Source: an optimization exercise on an open RTL-to-GDS flow (aim: small area and a short achievable clock period). Production flows keep margins and buffers that such runs may drop. Where RTL was checked, it was by simulation tests only, not by an equivalence proof against the original. Some runs may be left out. An edit can pass the tests and still lose a function that they never use. The RTL of runs 4 and 5 was laid out without a check of its function. Power and IR drop assume default switching activity.

Figure 1. Met4 routing (run 1).
(2 px per um) Supply wires on this layer in gray.
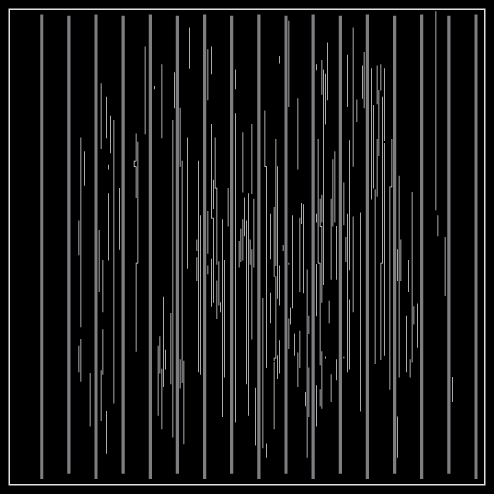
Figure 2. Close-up of the layout (run 1).
Region (47, 47) to (72, 72) um. Cells in gray, sequential cells in the stronger gray; small squares are vias.
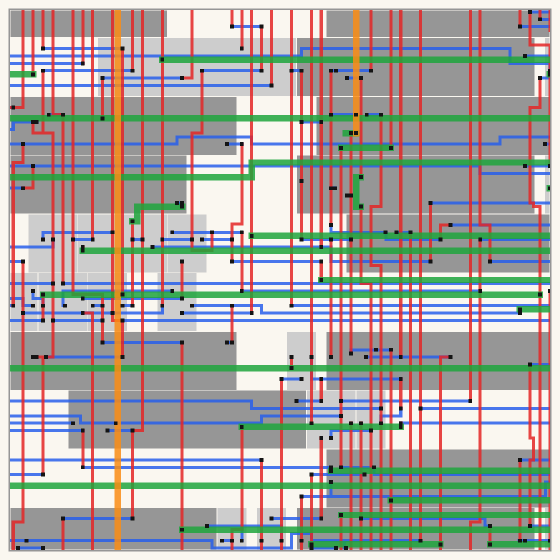
Figure 3. Final layout (run 1).
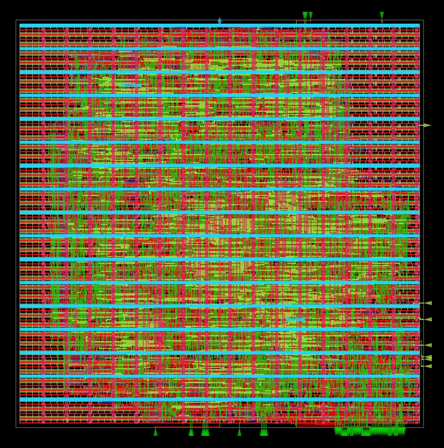
==> design.v <==
module sahinatilkan
(
input  logic        clk, reset,
input  logic [31:0] komut,
output logic [31:0] pc,
output logic        hata
);
logic [6:0] op;
logic [4:0] rd, rs1, rs2;
logic [2:0] f3;
logic [3:0] f;
assign op  = komut[6:0];
assign rd  = komut[11:7];
assign f3  = komut[14:12];
assign rs1 = komut[19:15];
assign rs2 = komut[24:20];
assign f   = {komut[30], f3};
logic isR, isI, isU, isB;
assign isR = (op == 7'b0000001);
assign isI = (op == 7'b0000011);
assign isU = (op == 7'b0000111);
assign isB = (op == 7'b0001111);
logic r_add, r_sub, r_and, r_or, r_xor, r_sll, r_srl, r_sra, r_ok;
assign r_add = isR & (f == 4'd0);
assign r_sub = isR & (f == 4'd8);
assign r_and = isR & (f == 4'd7);
assign r_or  = isR & (f == 4'd6);
assign r_xor = isR & (f == 4'd4);
assign r_sll = isR & (f == 4'd1);
assign r_srl = isR & (f == 4'd5);
assign r_sra = isR & (f == 4'd13);
assign r_ok  = r_add | r_sub | r_and | r_or | r_xor | r_sll | r_srl | r_sra;
logic i_add, i_and, i_or, i_xor, i_sll, i_srl, i_ok;
assign i_add = isI & (f3 == 3'd0);
assign i_and = isI & (f3 == 3'd7);
assign i_or  = isI & (f3 == 3'd6);
assign i_xor = isI & (f3 == 3'd4);
assign i_sll = isI & (f3 == 3'd1);
assign i_srl = isI & (f3 == 3'd5);
assign i_ok  = i_add | i_and | i_or | i_xor | i_sll | i_srl;
assign hata = ~(r_ok | i_ok | isU | (isB & (f3 != 3'd2)));
logic s_add, s_xor, s_and, s_or, s_land, s_lor, s_sl, s_sr, s_u, sub, left, arith;
assign s_add  = reset & (r_add | r_sub | i_add);
assign s_xor  = reset & (r_xor | i_xor);
assign s_and  = reset & i_and;
assign s_or   = reset & i_or;
assign s_land = reset & r_and;
assign s_lor  = reset & r_or;
assign s_sl   = reset & (r_sll | i_sll);
assign s_sr   = reset & (r_srl | r_sra | i_srl);
assign s_u    = reset & isU;
assign sub    = r_sub | isB;
assign left   = r_sll | i_sll;
assign arith  = r_sra;
logic wr;
assign wr = r_ok | i_ok | isU;
logic [31:0] x [0:9];
logic [31:0] res;
logic [31:0] a, b;
always_comb begin
    a = 32'b0;
    b = isI ? {20'b0, komut[31:20]} : 32'b0;
    for (int k = 0; k < 10; k++) begin
        if (rs1 == k) a = a | x[k];
        if (!isI && rs2 == k) b = b | x[k];
    end
end
genvar g;
generate
for (g = 0; g < 10; g++) begin : rf
    always_ff @(posedge clk)
        if (!reset || (wr && rd == g))
            x[g] <= res;
end
endgenerate
logic [32:0] sum;
logic [31:0] bop, gg, pp;
logic [31:0] G [0:5];
logic [31:0] P [0:5];
assign bop = b ^ {32{sub}};
assign gg  = a & bop;
assign pp  = a | bop;
always_comb begin
    G[0] = gg;
    P[0] = pp;
    G[0][0] = gg[0] | (pp[0] & sub);
    for (int l = 0; l < 5; l++)
        for (int i = 0; i < 32; i++)
            if (i >= (1 << l)) begin
                G[l+1][i] = G[l][i] | (P[l][i] & G[l][i - (1 << l)]);
                P[l+1][i] = P[l][i] & P[l][i - (1 << l)];
            end else begin
                G[l+1][i] = G[l][i];
                P[l+1][i] = P[l][i];
            end
end
assign sum[32]   = G[5][31];
assign sum[31:0] = (a ^ b) ^ ({G[5][30:0], sub} ^ {32{sub}});
logic [31:0] ax;
assign ax = a ^ b;
logic eq, ult, slt;
assign eq  = (ax == 32'b0);
assign ult = ~sum[32];
assign slt = (a[31] ^ b[31]) ? a[31] : ~sum[32];
logic anz, bnz;
assign anz = |a;
assign bnz = |b;
logic [31:0] src, shr, rsh;
logic        fill, over;
always_comb
    for (int i = 0; i < 32; i++) src[i] = left ? a[31 - i] : a[i];
assign fill = arith & a[31];
assign over = |b[31:5];
assign shr  = over ? {32{fill}} : 32'($signed({fill, src}) >>> b[4:0]);
always_comb
    for (int i = 0; i < 32; i++) rsh[i] = shr[31 - i];
assign res = ({32{s_add}} & sum[31:0])
           | ({32{s_xor}} & ax)
           | ({32{s_and}} & (a & {20'b0, komut[31:20]}))
           | ({32{s_or}}  & (a | {20'b0, komut[31:20]}))
           | {31'b0, s_land & anz & bnz}
           | {31'b0, s_lor & (anz | bnz)}
           | ({32{s_sl}}  & rsh)
           | ({32{s_sr}}  & shr)
           | ({32{s_u}}   & {12'b0, komut[31:12]});
logic taken;
always_comb
    case (f3)
        3'd0: taken = eq;
        3'd1: taken = ~eq;
        3'd3: taken = 1'b1;
        3'd4: taken = slt;
        3'd5: taken = ~slt;
        3'd6: taken = ult;
        3'd7: taken = ~ult;
        default: taken = 1'b0;
    endcase
logic [31:1] pcr;
logic [29:0] pcinc, ones;
logic [7:0]  grp;
always_comb begin
    for (int k = 0; k < 8; k++) begin
        grp[k] = 1'b1;
        for (int j = 4 * k; j < 4 * k + 4 && j < 30; j++) grp[k] = grp[k] & pcr[j + 2];
    end
    for (int i = 0; i < 30; i++) begin
        ones[i] = 1'b1;
        for (int k = 0; k < i / 4; k++) ones[i] = ones[i] & grp[k];
        for (int j = 4 * (i / 4); j < i; j++) ones[i] = ones[i] & pcr[j + 2];
        pcinc[i] = pcr[i + 2] ^ ones[i];
    end
end
always_ff @(posedge clk)
    if (!reset)
        pcr <= 31'b0;
    else if (isB && taken)
        pcr <= {19'b0, komut[31:25], komut[11:8], komut[7]};
    else
        pcr <= {pcinc, pcr[1]};
assign pc = {pcr, 1'b0};
endmodule
==> flow/run.sh <==
#!/bin/bash
# ORFS layout of this design: the standard flow's synthesis script with Yosys's abc call
# given flow/abc.script instead of ORFS's speed script, then the standard ORFS
# steps with the make variables listed in flow/settings.txt (one VAR=VALUE per
# line). Each tool's output goes to the ORFS logs and to make_*.log here.
set -euo pipefail
W=$PWD
# synthesis script: synth_recipe.tcl with abc's -script argument replaced
{
  echo 'proc abc {args} {'
  echo '  set i [lsearch -exact $args -script]'
  echo "  if {\$i >= 0} { lset args [expr {\$i + 1}] {$W/flow/abc.script} }"
  echo '  yosys abc {*}$args'
  echo '}'
  cat "$W/synth_recipe.tcl"
} > "$W/my_synth.tcl"
mapfile -t SETTINGS < <(grep -v '^\s*#' flow/settings.txt | grep '=')
make -C "$FLOW_HOME" DESIGN_CONFIG="$W/config.mk" WORK_HOME="$W/orfs" CLKGATE_MAP_FILE= \
  SYNTH_SCRIPT="$W/my_synth.tcl" "${SETTINGS[@]}" finish > "$W/make_finish.log" 2>&1
: # left out here: write the final layout as DEF
==> flow/abc.script <==
&get -n
&st
&dch
&nf
&put
buffer -c
topo
stime -c
upsize -c
dnsize -c
==> flow/settings.txt <==
CAP_MARGIN=20
CORE_MARGIN=2
CORE_UTILIZATION=40
SLEW_MARGIN=20
SETUP_SLACK_MARGIN=5.5
==> standard.sh <==
#!/bin/bash
# synth_recipe.tcl (not shown) runs the flow's synth.tcl, then flattens the netlist and writes it again
# the make line also repeats each setting of config.mk as NAME=value (left out here)
make -C /OpenROAD-flow-scripts/flow DESIGN_CONFIG=/design/flow/config.mk WORK_HOME=/design/flow/orfs CLKGATE_MAP_FILE= SYNTH_SCRIPT=/design/flow/synth_recipe.tcl "${@:-finish}"
==> config.mk <==
export PLATFORM = sky130hd
export DESIGN_NAME = sahinatilkan
export DESIGN_NICKNAME = sahinatilkan
export VERILOG_FILES = /design/flow/design.v
export SDC_FILE = /design/flow/constraint.sdc
export NUM_CORES = 4
export LEC_CHECK = 0
export CAP_MARGIN = 20
export CORE_MARGIN = 2
export CORE_UTILIZATION = 40
export SETUP_SLACK_MARGIN = 0.2
export SLEW_MARGIN = 20
==> constraint.sdc <==
create_clock -name core_clock -period 12.0 [get_ports {clk}]
set_input_delay 2.4000 -clock core_clock [delete_from_list [all_inputs] [get_ports {clk}]]
set_output_delay 2.4000 -clock core_clock [all_outputs]
set_load 0.01 [all_outputs]
==> flow_metrics.py, run 1 <==
metrics = {
    "place": {
        "preCtsSetupSlack_ns": 3.04,
        "io_buffers": 65,
    },
    "power_and_ir_drop": {
        "power_density_nw_per_um2": 115,
    },
    "cells_and_area": {
        "mostFrequentLayoutCell": "edfxtp_1",
        "diodes": 0,
    },
    "timing": {
        "maxSlewHeadroom": 0.147,
        "fin_skew_ns": 0.0152,
        "fin_worst_hold_slack_ns": 0.460,
        "period_minus_slack_ns": 6.52,
        "finalCritPeriodShare": 0.544,
        "slew_violations": 0,
        "setup_viol": 0,
    },
    "worst_hold_path": {
        "holdPathStages": 2,
        "min_to": "pcr[1]$_SDFFE_PN0P_",
    },
    "run_status": {
        "status": "timing/DRC/antenna clean",
    },
    "clock_network": {
        "postCtsSetupRepairBufs": 27,
        "insertion_delay_ns": 0.58,
        "path_clk_slew_ns": 0.06,
        "holdBufCountCts": 0,
    },
    "worst_setup_path": {
        "critPathLaunch": "komut[3]",
        "arrival_ns": 6.83,
        "required_ns": 12.31,
    },
    "logic_synthesis": {
        "ys_top_cells_by_area": "edfxtp_1, nand2_1, a22oi_1",
        "synth.avg_cell_area_sq_um": 9.81,
        "postSynthCellCount": 2213,
        "synthDistinctLibCells": 93,
        "yosys.area.top_type_share": 0.442,
        "yosysTopAreaCell": "edfxtp_1",
        "syn-cell-area_sq_um": 21700,
    },
    "global_route": {
        "grt_usage": 0.318,
    },
    "floorplanning": {
        "std_cell_rows": 85,
        "coreArea_sq_um": 53700,
    },
    "route": {
        "via_per_inst": 6.86,
        "drcViolationCount": 0,
        "wl_per_cell_um": 31.3,
    },
}
About Figure 1:
wire length on this layer = 5990 um
share of all routed wire = 6.2%
nets with wire on the layer = 111
longest straight run = 158 um
detailed-route via count: 21074
WL final: 96.2 mm

About Figure 2:
M2 -> red
M1 -> blue
M3 -> green
M4 -> orange
sequential cells in the window = 12
cells with their middle in the window = 25
most frequent = edfxtp_1 (12), nand2_1 (4), nand3_1 (4)
netlist names of flops here include = x (12)

About Figure 3:
io pins: 67
Die Y: 237 um
fin area: 26600 sq um
Die W: 237 um
Final Util: 0.496

## run 1: cell type report
class	count	area [sq um]
Inverter	26	97.6
Multi-Input combinational cell	1691	11800
Tap cell	696	871
Clock buffer	47	1050
Fill cell	4827	27100
Clock inverter	27	221
Sequential cell	351	10200
Timing Repair Buffer	234	2330
## run 1: logic make-up after synthesis
logic type	synth area share
buf+inv	0.0368
other cells	0.000173
fa+ha+maj	0.0136
compound gates	0.206
mux	0.0377
xor+xnor	0.0342
simple gates	0.200
flops	0.471
## run 1: registers in the layout, summed over array words and instances, names as in the netlist
| register | cells |
|---|---|
| pcr | 31 |
| x | 320 |
## run 1: power breakdown
group | internal [uW] | switching [uW]
Clock | 676 | 519
Sequential | 1370 | 24.2
Combinational | 149 | 323
Total | 2200 | 866
## run 1: critical path: stages
cell and delay, ns:
buf_4 0.14, and4bb_4 0.38, buf_12 0.14, a211oi_4 0.06, buf_4 0.14, buf_12 0.15, a222oi_1 0.32, nand4_1 0.18
a221oi_2 0.26, buf_4 0.18, and4_4 0.36, mux2i_1 0.24, mux2_2 0.20, mux2i_1 0.11, a21oi_1 0.38, nor2_1 0.07
nor3_1 0.56, a211o_1 0.53
## run 1: synthesized netlist by cell type (12+ instances only)
cell type and instances:
o221ai_1 17, clkbuf_1 94, a211oi_1 24, a311oi_1 14, edfxtp_1 320, a21oi_1 115, xor2_1 20, mux2i_1 65
inv_1 26, ha_1 22, dfxtp_1 31, buf_1 14, and4_1 12, nand4_1 64, nor2_1 144, nor3_1 44
o2111ai_1 14, nand3_1 98, a222oi_1 70, and4b_1 18, and3_1 44, nand2b_1 19, mux2_2 15, nand2_1 333
o21ai_0 109, xnor2_1 63, and2_1 25, o211ai_1 12, buf_2 31, a22oi_1 99
## run 1: stage by stage
stage / util / power, uW / instance area, sq um / cells
floorplan: - / 1650 / 21700 / 2213
global placement: 0.433 / 1810 / 23200 / 2886
detailed placement: 0.433 / 1810 / 23200 / 2886
CTS: 0.473 / 3010 / 25400 / 2992
global route: 0.496 / 3140 / 26600 / 3072
finish: 0.496 / 3060 / 26600 / 3072
## run 1: per-layer routing
layer,GRT usage,up-vias,wire [um]
met5,0,-,19
met1,0.422,10267,36700
met3,0.0660,359,11500
met2,0.491,1564,42000
li1,-,8880,-
met4,0.167,4,5990
Figure 4. Signal wires on met2 (run 1).
(2 px per um)
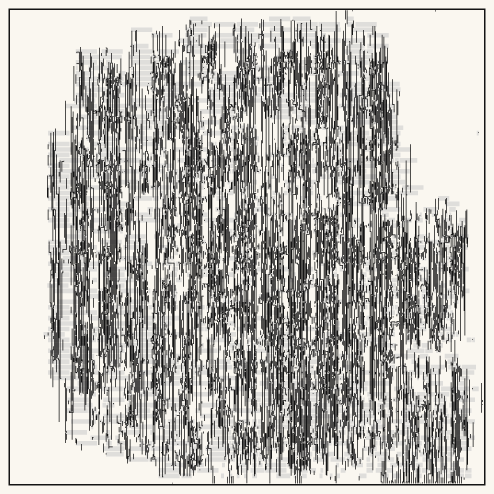

==> inputs of run 2 (changes only) <==
==> run.sh (new file) <==
#!/bin/bash
# synth_recipe.tcl (not shown) runs the flow's synth.tcl, then flattens the netlist and writes it again
# the make line also repeats each setting of config.mk as NAME=value (left out here)
make -C /OpenROAD-flow-scripts/flow DESIGN_CONFIG=/design/flow/config.mk WORK_HOME=/design/flow/orfs CLKGATE_MAP_FILE= SYNTH_SCRIPT=/design/flow/synth_recipe.tcl finish
--- a/config.mk
+++ b/config.mk
@@ -8,5 +8,5 @@
 export CAP_MARGIN = 20
 export CORE_MARGIN = 2
 export CORE_UTILIZATION = 40
-export SETUP_SLACK_MARGIN = 0.2
+export SETUP_SLACK_MARGIN = 5
 export SLEW_MARGIN = 20
removed: flow/run.sh
removed: flow/abc.script
removed: flow/settings.txt
removed: standard.sh
Figure 5. Signal wires on met2 (run 2).
(2 px per um)
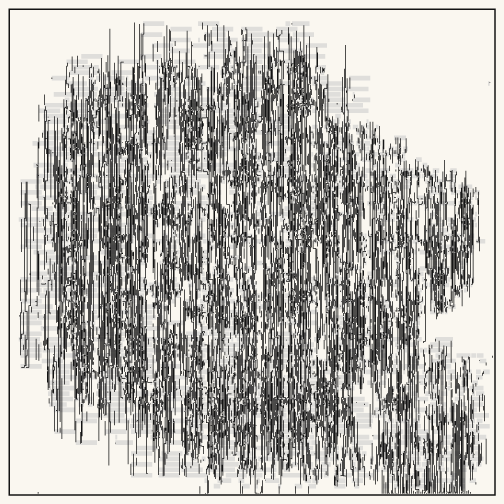
nets with wire on the layer = 2167
wire length on this layer = 43.8 mm
main direction = vertical
share of all routed wire = 42%
WL final: 104 mm
met2 Use GR: 0.497
detailed-route via count: 22455

Figure 6. Close-up of the layout (run 2).
Region (48, 48) to (73, 73) um. Cells in gray, sequential cells in the stronger gray; small squares are vias.
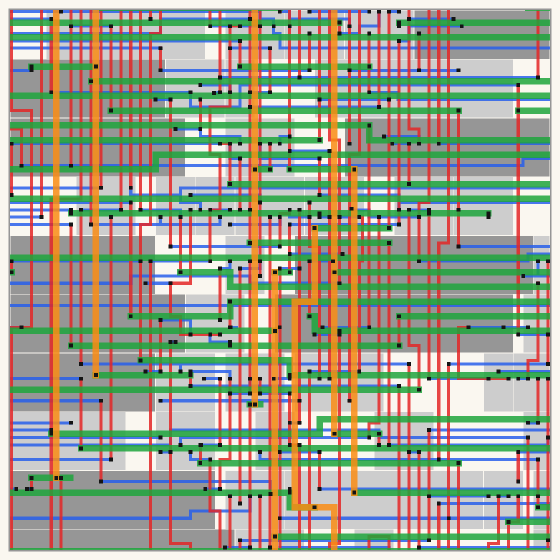

==> run 2 against run 1 <==
Against the previous run: critical path type unchanged; synthesized area increased by 4.4%; via count is 6.6% higher; clock power barely moved; highest routed layer unchanged; still clean; largest power group unchanged; global-route usage increased by 2.2 points; hold slack improved by 0.022 ns; largest cell class unchanged; core utilization up 1.3 points; combinational power grew 16%; setup slack worse by 0.48 ns.
==> flow_metrics.py, run 2 <==
metrics = {
    "place": {
        "preCtsSetupSlack_ns": 2.10,
        "io_buffers": 65,
    },
    "route": {
        "via_per_inst": 7.01,
        "met3_length_mm": 14.8,
        "wl_per_cell_um": 32.6,
        "drcViolationCount": 0,
        "highest_layer": "met5",
        "wl_met1_mm": 39.1,
    },
    "logic_synthesis": {
        "yosysTopAreaCell": "edfxtp_1",
        "yosys.area.top_type_share": 0.424,
        "syn-cell-area_sq_um": 22700,
        "synthDistinctLibCells": 101,
        "synth.avg_cell_area_sq_um": 10.1,
        "synth.top_cells.by_count": "edfxtp_1, nand2_1, a22oi_1, nor2_1, a21oi_1",
        "ys_top_cells_by_area": "edfxtp_1, a22oi_1, mux2i_1",
    },
    "timing": {
        "finalCritPeriodShare": 0.583,
        "period_minus_slack_ns": 7.00,
        "maxSlewHeadroom": 0.145,
        "fin_worst_hold_slack_ns": 0.482,
    },
    "worst_setup_path": {
        "critPathSlowestCell": "or4b_4",
        "arrival_ns": 7.29,
        "required_ns": 12.29,
    },
    "floorplanning": {
        "std_cell_rows": 87,
    },
    "global_route": {
        "met1_usage": 0.458,
        "grt_usage": 0.340,
        "busiest_layer": "met2",
    },
    "cells_and_area": {
        "largest_reg_flops": 320,
        "nFillCells": 5019,
        "mostFrequentLayoutCell": "edfxtp_1",
    },
    "worst_hold_path": {
        "min_to": "pcr[1]$_SDFFE_PN0P_",
    },
    "run_status": {
        "status": "timing/DRC/antenna clean",
    },
}
Figure 7. Final layout (run 2).
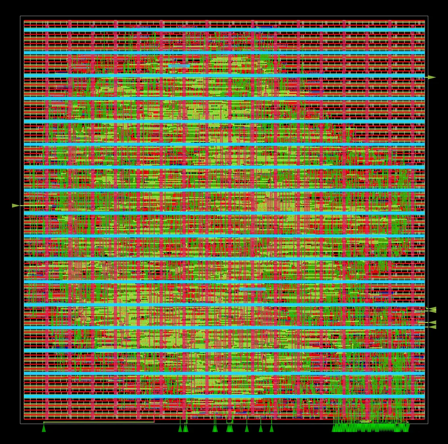
die outline area: 58600 sq um
Die Y: 242 um
Final Util: 0.509
Non-Filler Instances: 3203
Die W: 242 um

Figure 8. Cell density map (run 2).
(1.5 px per um) The die is cut into 24 by 24 equal tiles; white is low, dark blue is high, 0 to 100% covered.
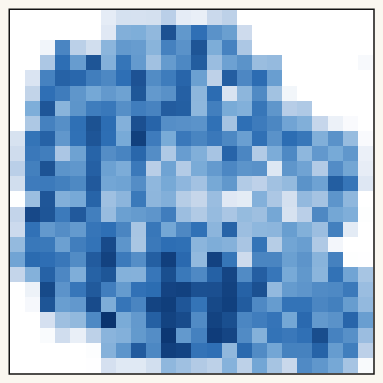
mean over tiles = 47%
nearly empty tiles = 16%
emptiest ninth of the die = top right
area of the core: 56300 sq um
Initial Utilization: 0.403

==> run 2: cell count changes after synthesis, sizes merged, moves of 34 or more <==
cell    change
a22oi      +68
nand2     -156
nand4      -34
xnor2      +46
a222oi     -59
mux2i      +49
a22o       +56
==> run 2: area by class of cell <==
cell class | count | area (sq um) | share of cell area
inverter | 26 | 101 | 0.00354
clock inverter | 19 | 209 | 0.00729
multi-input combinational | 1691 | 12800 | 0.448
timing repair buffer | 308 | 3220 | 0.112
clock buffer | 52 | 1100 | 0.0383
sequential | 351 | 10200 | 0.357
tap | 756 | 946 | 0.0330
==> run 2: timing repair <==
item	4_1_cts	5_1_grt
setup endpoints to repair	352	341
resized for setup	261	113
pin swaps	65	52
gates cloned	16	3
setup buffers	107	37
==> run 2: worst max path at each step <==
stage | start | end | slack, ns | depth (start not counted)
3_5_place_dp | komut[1] | pcr[20]$_SDFF_PP0_ | 2.10 | 18
3_3_place_gp | komut[1] | pcr[26]$_SDFF_PP0_ | 2.16 | 18
6_report | komut[5] | x[2][31]$_DFFE_PP_ | 5.00 | 22
5_1_grt | komut[22] | x[2][31]$_DFFE_PP_ | 4.82 | 23
2_1_floorplan | komut[23] | x[0][17]$_DFFE_PP_ | 5.00 | 22
4_1_cts | komut[1] | x[8][31]$_DFFE_PP_ | 5.00 | 24
==> run 2: stage by stage <==
stage | util | area (sq um) | total power (uW)
2_1_floorplan | - | 22700 | 1690
3_3_place_gp | 0.433 | 24300 | 1860
3_5_place_dp | 0.433 | 24300 | 1860
4_1_cts | 0.496 | 27900 | 3140
5_1_grt | 0.509 | 28700 | 3250
6_report | 0.509 | 28700 | 3170
==> run 2: cell families (layout without fill, tap and decap cells) <==
logic type	count (synthesis)	count (layout)	share of synthesized area
other cells	1	1	0.000165
flops	351	351	0.451
simple gates	663	664	0.146
mux	135	135	0.0627
fa+ha+maj	39	39	0.0197
buf+inv	219	405	0.0412
xor+xnor	124	124	0.0479
compound gates	724	728	0.231
==> run 2: worst max-delay path, delay by kind of cell <==
kind / cells / cell delay, ns
AO/OA/AOI/OAI: 12 / 2.77
XOR/XNOR: 1 / 0.13
adder cells (fa/ha/maj): 1 / 0.33
buffers and inverters: 5 / 0.69
multiplexers: 1 / 0.29
AND/OR/NAND/NOR: 2 / 0.65
==> run 2: power breakdown <==
group          switching [uW]  internal [uW]
Combinational             360            191
Clock                     508            714
Sequential               25.8           1370
Total                     894           2280
Figure 9. Met4 routing (run 2).
(2 px per um) Supply wires on this layer in gray.
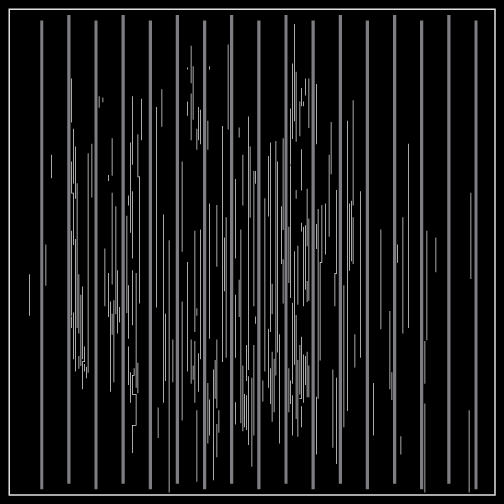

==> inputs of run 3 (changes only) <==
==> flow/run.sh (new file) <==
#!/bin/bash
# Standard ORFS layout of this design with the make variables listed in
# flow/settings.txt (one VAR=VALUE per line) given on the make command line.
set -euo pipefail
W=$PWD
mapfile -t SETTINGS < <(grep -v '^\s*#' flow/settings.txt | grep '=')
make -C "$FLOW_HOME" DESIGN_CONFIG="$W/config.mk" WORK_HOME="$W/orfs" CLKGATE_MAP_FILE= \
  SYNTH_SCRIPT="$W/synth_recipe.tcl" "${SETTINGS[@]}" finish > "$W/make_finish.log" 2>&1
: # left out here: write the final layout as DEF
==> flow/settings.txt (new file) <==
CAP_MARGIN=20
CORE_MARGIN=2
CORE_UTILIZATION=40
SLEW_MARGIN=20
SETUP_SLACK_MARGIN=6
==> standard.sh (new file) <==
#!/bin/bash
# synth_recipe.tcl (not shown) runs the flow's synth.tcl, then flattens the netlist and writes it again
# the make line also repeats each setting of config.mk as NAME=value (left out here)
make -C /OpenROAD-flow-scripts/flow DESIGN_CONFIG=/design/flow/config.mk WORK_HOME=/design/flow/orfs CLKGATE_MAP_FILE= SYNTH_SCRIPT=/design/flow/synth_recipe.tcl "${@:-finish}"
--- a/config.mk
+++ b/config.mk
@@ -8,5 +8,5 @@
 export CAP_MARGIN = 20
 export CORE_MARGIN = 2
 export CORE_UTILIZATION = 40
-export SETUP_SLACK_MARGIN = 5
+export SETUP_SLACK_MARGIN = 0.2
 export SLEW_MARGIN = 20
removed: run.sh
Figure 10. Met4 routing (run 3).
(2 px per um) Supply wires on this layer in gray.
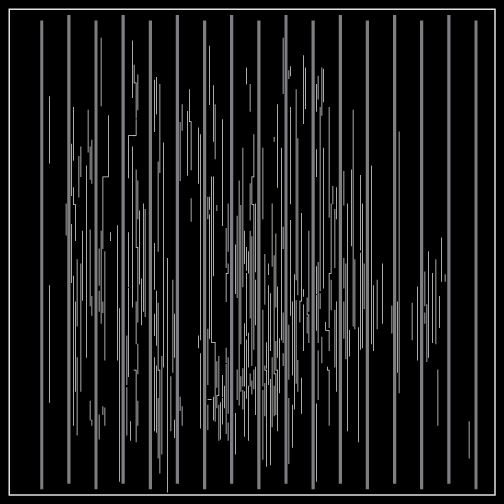
longest straight run = 131 um
wire length on this layer = 8170 um
detailed-route via count: 22927
WL final: 108 mm

Figure 11. Final layout (run 3).
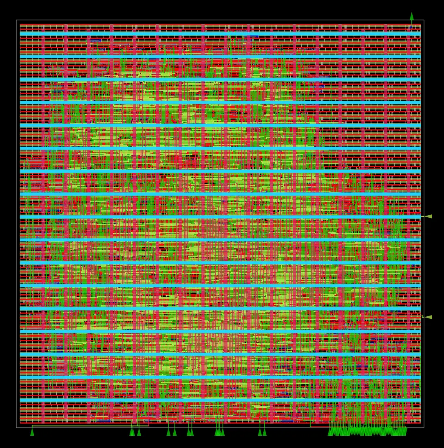
row count: 87
Non-Filler Instances: 3241
fin area: 30000 sq um
Final Util: 0.533

==> run 3 against run 2 <==
Against the previous run: cell area up 4.7%; still clean; final cell count up 1.2%; fmax down 1.5%; combinational power up 9.8%; core utilization up 2.4 points; sequential share of layout area down 1.6 points.
==> flow_metrics.py, run 3 <==
metrics = {
    "run_status": {
        "status": "timing/DRC/antenna clean",
    },
    "floorplanning": {
        "fp.dieArea_sq_um": 58600,
        "start_util": 0.403,
        "coreArea_sq_um": 56300,
        "die_w_um": 242,
        "die_y_um": 242,
    },
    "route": {
        "drt_iter0_drc": 3958,
        "wl_per_cell_um": 33.2,
        "via_per_inst": 7.07,
        "drcViolationCount": 0,
    },
    "timing": {
        "finalCritPeriodShare": 0.592,
        "tightest_slew_ns": 1.07,
        "maxSlewHeadroom": 0.279,
        "setup_viol": 0,
        "period_minus_slack_ns": 7.10,
        "fmax_mhz": 141,
    },
    "global_route": {
        "grt_usage": 0.348,
        "grt_remaining_overflow": 0,
        "grt_max_degree": 59,
    },
    "place": {
        "io_buffers": 65,
    },
    "logic_synthesis": {
        "synthDistinctLibCells": 101,
        "yosysTopAreaCell": "edfxtp_1",
        "synthSimpleGateAreaFrac": 0.146,
        "synthAdderAreaFrac": 0.0197,
        "synthMuxAreaShare": 0.0627,
        "yosys.area.top_type_share": 0.424,
        "synth_compound_area_frac": 0.231,
        "synth_ff_type": "edfxtp_1",
        "synth-xor-area-share": 0.0479,
        "ys_top_cells_by_area": "edfxtp_1, a22oi_1, mux2i_1",
        "synth.avg_cell_area_sq_um": 10.1,
        "syn-cell-area_sq_um": 22700,
        "synth_top_family_by_area": "compound AO/OA/AOI/OAI gates",
        "synth.top_cells.by_count": "edfxtp_1, nand2_1, a22oi_1, nor2_1, a21oi_1",
    },
    "worst_setup_path": {
        "critPathSlowestCell": "or4b_4",
        "path_class": "input pin to flop",
        "crit_path_end_kind": "flop",
        "required_ns": 12.28,
        "arrival_ns": 7.38,
    },
    "cells_and_area": {
        "mostFrequentLayoutCell": "edfxtp_1",
        "layout_common_cells": "edfxtp_1, buf_4, a22oi_1",
        "largest_reg_flops": 320,
    },
    "clock_network": {
        "insertion_delay_ns": 0.58,
        "holdBufCountCts": 0,
        "htreeDepth": 2,
        "cts_num_sinks": 351,
    },
    "flow_run": {
        "max_cap_viol_count": 0,
    },
}
Figure 12. Close-up of the layout (run 3).
Region (48, 48) to (73, 73) um. Cells in gray, sequential cells in the stronger gray; small squares are vias.
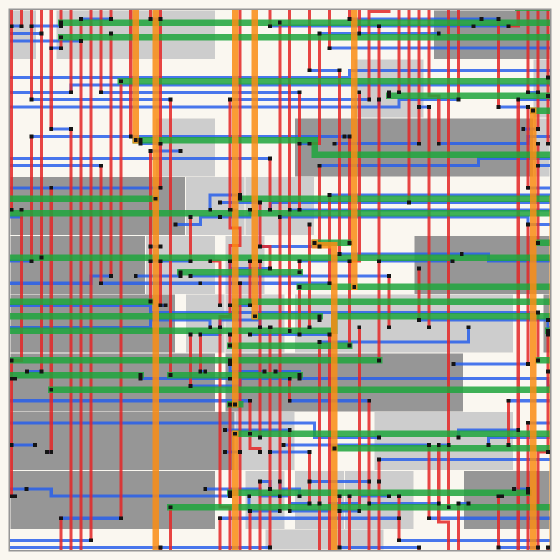
M4 -> orange
M2 -> red
M3 -> green
M1 -> blue
sequential cells in the window = 9
netlist names of flops here include = x (9)
most frequent = edfxtp_1 (9), nand3_1 (3), a22oi_1 (3)
cells with their middle in the window = 25

Figure 13. Cell density map (run 3).
(1.5 px per um) The die is cut into 24 by 24 equal tiles; white is low, dark blue is high, 0 to 100% covered.
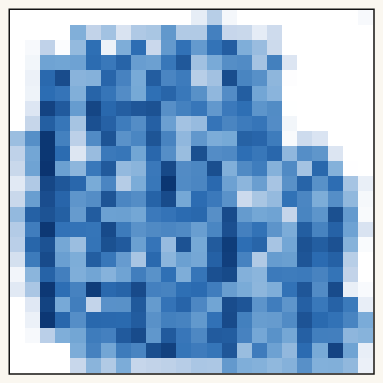

## run 3: cell counts after synthesis
Identical to the previous run, type by type.
## run 3: worst paths after layout
path,start,endpoint,slack [ns],depth (start not counted)
worst min register to register,pcr[1]$_SDFFE_PN0P_,pcr[1]$_SDFFE_PN0P_,0.47,2
worst max register to register,x[7][3]$_DFFE_PP_,x[3][31]$_DFFE_PP_,6.78,20
worst min-delay path,pcr[1]$_SDFFE_PN0P_,pcr[1]$_SDFFE_PN0P_,0.47,2
worst max-delay path,komut[6],x[3][31]$_DFFE_PP_,4.90,20
## run 3: worst max-delay path: cells and delay by family
family                 cells  cell delay [ns]
AOI/OAI and AO/OA         12             2.71
muxes                      1             0.33
and+or+nand+nor            4             1.40
buffers and inverters      3             0.53
## run 3: repair_timing
item                                   CTS  global route
endpoints found under the hold margin    0             0
setup endpoints to repair              352           352
pin swaps                               97            74
cloned                                  26             5
setup buffers                          142            36
resized for setup                      336           101
## run 3: metrics by stage
| step | worst slack (ns) | hold WS [ns] | power (uW) | instances | cell area, sq um |
|---|---|---|---|---|---|
| detailed placement | 2.98 | 0.466 | 1870 | 2958 | 24800 |
| finish | 4.90 | 0.471 | 3230 | 3241 | 30000 |
| global route | 4.89 | 0.518 | 3300 | 3238 | 30000 |
| floorplan | 5.25 | 0.473 | 1710 | 2256 | 23500 |
| CTS | 5.11 | 0.474 | 3180 | 3195 | 29100 |
| global placement | 3.02 | 0.462 | 1870 | 2957 | 24800 |
## run 3: area by class of cell
class	count	area [sq um]
Fill cell	4824	26300
Multi-Input combinational cell	1700	13700
Sequential cell	351	10200
Timing Repair Buffer	336	3690
Clock buffer	46	991
Tap cell	756	946
Clock inverter	23	288
Inverter	26	97.6
Antenna cell	3	7.51
## run 3: where the power goes
group | internal (uW) | switching (uW)
Sequential | 1370 | 27.3
Clock | 704 | 520
Combinational | 212 | 392
Total | 2290 | 940
## run 3: routing by layer
layer | vias up | global-route usage | wire (um)
li1 | 9264 | - | -
met1 | 11075 | 0.451 | 39400
met2 | 2025 | 0.503 | 44400
met3 | 563 | 0.109 | 15700
met4 | 0 | 0.221 | 8170
met5 | - | 0 | 0
Figure 14. Signal wires on met2 (run 3).
(2 px per um)
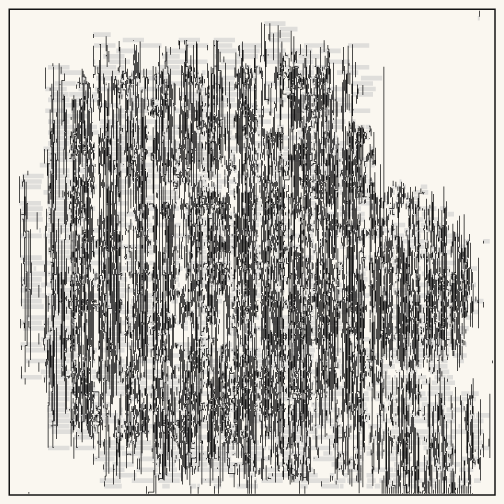

==> inputs of run 4 (changes only) <==
--- a/design.v
+++ b/design.v
@@ -74,28 +74,9 @@
 end
 endgenerate
 logic [32:0] sum;
-logic [31:0] bop, gg, pp;
-logic [31:0] G [0:5];
-logic [31:0] P [0:5];
+logic [31:0] bop;
 assign bop = b ^ {32{sub}};
-assign gg  = a & bop;
-assign pp  = a | bop;
-always_comb begin
-    G[0] = gg;
-    P[0] = pp;
-    G[0][0] = gg[0] | (pp[0] & sub);
-    for (int l = 0; l < 5; l++)
-        for (int i = 0; i < 32; i++)
-            if (i >= (1 << l)) begin
-                G[l+1][i] = G[l][i] | (P[l][i] & G[l][i - (1 << l)]);
-                P[l+1][i] = P[l][i] & P[l][i - (1 << l)];
-            end else begin
-                G[l+1][i] = G[l][i];
-                P[l+1][i] = P[l][i];
-            end
-end
-assign sum[32]   = G[5][31];
-assign sum[31:0] = (a ^ b) ^ ({G[5][30:0], sub} ^ {32{sub}});
+assign sum = {1'b0, a} + {1'b0, bop} + {32'b0, sub};
 logic [31:0] ax;
 assign ax = a ^ b;
 logic eq, ult, slt;
@@ -116,8 +97,8 @@
     for (int i = 0; i < 32; i++) rsh[i] = shr[31 - i];
 assign res = ({32{s_add}} & sum[31:0])
            | ({32{s_xor}} & ax)
-           | ({32{s_and}} & (a & {20'b0, komut[31:20]}))
-           | ({32{s_or}}  & (a | {20'b0, komut[31:20]}))
+           | ({32{s_and}} & (a & b))
+           | ({32{s_or}}  & (a | b))
            | {31'b0, s_land & anz & bnz}
            | {31'b0, s_lor & (anz | bnz)}
            | ({32{s_sl}}  & rsh)
@@ -136,26 +117,12 @@
         default: taken = 1'b0;
     endcase
 logic [31:1] pcr;
-logic [29:0] pcinc, ones;
-logic [7:0]  grp;
-always_comb begin
-    for (int k = 0; k < 8; k++) begin
-        grp[k] = 1'b1;
-        for (int j = 4 * k; j < 4 * k + 4 && j < 30; j++) grp[k] = grp[k] & pcr[j + 2];
-    end
-    for (int i = 0; i < 30; i++) begin
-        ones[i] = 1'b1;
-        for (int k = 0; k < i / 4; k++) ones[i] = ones[i] & grp[k];
-        for (int j = 4 * (i / 4); j < i; j++) ones[i] = ones[i] & pcr[j + 2];
-        pcinc[i] = pcr[i + 2] ^ ones[i];
-    end
-end
 always_ff @(posedge clk)
     if (!reset)
         pcr <= 31'b0;
     else if (isB && taken)
         pcr <= {19'b0, komut[31:25], komut[11:8], komut[7]};
     else
-        pcr <= {pcinc, pcr[1]};
+        pcr <= {pcr[31:2] + 30'd1, pcr[1]};
 assign pc = {pcr, 1'b0};
 endmodule
==> run.sh (new file) <==
#!/bin/bash
# synth_recipe.tcl (not shown) runs the flow's synth.tcl, then flattens the netlist and writes it again
# the make line also repeats each setting of config.mk as NAME=value (left out here)
make -C /OpenROAD-flow-scripts/flow DESIGN_CONFIG=/design/flow/config.mk WORK_HOME=/design/flow/orfs CLKGATE_MAP_FILE= SYNTH_SCRIPT=/design/flow/synth_recipe.tcl finish
removed: flow/run.sh
removed: flow/settings.txt
removed: standard.sh
Figure 15. Signal wires on met2 (run 4).
(2 px per um)
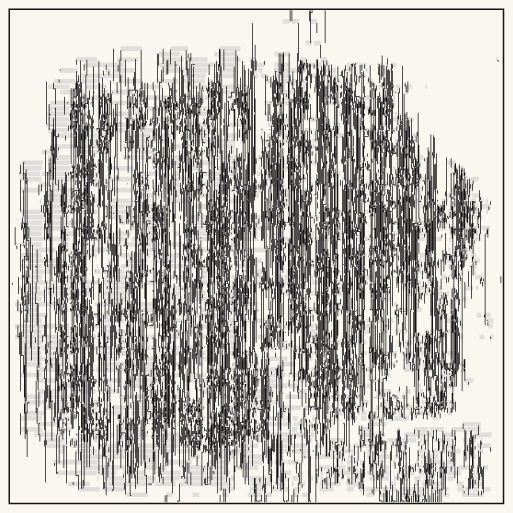
main direction = vertical
nets with wire on the layer = 2081
share of all routed wire = 42%
met2 Use GR: 0.508
WL final: 107 mm
detailed-route via count: 21958

Figure 16. Final layout (run 4).
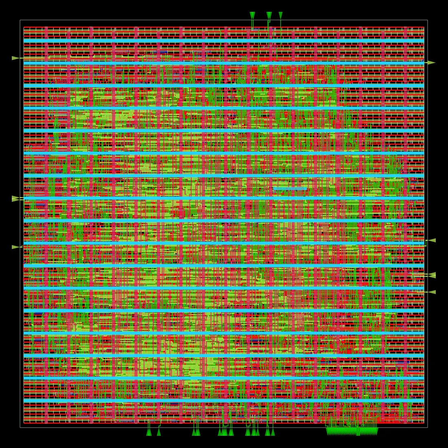
Die Y: 246 um
Non-Filler Instances: 3139
Die W: 246 um

Figure 17. Cell density map (run 4).
(1.5 px per um) The die is cut into 25 by 25 equal tiles; white is low, dark blue is high, 0 to 100% covered.
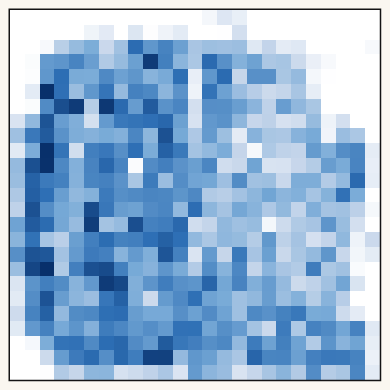
nearly empty tiles = 13%
fullest tile = 100%
mean over tiles = 42%
tiles over 75% full = 8.8%
densest ninth of the die = left middle
emptiest ninth of the die = top right
area of the core: 57900 sq um
Final Util: 0.461
Initial Utilization: 0.406

Figure 18. Met4 routing (run 4).
(2 px per um) Supply wires on this layer in gray.
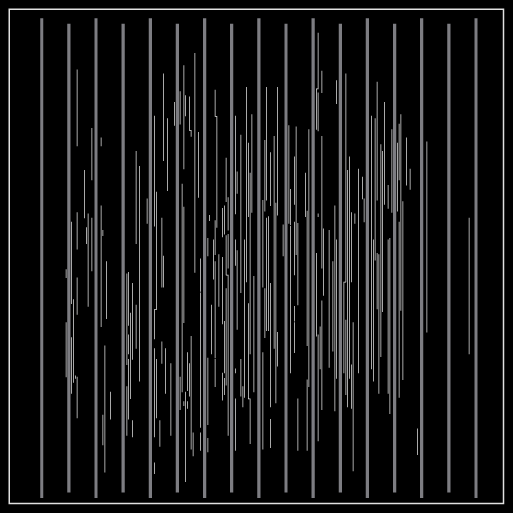
nets with wire on the layer = 135
main direction = vertical
longest straight run = 129 um
share of all routed wire = 6.9%
wire length on this layer = 7450 um

==> run 4 against run 3 <==
Against the previous run: core utilization down 7.2 points; fmax down 25%; clock skew up 0.0067 ns; setup slack worse by 2.4 ns; combinational power down 17%; global-route usage about the same; hold slack better by 0.0072 ns; non-clock buffer count down 172; clock-buffer cell count up 1; sequential share of layout area up 4.2 points; critical path type unchanged.
==> flow_metrics.py, run 4 <==
metrics = {
    "run_status": {
        "status": "timing/DRC/antenna clean",
    },
    "floorplanning": {
        "nWellTaps": 765,
        "fp.dieArea_sq_um": 60700,
    },
    "worst_setup_path": {
        "required_ns": 12.47,
        "path_class": "input pin to flop",
        "arrival_ns": 10.00,
        "crit_path_end_kind": "flop",
        "timing.rr.start": "x[7][7]$_DFFE_PP_",
        "path_delay_family": "simple AND/OR/NAND/NOR gates",
        "rr_endpoint": "pcr[26]$_SDFF_PP0_",
        "critPathSlowestCell": "nor2_2",
        "crit_buf_inv": 3,
    },
    "timing": {
        "maxSlewHeadroom": 0.103,
        "period_minus_slack_ns": 9.52,
        "setup_viol": 0,
    },
    "logic_synthesis": {
        "yosys.area.top_type_share": 0.409,
        "synth.avg_cell_area_sq_um": 10.2,
    },
    "worst_hold_path": {
        "holdCritStartpoint": "pcr[1]$_SDFFE_PN0P_",
        "holdPathStages": 2,
    },
    "cells_and_area": {
        "multi_input_area_share": 0.468,
        "mostFrequentLayoutCell": "edfxtp_1",
        "buffers_excl_clock": 164,
        "ff_latch_area_sq_um": 10200,
        "largest_reg_flops": 320,
        "multiInputGateArea_sq_um": 12500,
        "clkCellAreaFrac": 0.0494,
        "n_all_inverters": 81,
        "seq_cell_count": 351,
    },
    "clock_network": {
        "cts_num_sinks": 351,
        "insertion_delay_ns": 0.57,
        "postCtsSetupRepairBufs": 0,
    },
    "global_route": {
        "grt_remaining_overflow": 0,
    },
    "power_and_ir_drop": {
        "p_clk_frac": 0.394,
        "intPower_uw": 2250,
        "p_switching_uw": 883,
    },
    "route": {
        "wl_per_cell_um": 34.2,
        "drt_iter0_drc": 3729,
        "via_per_inst": 7.00,
    },
    "flow_run": {
        "max_cap_viol_count": 0,
    },
    "place": {
        "preCtsSetupSlack_ns": 2.18,
        "placed_area_sq_um": 25300,
    },
}
run 4: cell count changes after synthesis, sizes merged, moves of 21 or more:
| cell | previous run | this run |
|---|---|---|
| and3 | 33 | 145 |
| ha | 22 | 96 |
| inv | 25 | 80 |
| xnor2 | 110 | 63 |
| a22oi | 167 | 122 |
| nor2 | 162 | 117 |
| mux2i | 114 | 71 |
| o21ai | 89 | 117 |
| a222oi | 11 | 36 |
| a221oi | 39 | 15 |
| a21oi | 132 | 111 |
run 4: through the flow:
stage	util	total power, uW	hold slack [ns]
2_1_floorplan	-	1690	0.494
3_3_place_gp	0.437	1900	0.467
3_5_place_dp	0.437	1900	0.481
4_1_cts	0.460	3120	0.489
5_1_grt	0.461	3210	0.521
6_report	0.461	3130	0.478
run 4: power by group through the flow:
stage / logic (uW) / clock network [uW] / registers [uW]
final: 500 / 1230 / 1400
after CTS: 479 / 1240 / 1400
after floorplan: 278 / 0 / 1410
after detailed placement: 477 / 0 / 1420
after global routing: 518 / 1290 / 1400
after global placement: 477 / 0 / 1420
run 4: worst register-to-register path: cells and delay by family (launching register included):
family / cells / cell delay [ns]
and+or+nand+nor: 6 / 2.76
adders and majority gates: 1 / 0.52
DFF: 1 / 0.38
AOI/OAI and AO/OA: 8 / 2.09
buffers and inverters: 1 / 0.34
run 4: worst max-delay path by stage:
stage / endpoint / cells past startpoint / from
finish: pcr[26]$_SDFF_PP0_ / 21 / komut[23]
floorplan: pcr[21]$_SDFF_PP0_ / 23 / komut[5]
global placement: pcr[31]$_SDFF_PP0_ / 21 / komut[23]
CTS: pcr[26]$_SDFF_PP0_ / 21 / komut[23]
global route: pcr[28]$_SDFF_PP0_ / 21 / komut[23]
detailed placement: pcr[26]$_SDFF_PP0_ / 21 / komut[23]
run 4: cells by family after synthesis:
family,after synthesis,synth area share
AND/OR/NAND/NOR,736,0.170
other,1,0.000160
multiplexers,112,0.0556
buffers and inverters,261,0.0477
XOR/XNOR,86,0.0320
flip-flops,351,0.435
adder cells (fa/ha/maj),98,0.0524
AO/OA/AOI/OAI,671,0.207
run 4: per-layer routing:
| layer | part of all wire | global-route usage |
|---|---|---|
| met2 | 0.42 | 0.508 |
| met1 | 0.37 | 0.445 |
| met5 | 0.00017 | 0 |
| met4 | 0.069 | 0.205 |
| met3 | 0.14 | 0.118 |
Figure 19. Close-up of the layout (run 4).
Region (49, 49) to (74, 74) um. Cells in gray, sequential cells in the stronger gray; small squares are vias.
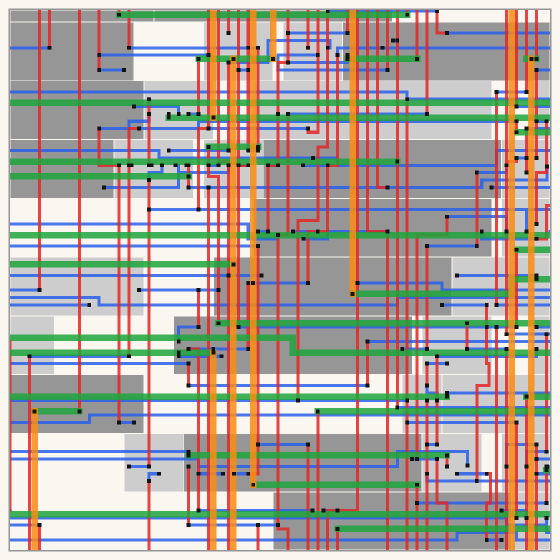

==> inputs of run 5 (changes only) <==
--- a/config.mk
+++ b/config.mk
@@ -8,5 +8,5 @@
 export CAP_MARGIN = 20
 export CORE_MARGIN = 2
 export CORE_UTILIZATION = 40
-export SETUP_SLACK_MARGIN = 0.2
+export SETUP_SLACK_MARGIN = 5
 export SLEW_MARGIN = 20
Figure 20. Close-up of the layout (run 5).
Region (49, 49) to (74, 74) um. Cells in gray, sequential cells in the stronger gray; small squares are vias.
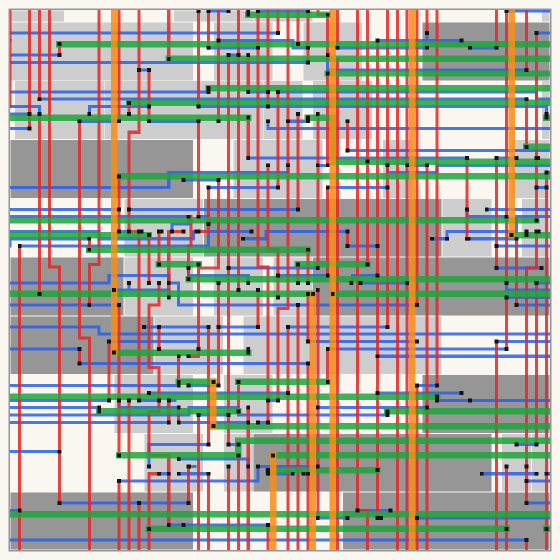
M2 -> red
M3 -> green
M4 -> orange
M1 -> blue
most frequent = edfxtp_1 (9)
sequential cells in the window = 9
cells with their middle in the window = 31
netlist names of flops here include = x (9)

Figure 21. Final layout (run 5).
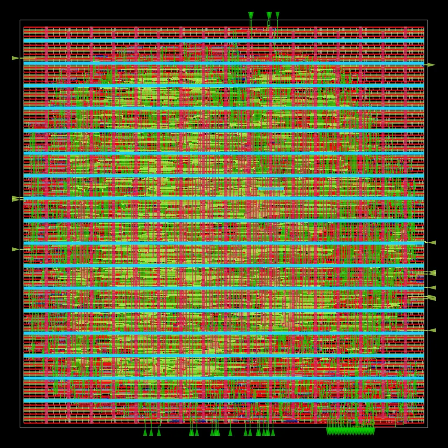
row count: 88
WL final: 117 mm
Non-Filler Instances: 3256
die outline area: 60700 sq um

Figure 22. Cell density map (run 5).
(1.5 px per um) The die is cut into 25 by 25 equal tiles; white is low, dark blue is high, 0 to 100% covered.
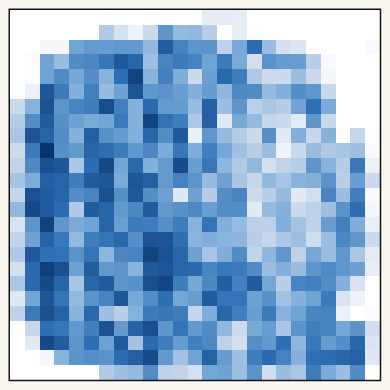
fullest tile = 99%
nearly empty tiles = 13%
mean over tiles = 46%
emptiest ninth of the die = top right
Final Util: 0.503

Figure 23. Met4 routing (run 5).
(2 px per um) Supply wires on this layer in gray.
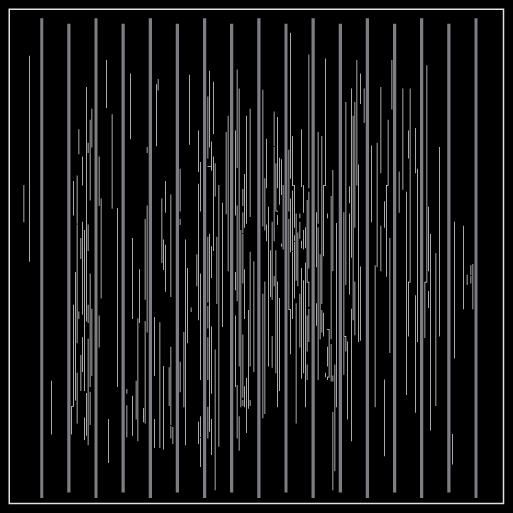
detailed-route via count: 23315

==> run 5 against run 4 <==
Against the previous run: sequential power hardly changed; combinational power is 19% higher; wire length is 9.0% higher; power is 5.7% higher; register-to-register slack better by 1.5 ns; highest routed layer unchanged; clock-buffer cell count is 2 higher; largest cell class unchanged; hold slack better by 0.0087 ns.
==> flow_metrics.py, run 5 <==
metrics = {
    "power_and_ir_drop": {
        "p_clk_frac": 0.398,
        "p_switching_uw": 945,
        "total_power_uw": 3310,
    },
    "global_route": {
        "grt_remaining_overflow": 0,
        "busiest_layer": "met2",
        "met1_usage": 0.484,
        "grtUsageMet2": 0.534,
    },
    "floorplanning": {
        "start_util": 0.406,
        "die_y_um": 246,
    },
    "clock_network": {
        "insertion_delay_ns": 0.60,
        "postCtsSetupRepairBufs": 67,
        "cts_num_sinks": 351,
    },
    "logic_synthesis": {
        "synth.avg_cell_area_sq_um": 10.2,
    },
    "place": {
        "placed_area_sq_um": 25300,
        "preCtsSetupSlack_ns": 2.30,
    },
    "timing": {
        "maxSlewHeadroom": 0.286,
        "setup_viol": 0,
        "fin_worst_hold_slack_ns": 0.487,
        "period_minus_slack_ns": 7.07,
    },
    "worst_setup_path": {
        "critPathSlowestCell": "a22oi_1",
        "crit_buf_inv": 3,
        "rr_endpoint": "x[0][30]$_DFFE_PP_",
        "required_ns": 12.22,
        "timing.rr.start": "x[5][0]$_DFFE_PP_",
        "path_delay_family": "compound AO/OA/AOI/OAI gates",
        "crit_path_end_kind": "flop",
        "path_class": "input pin to flop",
        "cp_num_cells": 14,
    },
    "route": {
        "met3_length_mm": 16.5,
        "via_per_inst": 7.16,
        "drt_iter0_drc": 4277,
        "wl_met2_mm": 48.5,
    },
    "run_status": {
        "status": "timing/DRC/antenna clean",
    },
    "flow_run": {
        "max_cap_viol_count": 0,
    },
    "cells_and_area": {
        "mostFrequentLayoutCell": "edfxtp_1",
    },
}
-- run 5: logic make-up (layout without fill, tap and decap cells) --
kind of cell / after synthesis / after routing / synth area share
other: 1 / 3 / 0.000160
flip-flops: 351 / 351 / 0.435
AND/OR/NAND/NOR: 736 / 738 / 0.170
XOR/XNOR: 86 / 86 / 0.0320
multiplexers: 112 / 112 / 0.0556
adder cells (fa/ha/maj): 98 / 98 / 0.0524
AO/OA/AOI/OAI: 671 / 677 / 0.207
buffers and inverters: 261 / 426 / 0.0477
-- run 5: cell type report --
cell class | count | share of cell area
sequential | 351 | 0.351
clock inverter | 23 | 0.0117
multi-input combinational | 1712 | 0.464
inverter | 81 | 0.0106
antenna | 2 | 0.000172
tap | 765 | 0.0328
clock buffer | 49 | 0.0362
timing repair buffer | 273 | 0.0938
-- run 5: power by group through the flow --
stage | combinational [uW] | clock [uW] | sequential (uW)
floorplan | 281 | 0 | 1410
global placement | 489 | 0 | 1420
detailed placement | 488 | 0 | 1420
CTS | 531 | 1320 | 1400
global route | 604 | 1380 | 1400
finish | 593 | 1320 | 1400
-- run 5: how the worst min path moves through the flow --
stage / end / slack (ns) / start / cells after the start
6_report: pcr[1]$_SDFFE_PN0P_ / 0.49 / pcr[1]$_SDFFE_PN0P_ / 2
5_1_grt: pcr[1]$_SDFFE_PN0P_ / 0.53 / pcr[1]$_SDFFE_PN0P_ / 2
4_1_cts: pcr[1]$_SDFFE_PN0P_ / 0.49 / pcr[1]$_SDFFE_PN0P_ / 2
3_5_place_dp: pcr[1]$_SDFFE_PN0P_ / 0.49 / pcr[1]$_SDFFE_PN0P_ / 2
3_3_place_gp: pcr[1]$_SDFFE_PN0P_ / 0.46 / pcr[1]$_SDFFE_PN0P_ / 2
2_1_floorplan: pcr[1]$_SDFFE_PN0P_ / 0.49 / pcr[1]$_SDFFE_PN0P_ / 2
-- run 5: worst reg2reg max path: stages, from the launching register on --
cell	delay, ns
edfxtp_1	0.40
mux2_2	0.28
and3_1	0.18
a211oi_1	0.32
o21ai_1	0.18
nor2_4	0.20
a21oi_1	0.12
fa_2	0.41
a21o_1	0.19
a21oi_4	0.20
o21ai_2	0.10
a21oi_2	0.21
nor4_4	0.09
o41ai_4	0.38
buf_4	0.17
o21bai_1	0.06
a21o_1	0.20
a21oi_2	0.20
xnor2_2	0.15
buf_12	0.15
o221ai_4	0.19
Figure 24. Signal wires on met2 (run 5).
(2 px per um)
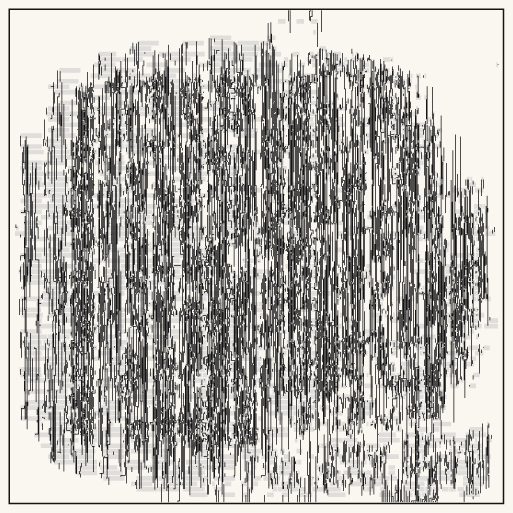

## Run 6: files that changed since run 5, shown whole
removed: run.sh
==> design.v <==
module sahinatilkan
(
input  logic        clk, reset,
input  logic [31:0] komut,
output logic [31:0] pc,
output logic        hata
);
logic [6:0] op;
logic [4:0] rd, rs1, rs2;
logic [2:0] f3;
logic [3:0] f;
assign op  = komut[6:0];
assign rd  = komut[11:7];
assign f3  = komut[14:12];
assign rs1 = komut[19:15];
assign rs2 = komut[24:20];
assign f   = {komut[30], f3};
logic isR, isI, isU, isB;
assign isR = (op == 7'b0000001);
assign isI = (op == 7'b0000011);
assign isU = (op == 7'b0000111);
assign isB = (op == 7'b0001111);
logic r_add, r_sub, r_and, r_or, r_xor, r_sll, r_srl, r_sra, r_ok;
assign r_add = isR & (f == 4'd0);
assign r_sub = isR & (f == 4'd8);
assign r_and = isR & (f == 4'd7);
assign r_or  = isR & (f == 4'd6);
assign r_xor = isR & (f == 4'd4);
assign r_sll = isR & (f == 4'd1);
assign r_srl = isR & (f == 4'd5);
assign r_sra = isR & (f == 4'd13);
assign r_ok  = r_add | r_sub | r_and | r_or | r_xor | r_sll | r_srl | r_sra;
logic i_add, i_and, i_or, i_xor, i_sll, i_srl, i_ok;
assign i_add = isI & (f3 == 3'd0);
assign i_and = isI & (f3 == 3'd7);
assign i_or  = isI & (f3 == 3'd6);
assign i_xor = isI & (f3 == 3'd4);
assign i_sll = isI & (f3 == 3'd1);
assign i_srl = isI & (f3 == 3'd5);
assign i_ok  = i_add | i_and | i_or | i_xor | i_sll | i_srl;
assign hata = ~(r_ok | i_ok | isU | (isB & (f3 != 3'd2)));
logic s_add, s_xor, s_and, s_or, s_land, s_lor, s_sl, s_sr, s_u, nu, sub, left, arith, useimm;
assign nu     = reset & ~op[2];
assign s_u    = reset & op[2];
assign s_add  = nu & (f3 == 3'd0);
assign s_xor  = nu & (f3 == 3'd4);
assign s_and  = nu & op[1] & (f3 == 3'd7);
assign s_or   = nu & op[1] & (f3 == 3'd6);
assign s_land = nu & ~op[1] & (f3 == 3'd7);
assign s_lor  = nu & ~op[1] & (f3 == 3'd6);
assign s_sl   = nu & (f3 == 3'd1);
assign s_sr   = nu & (f3 == 3'd5);
assign sub    = op[3] | (~op[1] & komut[30]);
assign left   = (f3 == 3'd1);
assign arith  = ~op[1] & komut[30];
assign useimm = op[1] & ~op[2];
logic wr;
assign wr = r_ok | i_ok | isU;
logic [31:0] x [0:9];
logic [31:0] res;
logic [31:0] a, b;
always_comb begin
    a = 32'b0;
    b = useimm ? {20'b0, komut[31:20]} : 32'b0;
    for (int k = 0; k < 10; k++) begin
        if (rs1 == k) a = a | x[k];
        if (!useimm && rs2 == k) b = b | x[k];
    end
end
genvar g;
generate
for (g = 0; g < 10; g++) begin : rf
    always_ff @(posedge clk)
        if (!reset || (wr && rd == g))
            x[g] <= res;
end
endgenerate
logic [32:0] sum;
logic [31:0] bop, gg, pp;
logic [31:0] G [0:5];
logic [31:0] P [0:5];
assign bop = b ^ {32{sub}};
assign gg  = a & bop;
assign pp  = a | bop;
always_comb begin
    G[0] = gg;
    P[0] = pp;
    G[0][0] = gg[0] | (pp[0] & sub);
    for (int l = 0; l < 5; l++)
        for (int i = 0; i < 32; i++)
            if (i >= (1 << l)) begin
                G[l+1][i] = G[l][i] | (P[l][i] & G[l][i - (1 << l)]);
                P[l+1][i] = P[l][i] & P[l][i - (1 << l)];
            end else begin
                G[l+1][i] = G[l][i];
                P[l+1][i] = P[l][i];
            end
end
assign sum[32]   = G[5][31];
assign sum[31:0] = (a ^ b) ^ ({G[5][30:0], sub} ^ {32{sub}});
logic [31:0] ax;
assign ax = a ^ b;
logic eq, ult, slt;
assign eq  = (ax == 32'b0);
assign ult = ~sum[32];
assign slt = (a[31] ^ b[31]) ? a[31] : ~sum[32];
logic anz, bnz;
assign anz = |a;
assign bnz = |b;
logic [31:0] src, shr, rsh;
logic        fill, over;
always_comb
    for (int i = 0; i < 32; i++) src[i] = left ? a[31 - i] : a[i];
assign fill = arith & a[31];
assign over = |b[31:5];
assign shr  = over ? {32{fill}} : 32'($signed({fill, src}) >>> b[4:0]);
always_comb
    for (int i = 0; i < 32; i++) rsh[i] = shr[31 - i];
assign res = ({32{s_add}} & sum[31:0])
           | ({32{s_xor}} & ax)
           | ({32{s_and}} & (a & {20'b0, komut[31:20]}))
           | ({32{s_or}}  & (a | {20'b0, komut[31:20]}))
           | {31'b0, s_land & anz & bnz}
           | {31'b0, s_lor & (anz | bnz)}
           | ({32{s_sl}}  & rsh)
           | ({32{s_sr}}  & shr)
           | ({32{s_u}}   & {12'b0, komut[31:12]});
logic taken;
always_comb
    case (f3)
        3'd0: taken = eq;
        3'd1: taken = ~eq;
        3'd3: taken = 1'b1;
        3'd4: taken = slt;
        3'd5: taken = ~slt;
        3'd6: taken = ult;
        3'd7: taken = ~ult;
        default: taken = 1'b0;
    endcase
logic [31:1] pcr;
logic [29:0] pcinc, ones;
logic [7:0]  grp;
always_comb begin
    for (int k = 0; k < 8; k++) begin
        grp[k] = 1'b1;
        for (int j = 4 * k; j < 4 * k + 4 && j < 30; j++) grp[k] = grp[k] & pcr[j + 2];
    end
    for (int i = 0; i < 30; i++) begin
        ones[i] = 1'b1;
        for (int k = 0; k < i / 4; k++) ones[i] = ones[i] & grp[k];
        for (int j = 4 * (i / 4); j < i; j++) ones[i] = ones[i] & pcr[j + 2];
        pcinc[i] = pcr[i + 2] ^ ones[i];
    end
end
always_ff @(posedge clk)
    if (!reset)
        pcr <= 31'b0;
    else if (isB && taken)
        pcr <= {19'b0, komut[31:25], komut[11:8], komut[7]};
    else
        pcr <= {pcinc, pcr[1]};
assign pc = {pcr, 1'b0};
endmodule
==> flow/run.sh <==
#!/bin/bash
# ORFS layout of this design: the standard flow's synthesis script with Yosys's abc call
# given flow/abc.script instead of ORFS's speed script, then the standard ORFS
# steps with the make variables listed in flow/settings.txt (one VAR=VALUE per
# line). Each tool's output goes to the ORFS logs and to make_*.log here.
set -euo pipefail
W=$PWD
# synthesis script: synth_recipe.tcl with abc's -script argument replaced
{
  echo 'proc abc {args} {'
  echo '  set i [lsearch -exact $args -script]'
  echo "  if {\$i >= 0} { lset args [expr {\$i + 1}] {$W/flow/abc.script} }"
  echo '  yosys abc {*}$args'
  echo '}'
  cat "$W/synth_recipe.tcl"
} > "$W/my_synth.tcl"
mapfile -t SETTINGS < <(grep -v '^\s*#' flow/settings.txt | grep '=')
make -C "$FLOW_HOME" DESIGN_CONFIG="$W/config.mk" WORK_HOME="$W/orfs" CLKGATE_MAP_FILE= \
  SYNTH_SCRIPT="$W/my_synth.tcl" "${SETTINGS[@]}" finish > "$W/make_finish.log" 2>&1
: # left out here: write the final layout as DEF
==> flow/abc.script <==
&get -n
&st
&dch
&nf
&put
buffer -c
topo
stime -c
upsize -c
dnsize -c
==> flow/settings.txt <==
CAP_MARGIN=20
CORE_MARGIN=2
CORE_UTILIZATION=65
SLEW_MARGIN=20
SETUP_SLACK_MARGIN=5.5
CTS_CLUSTER_SIZE=30
CTS_CLUSTER_DIAMETER=60
==> standard.sh <==
#!/bin/bash
# synth_recipe.tcl (not shown) runs the flow's synth.tcl, then flattens the netlist and writes it again
# the make line also repeats each setting of config.mk as NAME=value (left out here)
make -C /OpenROAD-flow-scripts/flow DESIGN_CONFIG=/design/flow/config.mk WORK_HOME=/design/flow/orfs CLKGATE_MAP_FILE= SYNTH_SCRIPT=/design/flow/synth_recipe.tcl "${@:-finish}"
==> config.mk <==
export PLATFORM = sky130hd
export DESIGN_NAME = sahinatilkan
export DESIGN_NICKNAME = sahinatilkan
export VERILOG_FILES = /design/flow/design.v
export SDC_FILE = /design/flow/constraint.sdc
export NUM_CORES = 4
export LEC_CHECK = 0
export CAP_MARGIN = 20
export CORE_MARGIN = 2
export CORE_UTILIZATION = 40
export SETUP_SLACK_MARGIN = 0.2
export SLEW_MARGIN = 20
Figure 25. Signal wires on met2 (run 6).
(2 px per um)
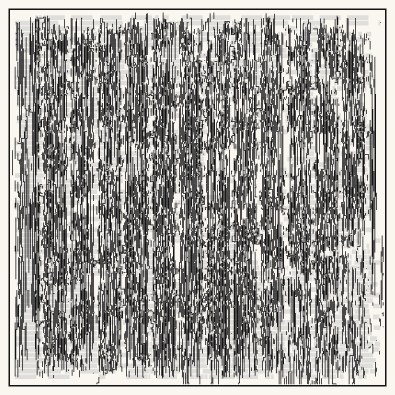
nets with wire on the layer = 2084
main direction = vertical
longest straight run = 97.8 um
wire length on this layer = 36.9 mm
WL final: 90.9 mm
met2 Use GR: 0.684

Figure 26. Close-up of the layout (run 6).
Region (34, 34) to (59, 59) um. Cells in gray, sequential cells in the stronger gray; small squares are vias.
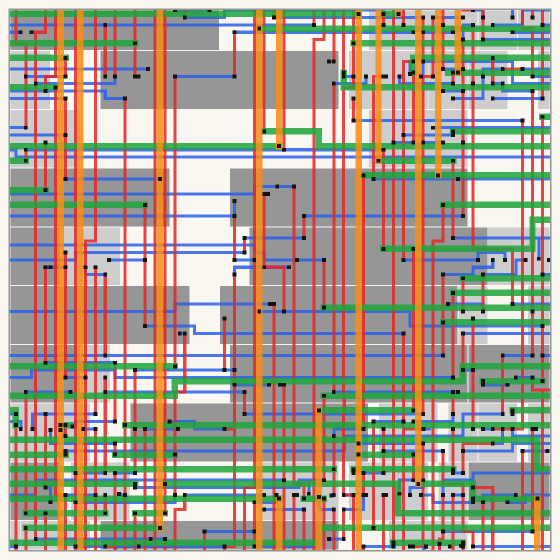
M2 -> red
M3 -> green
M1 -> blue
M4 -> orange
cells with their middle in the window = 35
most frequent = edfxtp_1 (10), a222oi_1 (6), nand2_1 (4)
sequential cells in the window = 10
netlist names of flops here include = x (10)

Figure 27. Cell density map (run 6).
(2 px per um) The die is cut into 19 by 19 equal tiles; white is low, dark blue is high, 0 to 100% covered.
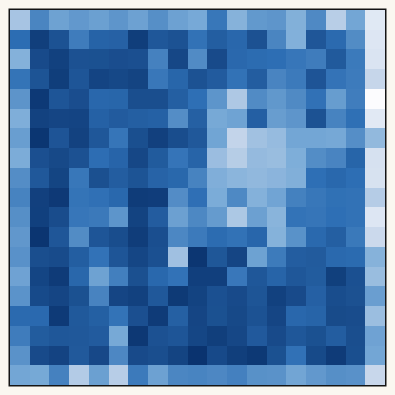
Initial Utilization: 0.656
Final Util: 0.774
area of the core: 33400 sq um

Figure 28. Met4 routing (run 6).
(3 px per um) Supply wires on this layer in gray.
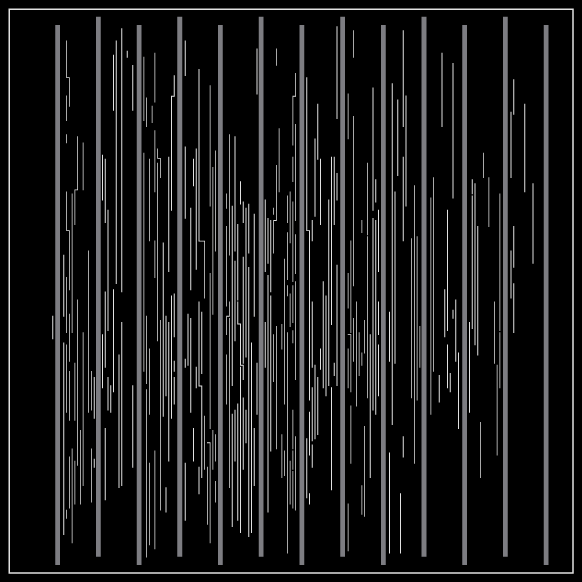
detailed-route via count: 21647

==> run 6 against run 5 <==
Against the previous run: flip-flop and latch count unchanged; power decreased by 4.6%; hold slack gained 0.024 ns; wire length down 22%; die area down 42%; critical path depth increased by 1; core utilization is 27 points higher; final cell count shrank 15%; synthesized cell count decreased by 5.2%; sequential share of layout area rose by 4.5 points; setup slack improved by 0.49 ns; sequential power is 4% higher.
==> flow_metrics.py, run 6 <==
metrics = {
    "place": {
        "hpwl_mm": 55.0,
    },
    "route": {
        "drcViolationCount": 0,
        "drt_iter0_drc": 5216,
        "via_per_inst": 7.82,
        "antenna_left": 0,
    },
    "logic_synthesis": {
        "yosys.area.top_type_share": 0.439,
        "async_flop_share": 0,
        "ys_seq_elements": 351,
        "synth.avg_cell_area_sq_um": 9.97,
        "ys_seq_area_frac": 0.468,
        "postSynthCellCount": 2195,
        "syn-cell-area_sq_um": 21900,
    },
    "global_route": {
        "grt_remaining_overflow": 0,
        "grt_pass1_vias": 20257,
        "antenna_found_initial": 2,
        "grt_pass1_wl_mm": 126,
    },
    "floorplanning": {
        "std_cell_rows": 67,
        "fp.dieArea_sq_um": 35100,
        "die_w_um": 187,
        "die_y_um": 187,
    },
    "timing": {
        "period_minus_slack_ns": 6.58,
        "maxSlewHeadroom": 0.0889,
        "slew_violations": 0,
        "hold_viol_final": 0,
        "setup_viol": 0,
        "grt_setup_unrepaired": "false",
        "timing.setup.tns_ns": 0,
    },
    "clock_network": {
        "insertion_delay_ns": 0.59,
        "cts_tree": "built",
        "cts_num_sinks": 351,
    },
    "worst_setup_path": {
        "crit_path_end_kind": "flop",
        "path_class": "input pin to flop",
        "required_ns": 12.28,
        "critPathSlowestCell": "clkdlybuf4s50_1",
        "crit_path_max_incr_delay_ns": 0.67,
    },
    "cells_and_area": {
        "layout-drive-gt1-share": 0.183,
        "mostFrequentLayoutCell": "edfxtp_1",
        "nNetsFinal": 2355,
        "final_cells": 2767,
        "largest_register": "x",
        "largest_reg_flops": 320,
        "top_regs": "x (320), pcr (31)",
    },
    "worst_hold_path": {
        "hold_class": "flop to flop",
    },
    "run_status": {
        "status": "timing/DRC/antenna clean",
    },
    "flow_run": {
        "max_cap_viol_count": 0,
    },
}
[run 6: layer usage]
layer,GRT usage,wire [um],up-vias
met5,0,32,-
met4,0.293,6890,4
met3,0.178,17600,570
met2,0.684,36900,2398
met1,0.624,29400,9980
li1,-,-,8695
[run 6: area by class of cell]
class	instances	area, sq um	share of cell area
clock inverters	20	270	0.0105
repair buffers	230	2470	0.0957
flip-flops and latches	351	10200	0.396
well taps	448	561	0.0217
multi-input cells	1673	11600	0.450
diodes	2	5.00	0.000194
clock buffers	24	601	0.0233
inverters	19	75.1	0.00291
[run 6: worst max-delay path: cells and delay by family]
family / cells / cell delay, ns
and+or+nand+nor: 9 / 2.47
AOI/OAI and AO/OA: 5 / 1.29
buffers and inverters: 1 / 0.67
[run 6: logic make-up (layout without fill, tap and decap cells)]
family,Yosys count,count (layout),synth area share
xor+xnor,113,113,0.0470
buf+inv,174,293,0.0397
mux,78,78,0.0359
simple gates,879,880,0.207
other cells,1,3,0.000171
fa+ha+maj,32,32,0.0172
compound gates,567,569,0.186
flops,351,351,0.468
[run 6: path summary, 6_finish.rpt]
kind	startpoint	end	slack (ns)	depth (start not counted)
min reg2reg	pcr[2]$_SDFF_PN0_	pcr[2]$_SDFF_PN0_	0.51	1
max	komut[26]	x[0][27]$_DFFE_PP_	5.42	15
max reg2reg	x[0][6]$_DFFE_PP_	x[0][27]$_DFFE_PP_	7.74	14
min	pcr[2]$_SDFF_PN0_	pcr[2]$_SDFF_PN0_	0.51	1
[run 6: repair_timing]
action	CTS	global route
setup buffers	50	46
setup endpoints to repair	352	352
pin swaps	17	20
gates resized for setup	170	116
hold buffers	0	0
gates cloned	5	10
[run 6: where the power goes]
group / internal (uW) / leakage [uW] / switching (uW)
clock network: 411 / 0.000421 / 501
logic: 262 / 0.00549 / 521
registers: 1420 / 0.00354 / 41.4
total: 2090 / 0.00945 / 1060
[run 6: stage by stage]
step	setup slack, ns	hold WS (ns)	area [sq um]	power [uW]
floorplan	5.69	0.479	21900	1890
global placement	2.98	0.469	22900	2100
detailed placement	2.94	0.484	22900	2110
CTS	5.50	0.503	24900	3040
global route	5.45	0.512	25800	3210
finish	5.42	0.510	25800	3160
Figure 29. Final layout (run 6).
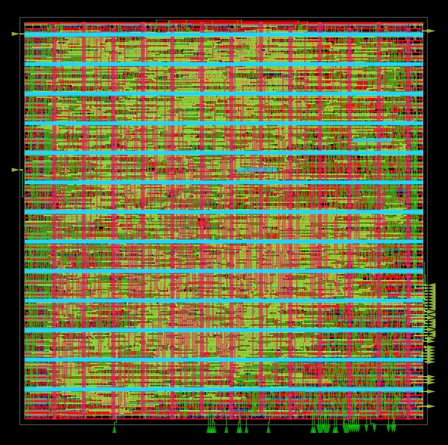

==> inputs of run 7 (changes only) <==
--- a/design.v
+++ b/design.v
@@ -88,9 +88,9 @@
     G[0][0] = gg[0] | (pp[0] & sub);
     for (int l = 0; l < 5; l++)
         for (int i = 0; i < 32; i++)
-            if (i >= (1 << l)) begin
-                G[l+1][i] = G[l][i] | (P[l][i] & G[l][i - (1 << l)]);
-                P[l+1][i] = P[l][i] & P[l][i - (1 << l)];
+            if ((i >> l) % 2 == 1) begin
+                G[l+1][i] = G[l][i] | (P[l][i] & G[l][((i >> l) << l) - 1]);
+                P[l+1][i] = P[l][i] & P[l][((i >> l) << l) - 1];
             end else begin
                 G[l+1][i] = G[l][i];
                 P[l+1][i] = P[l][i];
@@ -118,8 +118,8 @@
     for (int i = 0; i < 32; i++) rsh[i] = shr[31 - i];
 assign res = ({32{s_add}} & sum[31:0])
            | ({32{s_xor}} & ax)
-           | ({32{s_and}} & (a & {20'b0, komut[31:20]}))
-           | ({32{s_or}}  & (a | {20'b0, komut[31:20]}))
+           | ({32{s_and}} & gg)
+           | ({32{s_or}}  & pp)
            | {31'b0, s_land & anz & bnz}
            | {31'b0, s_lor & (anz | bnz)}
            | ({32{s_sl}}  & rsh)
==> flow/abc.script (replaced) <==
&get -n
&st
&dch
&nf -p -R 10
&put
buffer -c
topo
stime -c
upsize -c
dnsize -c
==> flow/settings.txt (replaced) <==
CAP_MARGIN=20
CORE_MARGIN=2
CORE_UTILIZATION=55
SLEW_MARGIN=20
SETUP_SLACK_MARGIN=5.5
CTS_CLUSTER_SIZE=30
CTS_CLUSTER_DIAMETER=60
Figure 30. Final layout (run 7).
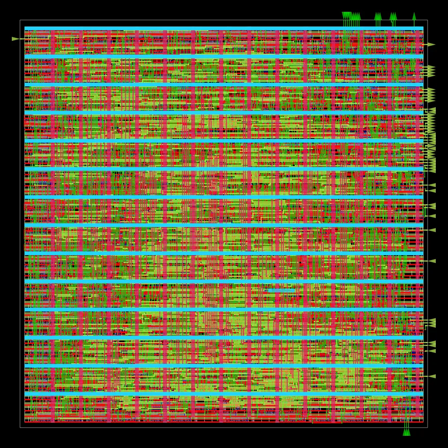
die outline area: 38900 sq um
row count: 70
WL final: 89.2 mm

Figure 31. Close-up of the layout (run 7).
Region (37, 37) to (62, 62) um. Cells in gray, sequential cells in the stronger gray; small squares are vias.
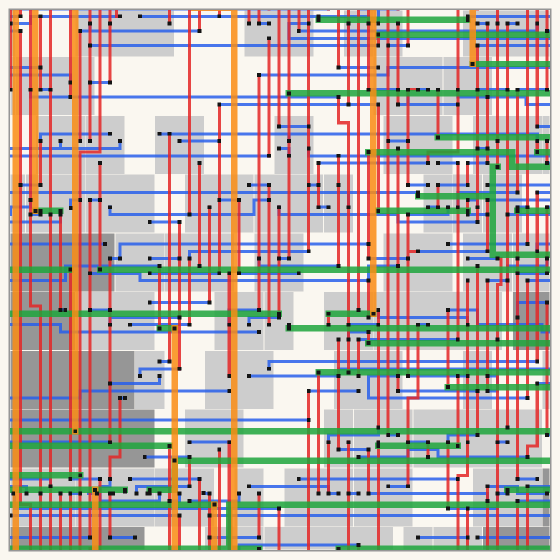
M1 -> blue
M3 -> green
M2 -> red
M4 -> orange
netlist names of flops here include = x (2)
most frequent = xnor2_1 (7), nand2_1 (6), nor2_1 (4)
cells with their middle in the window = 50
sequential cells in the window = 2

==> run 7 against run 6 <==
Against the previous run: clock power rose by 17%; synthesized cell count fell by 10%; non-clock buffer count rose by 27; via count is 7.9% lower; global-route usage down 3.7 points; power increased by 2.8%; fmax is 0.52% lower; largest power group unchanged.
==> flow_metrics.py, run 7 <==
metrics = {
    "route": {
        "dr.pass1.iters": 10,
        "wl_met2_mm": 36.0,
        "via_per_inst": 7.57,
        "drcViolationCount": 0,
        "wl_met1_mm": 31.3,
        "met3_length_mm": 15.0,
        "highest_layer": "met5",
        "drt_iter0_drc": 4245,
        "antenna_left": 0,
    },
    "logic_synthesis": {
        "synth_compound_area_frac": 0.203,
        "yosys.area.top_type_share": 0.468,
        "synth_top_family_by_area": "compound AO/OA/AOI/OAI gates",
        "syn-cell-area_sq_um": 20500,
        "synthSimpleGateAreaFrac": 0.171,
        "postSynthCellCount": 1974,
        "synthAdderAreaFrac": 0.0159,
        "ys_seq_area_frac": 0.498,
        "async_flop_share": 0,
        "synth-xor-area-share": 0.0425,
        "ys_seq_elements": 351,
        "synthMuxAreaShare": 0.0393,
    },
    "cells_and_area": {
        "final_cells": 2635,
        "multiInputGateArea_sq_um": 11000,
        "mostFrequentLayoutCell": "edfxtp_1",
        "layout-drive-gt1-share": 0.224,
        "largest_reg_flops": 320,
        "final_area_sq_um": 25800,
        "nNetsFinal": 2199,
        "largest_register": "x",
    },
    "worst_setup_path": {
        "path_class": "input pin to flop",
        "crit_path_end_kind": "flop",
        "critPathSlowestCell": "a21boi_1",
        "arrival_ns": 7.11,
        "required_ns": 12.49,
        "crit_path_max_incr_delay_ns": 0.73,
    },
    "timing": {
        "timing.setup.tns_ns": 0,
        "hold_viol_final": 0,
        "setup_viol": 0,
        "worst_slack_ns": 5.39,
        "maxSlewHeadroom": 0.110,
        "period_minus_slack_ns": 6.61,
        "slew_violations": 0,
    },
    "place": {
        "preCtsSetupSlack_ns": 2.55,
        "hpwl_mm": 53.7,
        "placed_area_sq_um": 21900,
    },
    "clock_network": {
        "insertion_delay_ns": 0.64,
        "cts_tree": "built",
        "cts_num_sinks": 351,
    },
    "worst_hold_path": {
        "hold_class": "flop to flop",
    },
    "floorplanning": {
        "die_w_um": 197,
    },
    "power_and_ir_drop": {
        "ir_worst_vdd_v": 0.000142,
    },
    "flow_run": {
        "max_cap_viol_count": 0,
    },
    "global_route": {
        "grt_pass1_vias": 18505,
        "met1_usage": 0.588,
        "grt_remaining_overflow": 0,
        "busiest_layer": "met2",
        "antenna_found_initial": 2,
        "grt_pass1_wl_mm": 124,
    },
    "run_status": {
        "status": "timing/DRC/antenna clean",
    },
}
Figure 32. Cell density map (run 7).
(2 px per um) The die is cut into 20 by 20 equal tiles; white is low, dark blue is high, 0 to 100% covered.
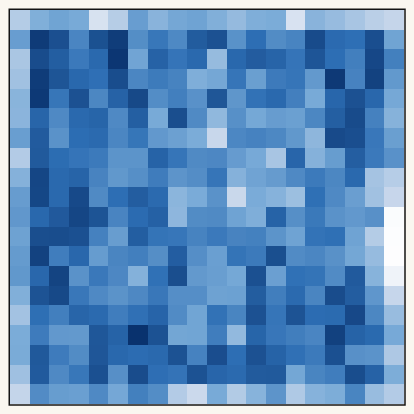
nearly empty tiles = 0.50%
mean over tiles = 65%
tiles over 75% full = 31%
area of the core: 36700 sq um
Final Util: 0.702
Initial Utilization: 0.559

Figure 33. Signal wires on met2 (run 7).
(2 px per um)
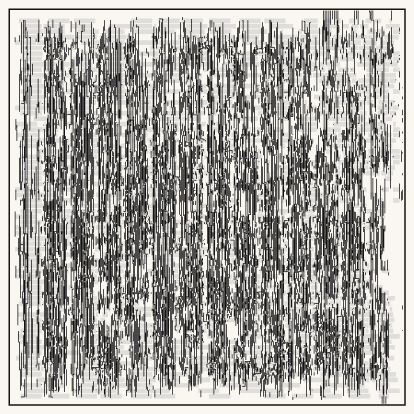
main direction = vertical
wire length on this layer = 36.0 mm
nets with wire on the layer = 1951
longest straight run = 72.4 um
detailed-route via count: 19940
met2 Use GR: 0.625

[run 7: changes by cell type in the layout (fill, tap and decap cells not counted), sizes merged, moves of 15 or more]
cell    before  now
a221o        2   17
nand3      125   52
xnor2       97   82
o21ai      135  114
o31ai       23    8
o22ai       18    3
a222oi      88  104
nand4       66   42
nand2      302  230
buf        158  190
o221ai       6   22
and4b       23    7
a221oi       3   27
nor2b       18   40
[run 7: logic make-up (layout without fill, tap and decap cells)]
group / after synthesis / in the layout
and+or+nand+nor: 710 / 713
xor gates and xnor gates: 98 / 98
buffers and inverters: 142 / 325
muxes: 79 / 79
DFF: 351 / 351
adders and majority gates: 27 / 27
other: 1 / 3
AOI/OAI and AO/OA: 566 / 571
[run 7: what timing repair did]
| action | 4_1_cts | 5_1_grt |
|---|---|---|
| gates cloned | 18 | 9 |
| buffers inserted | 70 | 47 |
| resized for setup | 257 | 126 |
| pin swaps | 35 | 60 |
| setup endpoints to repair | 352 | 351 |
| hold buffers | 0 | 0 |
[run 7: cell type report]
cell class	count	share of cell area
antenna	2	0.000194
clock buffer	28	0.0272
clock inverter	24	0.0154
inverter	16	0.00233
multi-input combinational	1489	0.426
sequential	351	0.397
tap	468	0.0227
timing repair buffer	257	0.109
[run 7: worst paths after layout]
check | start | end | slack [ns] | cells past startpoint
max | komut[15] | pcr[2]$_SDFF_PN0_ | 5.39 | 18
min | pcr[31]$_SDFF_PP0_ | pcr[31]$_SDFF_PP0_ | 0.53 | 2
max reg2reg | x[0][16]$_DFFE_PP_ | pcr[2]$_SDFF_PN0_ | 7.62 | 18
min reg2reg | pcr[31]$_SDFF_PP0_ | pcr[31]$_SDFF_PP0_ | 0.53 | 2
[run 7: stage by stage]
stage                util  power, uW  hold slack [ns]
detailed placement  0.597       2040            0.503
global route        0.702       3320            0.569
floorplan               -       1830            0.538
global placement    0.597       2030            0.499
CTS                 0.674       3160            0.537
finish              0.702       3240            0.527
[run 7: power by group]
part	total [uW]	switching, uW	internal, uW
sequential	1470	44.5	1420
combinational	706	461	245
clock	1070	532	538
[run 7: critical path: cells and delay by family]
kind	cells	cell delay [ns]
buffers and inverters	4	0.88
AOI/OAI and AO/OA	6	1.56
xor gates and xnor gates	1	0.29
and+or+nand+nor	7	1.95
Figure 34. Met4 routing (run 7).
(3 px per um) Supply wires on this layer in gray.
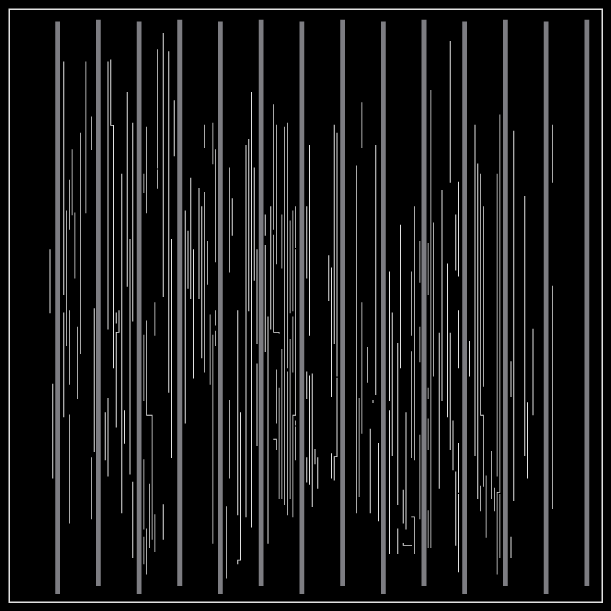

==> inputs of run 8 (changes only) <==
==> flow/settings.txt (replaced) <==
CAP_MARGIN=20
CORE_MARGIN=2
CORE_UTILIZATION=55
SLEW_MARGIN=20
SETUP_SLACK_MARGIN=5.5
CTS_CLUSTER_SIZE=30
CTS_CLUSTER_DIAMETER=60
BUFFER_PORTS_ARGS=-buffer_cell sky130_fd_sc_hd__buf_4
Figure 35. Met4 routing (run 8).
(3 px per um) Supply wires on this layer in gray.
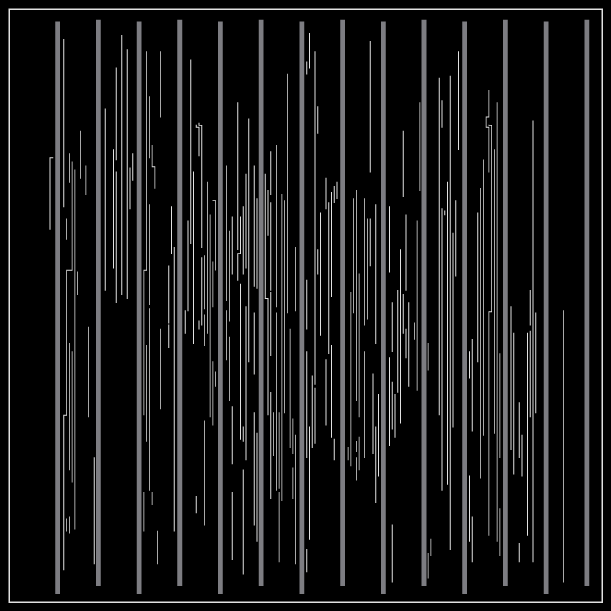
WL final: 89.9 mm
detailed-route via count: 19802

Figure 36. Cell density map (run 8).
(2 px per um) The die is cut into 20 by 20 equal tiles; white is low, dark blue is high, 0 to 100% covered.
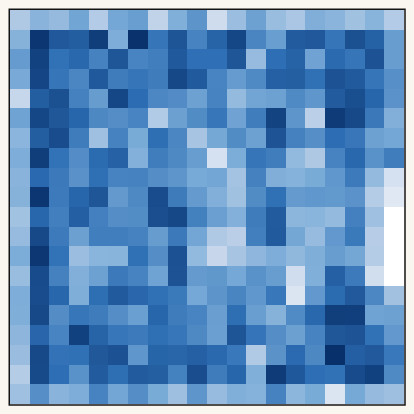
Final Util: 0.678

Figure 37. Final layout (run 8).
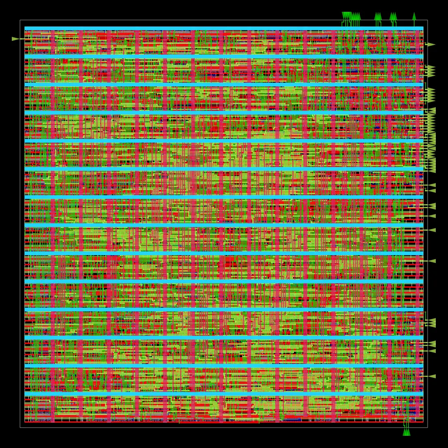
Non-Filler Instances: 2581
Die Y: 197 um
fin area: 24900 sq um

Figure 38. Signal wires on met2 (run 8).
(2 px per um)
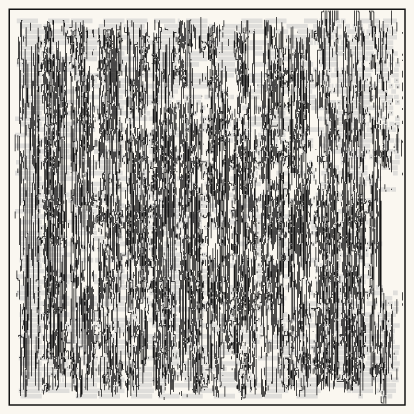
met2 Use GR: 0.609

==> run 8 against run 7 <==
Against the previous run: global-route usage shrank 1.7 points; core utilization decreased by 2.4 points; sequential power barely moved; hold slack barely moved; sequential share of layout area up 1.4 points; flip-flop and latch count unchanged; cell area is 3.4% lower; clock skew decreased by 0.017 ns; register-to-register slack lost 0.04 ns.
==> flow_metrics.py, run 8 <==
metrics = {
    "floorplanning": {
        "start_util": 0.559,
        "fp.dieArea_sq_um": 38900,
    },
    "worst_setup_path": {
        "timing.rr.start": "x[0][5]$_DFFE_PP_",
        "rr_endpoint": "x[7][30]$_DFFE_PP_",
        "crit_buf_inv": 8,
        "ff2ff_setup_slack_ns": 7.58,
        "cp_num_cells": 20,
        "crit_path_end_kind": "flop",
        "path_class": "input pin to flop",
    },
    "route": {
        "dr.pass1.iters": 7,
        "antenna_left": 0,
        "wl_met1_mm": 31.9,
        "highest_layer": "met4",
        "drt_iter0_drc": 4191,
        "wl_met2_mm": 36.1,
    },
    "cells_and_area": {
        "layout-drive-gt1-share": 0.223,
        "mostFrequentLayoutCell": "edfxtp_1",
        "nNetsFinal": 2148,
        "largest_reg_flops": 320,
    },
    "logic_synthesis": {
        "ys_seq_area_frac": 0.498,
        "postSynthCellCount": 1974,
        "synth_compound_area_frac": 0.203,
        "synthMuxAreaShare": 0.0393,
        "synth_top_family_by_area": "compound AO/OA/AOI/OAI gates",
        "async_flop_share": 0,
        "syn-cell-area_sq_um": 20500,
    },
    "power_and_ir_drop": {
        "total_power_uw": 3170,
        "p_switching_uw": 1010,
        "p_clk_frac": 0.325,
        "p_seq_frac": 0.462,
    },
    "timing": {
        "fin_worst_hold_slack_ns": 0.527,
        "worst_slack_ns": 5.44,
        "setup_viol": 0,
    },
    "flow_run": {
        "max_cap_viol_count": 0,
    },
    "clock_network": {
        "insertion_delay_ns": 0.59,
        "cts_num_sinks": 351,
    },
    "global_route": {
        "grt_remaining_overflow": 0,
        "grt_pass1_wl_mm": 119,
    },
    "place": {
        "preCtsSetupSlack_ns": 3.31,
    },
    "worst_hold_path": {
        "hold_class": "flop to flop",
    },
    "run_status": {
        "status": "timing/DRC/antenna clean",
    },
}
==> run 8: final cells by class <==
class / instances / area [sq um] / area share
inverter: 16 / 60.1 / 0.00241
clock buffer: 27 / 676 / 0.0271
multi-input combinational: 1488 / 10900 / 0.436
timing repair buffer: 209 / 2120 / 0.0851
clock inverter: 21 / 359 / 0.0144
tap: 468 / 586 / 0.0235
sequential: 351 / 10200 / 0.411
antenna: 1 / 2.50 / 0.000101
==> run 8: worst reg2reg max path: stages (launching register included) <==
cell and delay, ns:
edfxtp_1 0.42, a222oi_1 0.54, nand4_1 0.13, a221o_1 0.35
a221o_1 0.40, o21ai_1 0.49, mux2i_1 0.27, mux2i_1 0.27
a222oi_1 0.20, o221ai_2 0.30, nor2_1 0.08, a211oi_2 0.48
o21ai_4 0.19
==> run 8: worst min-delay path by stage <==
stage | startpoint | slack, ns | end
after floorplan | pcr[31]$_SDFF_PP0_ | 0.54 | pcr[31]$_SDFF_PP0_
after global placement | pcr[31]$_SDFF_PP0_ | 0.50 | pcr[31]$_SDFF_PP0_
after detailed placement | pcr[31]$_SDFF_PP0_ | 0.51 | pcr[31]$_SDFF_PP0_
after CTS | pcr[31]$_SDFF_PP0_ | 0.54 | pcr[31]$_SDFF_PP0_
after global routing | pcr[31]$_SDFF_PP0_ | 0.57 | pcr[31]$_SDFF_PP0_
final | pcr[31]$_SDFF_PP0_ | 0.53 | pcr[31]$_SDFF_PP0_
==> run 8: repair_timing <==
action,in CTS,in global routing
cloned,4,19
endpoints found under the setup margin,351,341
hold endpoints to repair,0,0
resized for setup,122,163
setup buffers,21,54
pin swaps,15,44
hold buffers,0,0
==> run 8: power groups by stage <==
stage          logic (uW)  clock network [uW]  registers, uW
2_1_floorplan         353                   0           1480
3_3_place_gp          545                   0           1490
3_5_place_dp          543                   0           1490
4_1_cts               581                1030           1460
5_1_grt               697                1080           1470
6_report              678                1030           1470
==> run 8: cells by family (layout without fill, tap and decap cells) <==
group	count (synthesis)	after routing
DFF	351	351
muxes	79	79
other	1	2
buffers and inverters	142	273
adders and majority gates	27	27
and+or+nand+nor	710	714
xor gates and xnor gates	98	98
AOI/OAI and AO/OA	566	569
==> run 8: per-layer routing <==
metal / GRT usage / vias up
li1: - / 8023
met1: 0.579 / 9461
met2: 0.609 / 1901
met3: 0.113 / 417
met4: 0.267 / 0
met5: 0 / -
Figure 39. Close-up of the layout (run 8).
Region (37, 37) to (62, 62) um. Cells in gray, sequential cells in the stronger gray; small squares are vias.
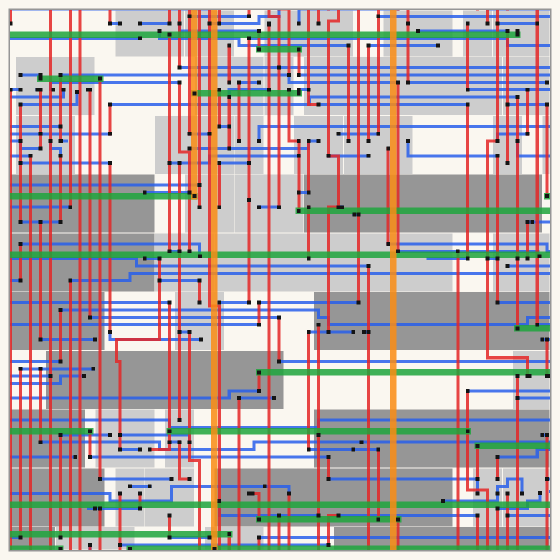

==> inputs of run 9 (changes only) <==
==> flow/settings.txt (replaced) <==
CAP_MARGIN=20
CORE_MARGIN=2
CORE_UTILIZATION=55
SLEW_MARGIN=20
SETUP_SLACK_MARGIN=5.75
CTS_CLUSTER_SIZE=30
CTS_CLUSTER_DIAMETER=60
BUFFER_PORTS_ARGS=-buffer_cell sky130_fd_sc_hd__buf_4
Figure 40. Close-up of the layout (run 9).
Region (37, 37) to (62, 62) um. Cells in gray, sequential cells in the stronger gray; small squares are vias.
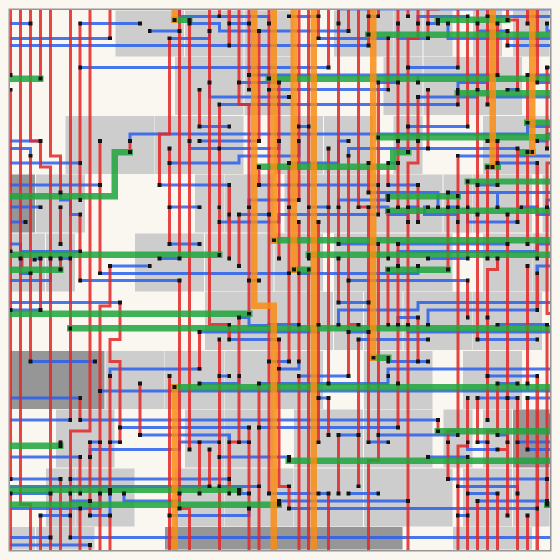
M3 -> green
M1 -> blue
M2 -> red
M4 -> orange
most frequent = nand2_1 (6), xnor2_1 (6), nor2_1 (6)
cells with their middle in the window = 58
sequential cells in the window = 0

Figure 41. Met4 routing (run 9).
(3 px per um) Supply wires on this layer in gray.
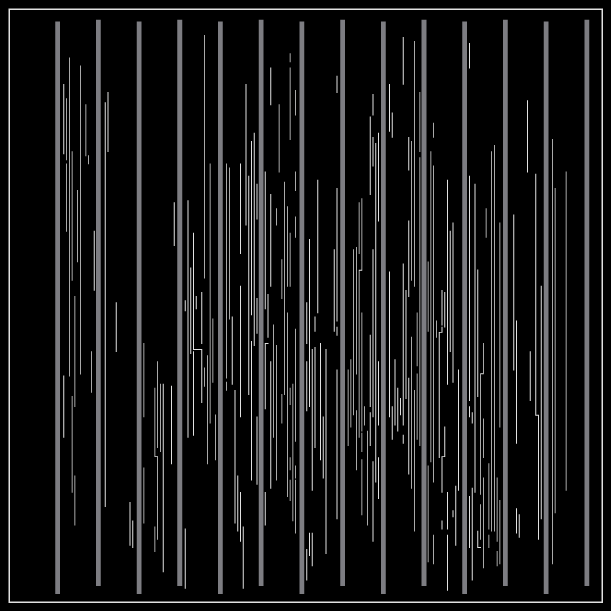
detailed-route via count: 20449
WL final: 91.5 mm

Figure 42. Signal wires on met2 (run 9).
(2 px per um)
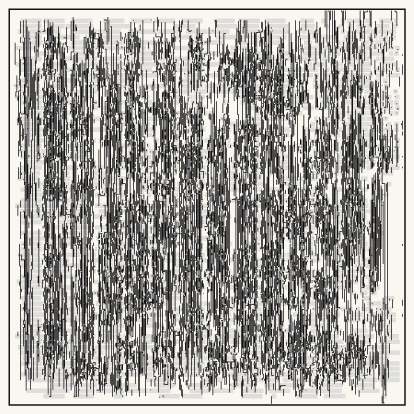
met2 Use GR: 0.624

Figure 43. Final layout (run 9).
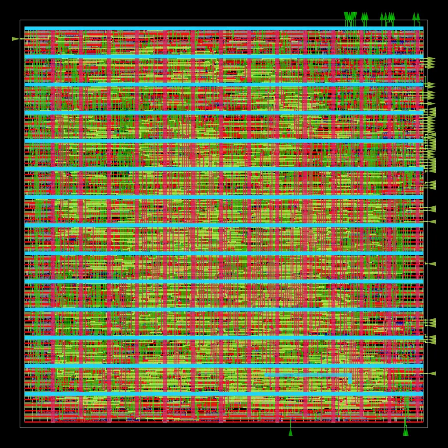
Non-Filler Instances: 2671
fin area: 26500 sq um
Die W: 197 um
Final Util: 0.722

==> run 9 against run 8 <==
Against the previous run: the layout now fails its checks (capacitance limit, slew limit); fmax rose by 1.1%; register-to-register slack gained 0.10 ns; critical endpoint is now pcr[1]$_SDFFE_PN0P_; die area stayed put; largest cell class unchanged; largest power group unchanged.
==> flow_metrics.py, run 9 <==
metrics = {
    "worst_setup_path": {
        "crit_buf_inv": 3,
        "cp_num_cells": 17,
        "timing.rr.start": "x[0][16]$_DFFE_PP_",
        "ff2ff_setup_slack_ns": 7.68,
        "path_class": "input pin to flop",
        "rr_endpoint": "pcr[10]$_SDFF_PN0_",
        "crit_path_end_kind": "flop",
    },
    "global_route": {
        "grt_pass1_wl_mm": 123,
        "grt_remaining_overflow": 0,
    },
    "clock_network": {
        "cts_num_sinks": 351,
        "insertion_delay_ns": 0.58,
        "post_cts_resized": 254,
        "holdBufCountCts": 0,
        "postCtsSetupRepairBufs": 76,
    },
    "worst_hold_path": {
        "hold_class": "flop to flop",
    },
    "route": {
        "dr.pass1.iters": 13,
        "drt_iter0_drc": 4287,
        "antenna_left": 0,
    },
    "cells_and_area": {
        "layout-drive-gt1-share": 0.297,
        "nNetsFinal": 2239,
        "largest_reg_flops": 320,
    },
    "timing": {
        "slew_violations": 18,
        "setup_viol": 0,
        "worst_slack_ns": 5.51,
    },
    "flow_run": {
        "max_cap_viol_count": 1,
    },
    "power_and_ir_drop": {
        "p_seq_frac": 0.466,
        "p_clk_frac": 0.285,
    },
    "floorplanning": {
        "start_util": 0.559,
        "std_cell_rows": 70,
        "fp.dieArea_sq_um": 38900,
    },
    "run_status": {
        "violations": "capacitance limit, slew limit",
        "status": "complete, but fails checks",
    },
    "logic_synthesis": {
        "async_flop_share": 0,
        "ys_seq_area_frac": 0.498,
    },
}
==> run 9: cell counts after synthesis <==
Identical to the previous run, type by type.
==> run 9: cell families after synthesis <==
| family | after synthesis | synth area share |
|---|---|---|
| adder cells (fa/ha/maj) | 27 | 0.0159 |
| multiplexers | 79 | 0.0393 |
| AO/OA/AOI/OAI | 566 | 0.203 |
| flip-flops | 351 | 0.498 |
| XOR/XNOR | 98 | 0.0425 |
| buffers and inverters | 142 | 0.0300 |
| AND/OR/NAND/NOR | 710 | 0.171 |
| other | 1 | 0.000183 |
==> run 9: through the flow <==
step / area [sq um] / power (uW)
global placement: 21800 / 2040
CTS: 24700 / 3000
global route: 26500 / 3220
detailed placement: 21800 / 2040
finish: 26500 / 3160
floorplan: 20600 / 1840
==> run 9: routing by layer <==
metal / wire length, um / global-route usage / part of all wire
met5: 43 / 0 / 0.00047
met4: 6760 / 0.275 / 0.074
met2: 37000 / 0.624 / 0.40
met1: 31500 / 0.566 / 0.34
met3: 16100 / 0.169 / 0.18
==> run 9: final cells by class <==
| class | count | area, sq um |
|---|---|---|
| clock buffer | 26 | 629 |
| clock inverter | 19 | 225 |
| timing repair buffer | 283 | 2860 |
| tap | 468 | 586 |
| inverter | 16 | 60.1 |
| antenna | 2 | 5.00 |
| sequential | 351 | 10200 |
| multi-input combinational | 1506 | 11900 |
| fill | 2607 | 10200 |
==> run 9: worst min-delay path by stage <==
stage | startpoint | to | cells past startpoint
6_report | pcr[31]$_SDFF_PP0_ | pcr[31]$_SDFF_PP0_ | 2
5_1_grt | pcr[31]$_SDFF_PP0_ | pcr[31]$_SDFF_PP0_ | 2
4_1_cts | pcr[31]$_SDFF_PP0_ | pcr[31]$_SDFF_PP0_ | 2
3_5_place_dp | pcr[31]$_SDFF_PP0_ | pcr[31]$_SDFF_PP0_ | 2
3_3_place_gp | pcr[31]$_SDFF_PP0_ | pcr[31]$_SDFF_PP0_ | 2
2_1_floorplan | pcr[31]$_SDFF_PP0_ | pcr[31]$_SDFF_PP0_ | 2
==> run 9: power by group through the flow <==
stage | combinational, uW | clock, uW | sequential, uW
6_report | 785 | 900 | 1470
3_5_place_dp | 547 | 0 | 1490
2_1_floorplan | 357 | 0 | 1480
3_3_place_gp | 546 | 0 | 1490
4_1_cts | 640 | 897 | 1470
5_1_grt | 802 | 948 | 1480
Figure 44. Cell density map (run 9).
(2 px per um) The die is cut into 20 by 20 equal tiles; white is low, dark blue is high, 0 to 100% covered.
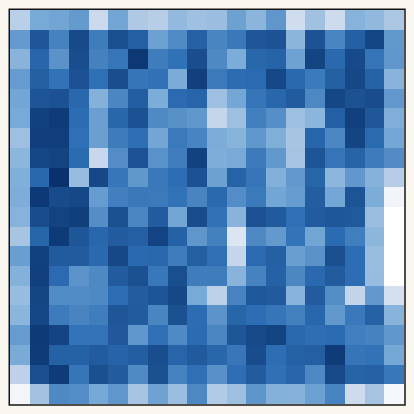

==> inputs of run 10 (changes only) <==
==> flow/settings.txt (replaced) <==
CAP_MARGIN=20
CORE_MARGIN=2
CORE_UTILIZATION=55
SLEW_MARGIN=20
SETUP_SLACK_MARGIN=5.5
CTS_CLUSTER_SIZE=30
CTS_CLUSTER_DIAMETER=60
BUFFER_PORTS_ARGS=-buffer_cell sky130_fd_sc_hd__buf_2
Figure 45. Cell density map (run 10).
(2 px per um) The die is cut into 20 by 20 equal tiles; white is low, dark blue is high, 0 to 100% covered.
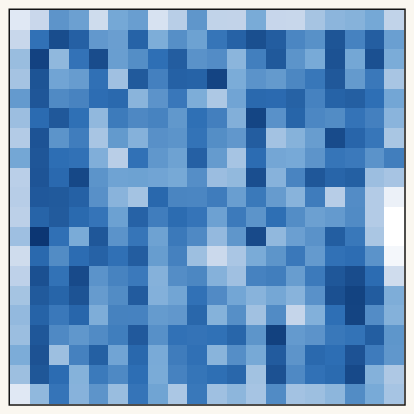
mean over tiles = 61%
fullest tile = 97%
nearly empty tiles = 0.50%
tiles over 75% full = 25%
Final Util: 0.660

Figure 46. Met4 routing (run 10).
(3 px per um) Supply wires on this layer in gray.
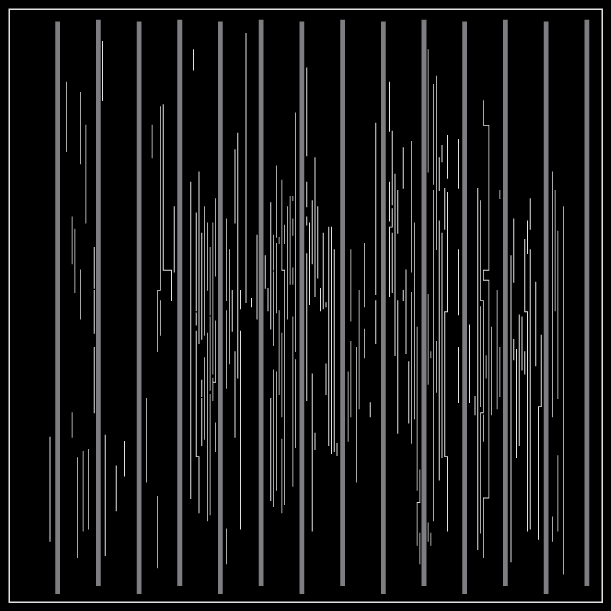
detailed-route via count: 19412
WL final: 83.8 mm

==> run 10 against run 9 <==
Against the previous run: the run now finishes clean; core utilization down 6.2 points; sequential share of layout area rose by 3.6 points; clock power is 7.4% higher; fmax down 3.5%; cell area is 8.6% lower; clock-buffer cell count stayed put; setup slack worse by 0.24 ns; non-clock buffer count fell by 102; hold slack improved by 0.027 ns; critical path type unchanged; critical endpoint is now x[0][11]$_DFFE_PP_; largest power group unchanged; highest routed layer unchanged.
==> flow_metrics.py, run 10 <==
metrics = {
    "cells_and_area": {
        "layout-drive-gt1-share": 0.210,
        "ff_latch_area_sq_um": 10200,
        "largest_reg_flops": 320,
        "multiInputGateArea_sq_um": 10800,
        "final_area_sq_um": 24200,
        "nFillCells": 2838,
    },
    "route": {
        "wl_met2_mm": 33.8,
        "dr.pass1.iters": 9,
        "wl_met1_mm": 30.4,
        "drt_iter0_drc": 3978,
        "met3_length_mm": 13.6,
        "antenna_left": 0,
    },
    "global_route": {
        "busiest_layer": "met2",
        "grt_pass1_wl_mm": 116,
        "met3_usage": 0.129,
        "grt_remaining_overflow": 0,
        "grt_max_degree": 43,
    },
    "logic_synthesis": {
        "async_flop_share": 0,
        "synthDistinctLibCells": 89,
    },
    "power_and_ir_drop": {
        "p_clk_uw": 967,
        "p_switching_uw": 987,
        "power_leader": "sequential cells",
        "p_seq_frac": 0.476,
        "p_clk_frac": 0.314,
        "pg_seq_uw": 1470,
        "swShare": 0.320,
        "combinationalPower_uw": 648,
    },
    "clock_network": {
        "cts_num_sinks": 351,
        "holdBufCountCts": 0,
    },
    "floorplanning": {
        "die_w_um": 197,
        "std_cell_rows": 70,
        "start_util": 0.559,
    },
    "timing": {
        "fmax_mhz": 149,
        "setup_viol": 0,
    },
    "worst_hold_path": {
        "hold_class": "flop to flop",
    },
    "run_status": {
        "status": "timing/DRC/antenna clean",
    },
    "worst_setup_path": {
        "crit_buf_inv": 4,
        "path_class": "input pin to flop",
    },
}
Figure 47. Signal wires on met2 (run 10).
(2 px per um)
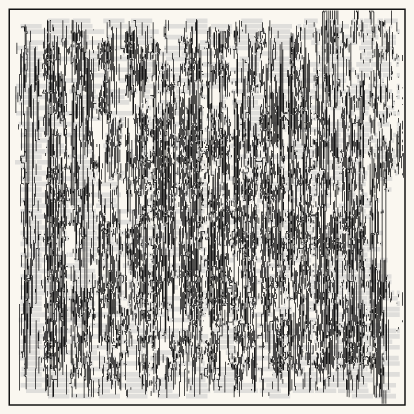
met2 Use GR: 0.582

Figure 48. Close-up of the layout (run 10).
Region (37, 37) to (62, 62) um. Cells in gray, sequential cells in the stronger gray; small squares are vias.
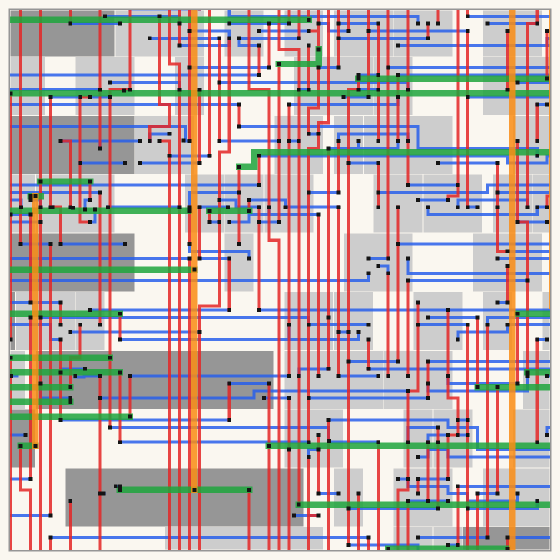

-- run 10: cell types whose count changed in the layout (fill, tap and decap cells not counted), moves of 18 or more --
cell,delta
buf_6,-37
nor2_2,-18
buf_2,+62
a21oi_4,-19
buf_4,-111
o21ai_4,-21
a21oi_1,+25
o21ai_0,+22
nor2_1,+22
-- run 10: final cells by class --
| cell class | count | area share |
|---|---|---|
| inverters | 16 | 0.00248 |
| repair buffers | 181 | 0.0634 |
| diodes | 1 | 0.000103 |
| clock buffers | 26 | 0.0269 |
| clock inverters | 22 | 0.0131 |
| flip-flops and latches | 351 | 0.423 |
| well taps | 468 | 0.0242 |
| multi-input cells | 1489 | 0.447 |
-- run 10: worst paths after layout --
kind | from | end | slack, ns | cells past startpoint
min reg2reg | pcr[1]$_SDFFE_PN0P_ | pcr[1]$_SDFFE_PN0P_ | 0.54 | 2
max | komut[22] | x[0][11]$_DFFE_PP_ | 5.27 | 19
max reg2reg | x[0][16]$_DFFE_PP_ | x[0][11]$_DFFE_PP_ | 7.61 | 16
min | pcr[1]$_SDFFE_PN0P_ | pcr[1]$_SDFFE_PN0P_ | 0.54 | 2
-- run 10: repair_timing --
item / CTS / global route
pin swaps: 12 / 34
cloned: 5 / 12
setup buffers: 13 / 43
setup endpoints to repair: 351 / 351
resized for setup: 101 / 146
-- run 10: logic make-up (layout without fill, tap and decap cells) --
| family | after synthesis | after routing | synth area share |
|---|---|---|---|
| adder cells (fa/ha/maj) | 27 | 27 | 0.0159 |
| buffers and inverters | 142 | 245 | 0.0300 |
| multiplexers | 79 | 79 | 0.0393 |
| AND/OR/NAND/NOR | 710 | 716 | 0.171 |
| other | 1 | 2 | 0.000183 |
| AO/OA/AOI/OAI | 566 | 568 | 0.203 |
| XOR/XNOR | 98 | 98 | 0.0425 |
| flip-flops | 351 | 351 | 0.498 |
-- run 10: metrics by stage --
stage           util  std cells  power (uW)  hold WS, ns  worst slack [ns]
2_1_floorplan      -       1974        1830        0.538              5.16
3_3_place_gp   0.587       2430        2020        0.484              3.27
3_5_place_dp   0.588       2432        2020        0.524              3.42
4_1_cts        0.628       2498        2990        0.545              5.46
5_1_grt        0.660       2553        3170        0.571              5.39
6_report       0.660       2554        3080        0.542              5.27
-- run 10: tightest hold or removal path, cell delays in order (launching register included) --
cell	delay, ns
dfxtp_1	0.33
o21ai_0	0.08
a21oi_1	0.10
Figure 49. Final layout (run 10).
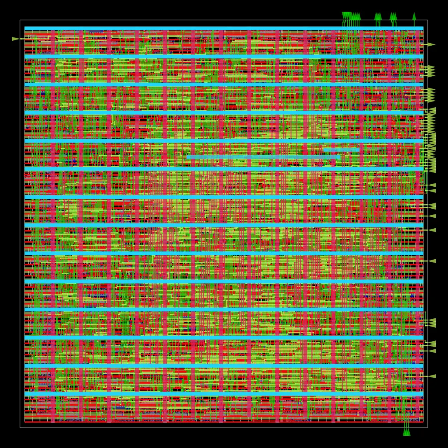

==> inputs of run 11 (changes only) <==
==> flow/settings.txt (replaced) <==
CAP_MARGIN=20
CORE_MARGIN=2
CORE_UTILIZATION=60
SLEW_MARGIN=20
SETUP_SLACK_MARGIN=5.5
CTS_CLUSTER_SIZE=30
CTS_CLUSTER_DIAMETER=60
BUFFER_PORTS_ARGS=-buffer_cell sky130_fd_sc_hd__buf_2
Figure 50. Final layout (run 11).
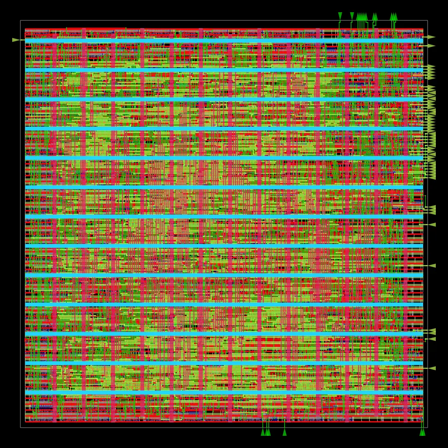
fin area: 24200 sq um
Final Util: 0.719
Die W: 189 um

Figure 51. Close-up of the layout (run 11).
Region (35, 35) to (60, 60) um. Cells in gray, sequential cells in the stronger gray; small squares are vias.
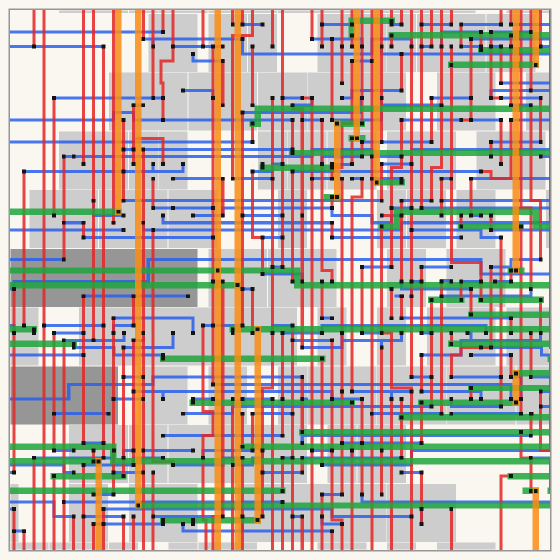
M2 -> red
M4 -> orange
M1 -> blue
M3 -> green
netlist names of flops here include = x (1)
most frequent = nor2_1 (7)
cells with their middle in the window = 58
sequential cells in the window = 1

==> run 11 against run 10 <==
Against the previous run: still clean; clock power is 8.0% lower; hold slack got worse by 0.024 ns; core utilization rose by 5.9 points; cell area down 0.22%; power is 2.3% lower; critical path type unchanged.
==> flow_metrics.py, run 11 <==
metrics = {
    "run_status": {
        "status": "timing/DRC/antenna clean",
    },
    "global_route": {
        "grt_max_degree": 43,
        "grt_pass1_wl_mm": 117,
        "met3_usage": 0.147,
        "busiest_layer": "met2",
        "grt_remaining_overflow": 0,
    },
    "power_and_ir_drop": {
        "total_power_uw": 3010,
        "swShare": 0.323,
        "p_clk_frac": 0.296,
        "p_switching_uw": 974,
    },
    "logic_synthesis": {
        "synthSimpleGateAreaFrac": 0.171,
        "synthMuxAreaShare": 0.0393,
        "synthAdderAreaFrac": 0.0159,
        "synth-xor-area-share": 0.0425,
        "synthDistinctLibCells": 89,
        "syn-cell-area_sq_um": 20500,
        "synth_top_family_by_area": "compound AO/OA/AOI/OAI gates",
        "synth_compound_area_frac": 0.203,
        "synth_nets": 2030,
        "async_flop_share": 0,
    },
    "worst_hold_path": {
        "hold_class": "flop to flop",
    },
    "timing": {
        "fin_worst_hold_slack_ns": 0.518,
        "setup_viol": 0,
    },
    "clock_network": {
        "holdBufCountCts": 0,
    },
    "worst_setup_path": {
        "crit_buf_inv": 3,
        "path_class": "input pin to flop",
    },
    "route": {
        "dr.pass1.iters": 13,
        "drt_iter0_drc": 4291,
        "antenna_left": 0,
    },
    "cells_and_area": {
        "layout-drive-gt1-share": 0.204,
    },
    "place": {
        "hpwl_mm": 52.5,
    },
}
Figure 52. Cell density map (run 11).
(2 px per um) The die is cut into 19 by 19 equal tiles; white is low, dark blue is high, 0 to 100% covered.
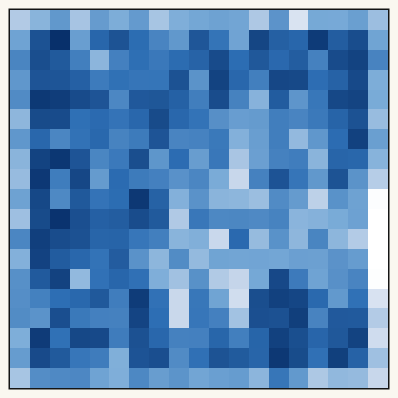
tiles over 75% full = 37%
emptiest ninth of the die = right middle
mean over tiles = 66%
nearly empty tiles = 1.4%
fullest tile = 100%
area of the core: 33600 sq um
Initial Utilization: 0.610

Figure 53. Signal wires on met2 (run 11).
(2 px per um)
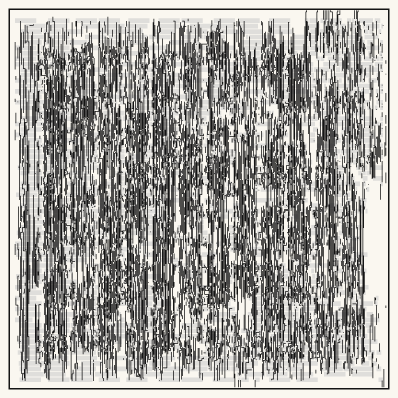
main direction = vertical
wire length on this layer = 34.5 mm
longest straight run = 93.2 um
nets with wire on the layer = 1865
share of all routed wire = 40%
met2 Use GR: 0.639
WL final: 86.7 mm
detailed-route via count: 19909

[run 11: final cells by class]
type	count	area, sq um
timing repair buffer	187	1710
clock buffer	25	604
sequential	351	10200
multi-input combinational	1486	10700
tap	448	561
fill	2403	9460
clock inverter	19	256
inverter	16	60.1
antenna	2	5.00
[run 11: power by group through the flow]
stage	clock (uW)	sequential, uW	combinational (uW)
5_1_grt	936	1480	666
6_report	890	1470	650
3_5_place_dp	0	1490	530
3_3_place_gp	0	1490	529
2_1_floorplan	0	1480	353
4_1_cts	888	1470	560
[run 11: worst reg2reg max path: cells and delay by family (launching register included)]
| family | cells | cell delay [ns] |
|---|---|---|
| compound gates | 9 | 2.26 |
| xor+xnor | 1 | 0.36 |
| buf+inv | 2 | 0.31 |
| flops | 1 | 0.47 |
| simple gates | 4 | 0.85 |
[run 11: repair_timing]
item | 4_1_cts | 5_1_grt
endpoints found under the setup margin | 351 | 341
pin swaps | 13 | 36
cloned | 3 | 15
setup buffers | 24 | 36
gates resized for setup | 95 | 166
[run 11: per-layer routing]
| metal | routed length, um | vias up |
|---|---|---|
| li1 | - | 7954 |
| met1 | 28900 | 9281 |
| met2 | 34500 | 2130 |
| met3 | 15700 | 544 |
| met4 | 7560 | 0 |
| met5 | 0 | - |
[run 11: kinds of logic after synthesis]
kind of cell / Yosys count
XOR/XNOR: 98
AO/OA/AOI/OAI: 566
buffers and inverters: 142
AND/OR/NAND/NOR: 710
flip-flops: 351
adder cells (fa/ha/maj): 27
multiplexers: 79
other: 1
[run 11: path summary, 6_finish.rpt]
| check | from | end | slack, ns | cells past startpoint |
|---|---|---|---|---|
| hold / removal | pcr[31]$_SDFF_PP0_ | pcr[31]$_SDFF_PP0_ | 0.52 | 2 |
| setup reg to reg | x[0][11]$_DFFE_PP_ | x[1][22]$_DFFE_PP_ | 7.58 | 16 |
| setup / recovery | komut[19] | pcr[23]$_SDFF_PP0_ | 5.40 | 17 |
| hold reg to reg | pcr[31]$_SDFF_PP0_ | pcr[31]$_SDFF_PP0_ | 0.52 | 2 |
[run 11: stage by stage]
stage,instances,setup WS [ns]
after floorplan,1974,5.16
after global placement,2410,3.71
after detailed placement,2410,3.62
after CTS,2481,5.50
after global routing,2532,5.43
final,2534,5.40
Figure 54. Met4 routing (run 11).
(3 px per um) Supply wires on this layer in gray.
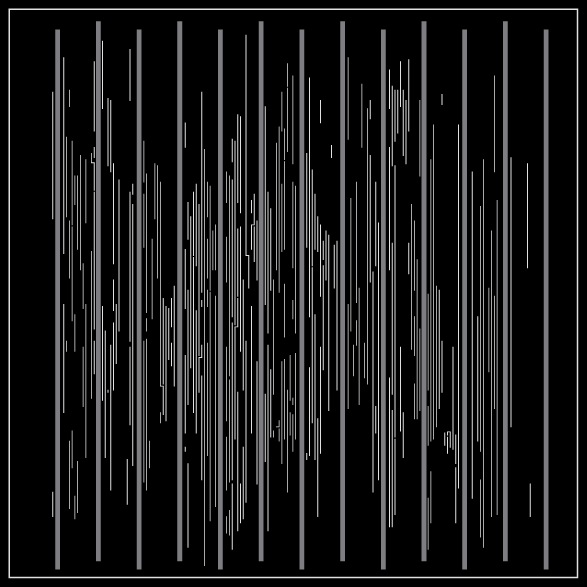

==> inputs of run 12 (changes only) <==
--- a/design.v
+++ b/design.v
@@ -137,7 +137,10 @@
         3'd7: taken = ~ult;
         default: taken = 1'b0;
     endcase
-logic [31:1] pcr;
+logic [31:1] pcr, pcn;
+logic [12:1] pct;
+logic        tkn;
+assign pcr = tkn ? {19'b0, pct} : pcn;
 logic [29:0] pcinc, ones;
 logic [7:0]  grp;
 always_comb begin
@@ -152,12 +155,15 @@
         pcinc[i] = pcr[i + 2] ^ ones[i];
     end
 end
-always_ff @(posedge clk)
-    if (!reset)
-        pcr <= 31'b0;
-    else if (isB && taken)
-        pcr <= {19'b0, komut[31:25], komut[11:8], komut[7]};
-    else
-        pcr <= {pcinc, pcr[1]};
+always_ff @(posedge clk) begin
+    pct <= {komut[31:25], komut[11:7]};
+    if (!reset) begin
+        pcn <= 31'b0;
+        tkn <= 1'b0;
+    end else begin
+        pcn <= {pcinc, pcr[1]};
+        tkn <= isB & taken;
+    end
+end
 assign pc = {pcr, 1'b0};
 endmodule
==> flow/settings.txt (replaced) <==
CAP_MARGIN=20
CORE_MARGIN=2
CORE_UTILIZATION=55
SLEW_MARGIN=20
SETUP_SLACK_MARGIN=5.5
CTS_CLUSTER_SIZE=30
CTS_CLUSTER_DIAMETER=60
BUFFER_PORTS_ARGS=-buffer_cell sky130_fd_sc_hd__buf_2
Figure 55. Met4 routing (run 12).
(3 px per um) Supply wires on this layer in gray.
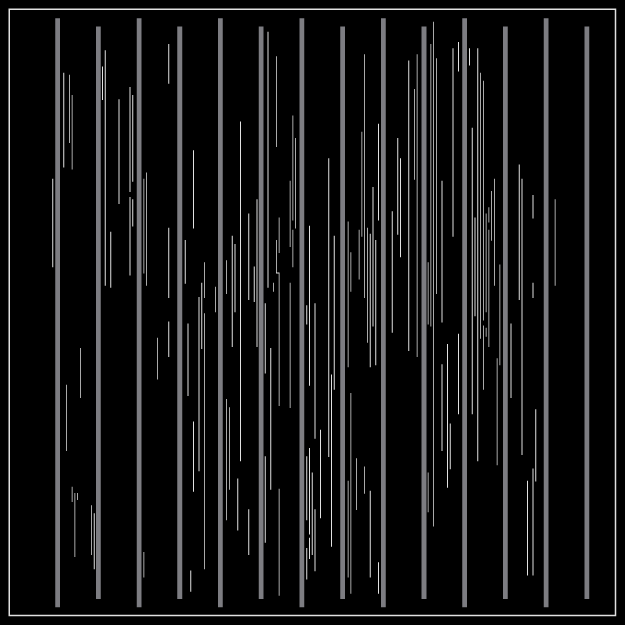
share of all routed wire = 5.5%
longest straight run = 168 um
WL final: 83.0 mm
detailed-route via count: 19186

Figure 56. Cell density map (run 12).
(2 px per um) The die is cut into 20 by 20 equal tiles; white is low, dark blue is high, 0 to 100% covered.
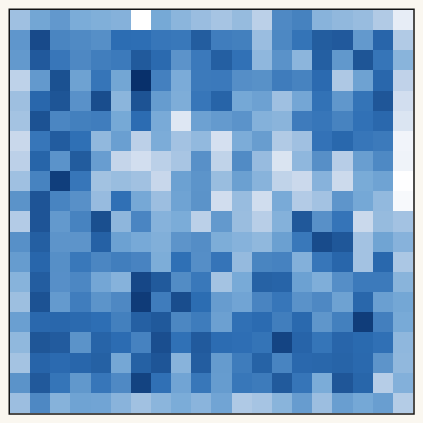
nearly empty tiles = 0.50%
fullest tile = 100%
tiles over 75% full = 22%
mean over tiles = 59%
Final Util: 0.634
area of the core: 38600 sq um
Initial Utilization: 0.557

Figure 57. Final layout (run 12).
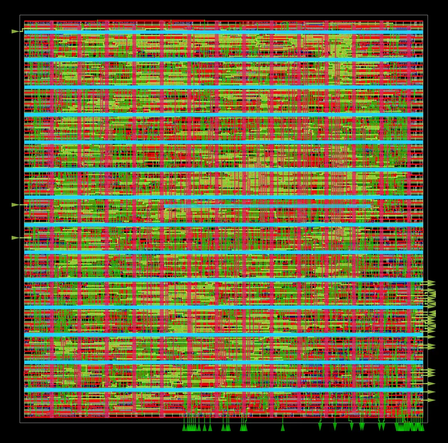
row count: 72
Die W: 202 um
die outline area: 40600 sq um
Non-Filler Instances: 2672

Figure 58. Close-up of the layout (run 12).
Region (38, 38) to (63, 63) um. Cells in gray, sequential cells in the stronger gray; small squares are vias.
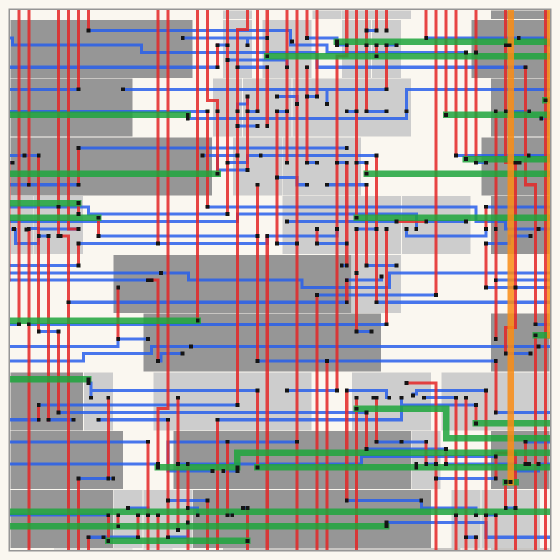
M1 -> blue
M4 -> orange
M3 -> green
M2 -> red
cells with their middle in the window = 29
most frequent = nand2_1 (8), edfxtp_1 (7), and3_1 (4)
netlist names of flops here include = x (7)
sequential cells in the window = 7

==> run 12 against run 11 <==
Against the previous run: fmax decreased by 0.39%; hold slack improved by 0.043 ns; cell area increased by 1.2%; critical endpoint is now x[0][6]$_DFFE_PP_.
==> flow_metrics.py, run 12 <==
metrics = {
    "run_status": {
        "status": "timing/DRC/antenna clean",
    },
    "global_route": {
        "busiest_layer": "met2",
        "grt_max_degree": 62,
    },
    "floorplanning": {
        "nWellTaps": 518,
    },
    "cells_and_area": {
        "seq-cell-share": 0.429,
        "clkCellAreaFrac": 0.0399,
        "n_all_inverters": 13,
        "ff_latch_area_sq_um": 10500,
    },
    "power_and_ir_drop": {
        "swShare": 0.312,
        "power_leader": "sequential cells",
    },
    "logic_synthesis": {
        "synth_nets": 2131,
    },
    "worst_setup_path": {
        "reg2regPathDepth": 16,
    },
    "route": {
        "wl_met1_mm": 31.4,
        "dr.pass1.iters": 12,
    },
}
-- run 12: cell families after synthesis --
logic type,Yosys count,synth area share
and+or+nand+nor,825,0.198
AOI/OAI and AO/OA,491,0.167
DFF,364,0.489
buffers and inverters,155,0.0348
muxes,114,0.0553
xor gates and xnor gates,98,0.0410
adders and majority gates,27,0.0152
other,1,0.000175
-- run 12: what timing repair did --
item	4_1_cts	5_1_grt
hold buffers	0	0
gates resized for setup	71	78
pin swaps	10	11
buffers inserted	15	28
setup endpoints to repair	321	321
cloned	4	2
-- run 12: path summary, 6_finish.rpt --
kind	end	from	slack, ns
worst min-delay path	pcn[2]$_SDFF_PN0_	pcn[2]$_SDFF_PN0_	0.56
worst max-delay path	x[0][6]$_DFFE_PP_	komut[18]	5.38
worst max register to register	x[6][26]$_DFFE_PP_	x[0][3]$_DFFE_PP_	7.65
worst min register to register	pcn[2]$_SDFF_PN0_	pcn[2]$_SDFF_PN0_	0.56

separate check: timing with driven ports:
The flow's constraints put no driver on any port. The routed layouts listed below were extracted and timed again, unchanged, in two steps. Step 1 assumes that a clkbuf_16 drives the clock port and a buf_2 every other input. Step 2 moves the port delays by t, midway between the first and last clock arrival at a register: inputs arrive t later, outputs are due t later. That takes back most of the time a late clock gives input paths. a / b / c = no drivers / after step 1 / after step 2; a / b = the first two.
run	t, ns	setup slack, ns	worst setup path after step 2	worst register clock-pin slew, ns	pins driven straight from the clock port
run 1	0.625	5.478 / 5.497 / 4.887	input to register	0.07 / 0.07	1
run 2	0.635	5.002 / 5.023 / 4.387	input to register	0.06 / 0.06	1
run 3	0.631	4.899 / 4.928 / 4.298	input to register	0.07 / 0.07	1
run 4	0.619	2.477 / 2.512 / 1.894	input to register	0.06 / 0.06	1
run 5	0.638	4.930 / 4.964 / 4.326	input to register	0.08 / 0.08	1
run 6	0.629	5.420 / 5.450 / 4.821	input to register	0.10 / 0.10	1
run 7	0.669	5.385 / 5.423 / 4.754	input to register	0.09 / 0.09	1
run 8	0.634	5.443 / 5.452 / 4.818	input to register	0.10 / 0.10	1
run 9	0.623	5.512 / 5.540 / 4.918	input to register	0.10 / 0.10	1
run 10	0.657	5.273 / 5.296 / 4.639	input to register	0.09 / 0.09	1
run 11	0.637	5.403 / 5.437 / 4.800	input to register	0.10 / 0.10	1
run 12	0.650	5.377 / 5.415 / 4.765	input to register	0.09 / 0.09	1
The setup slack of run 10, which loses most, moves by +0.023 ns with the drivers and by -0.634 ns with both steps.
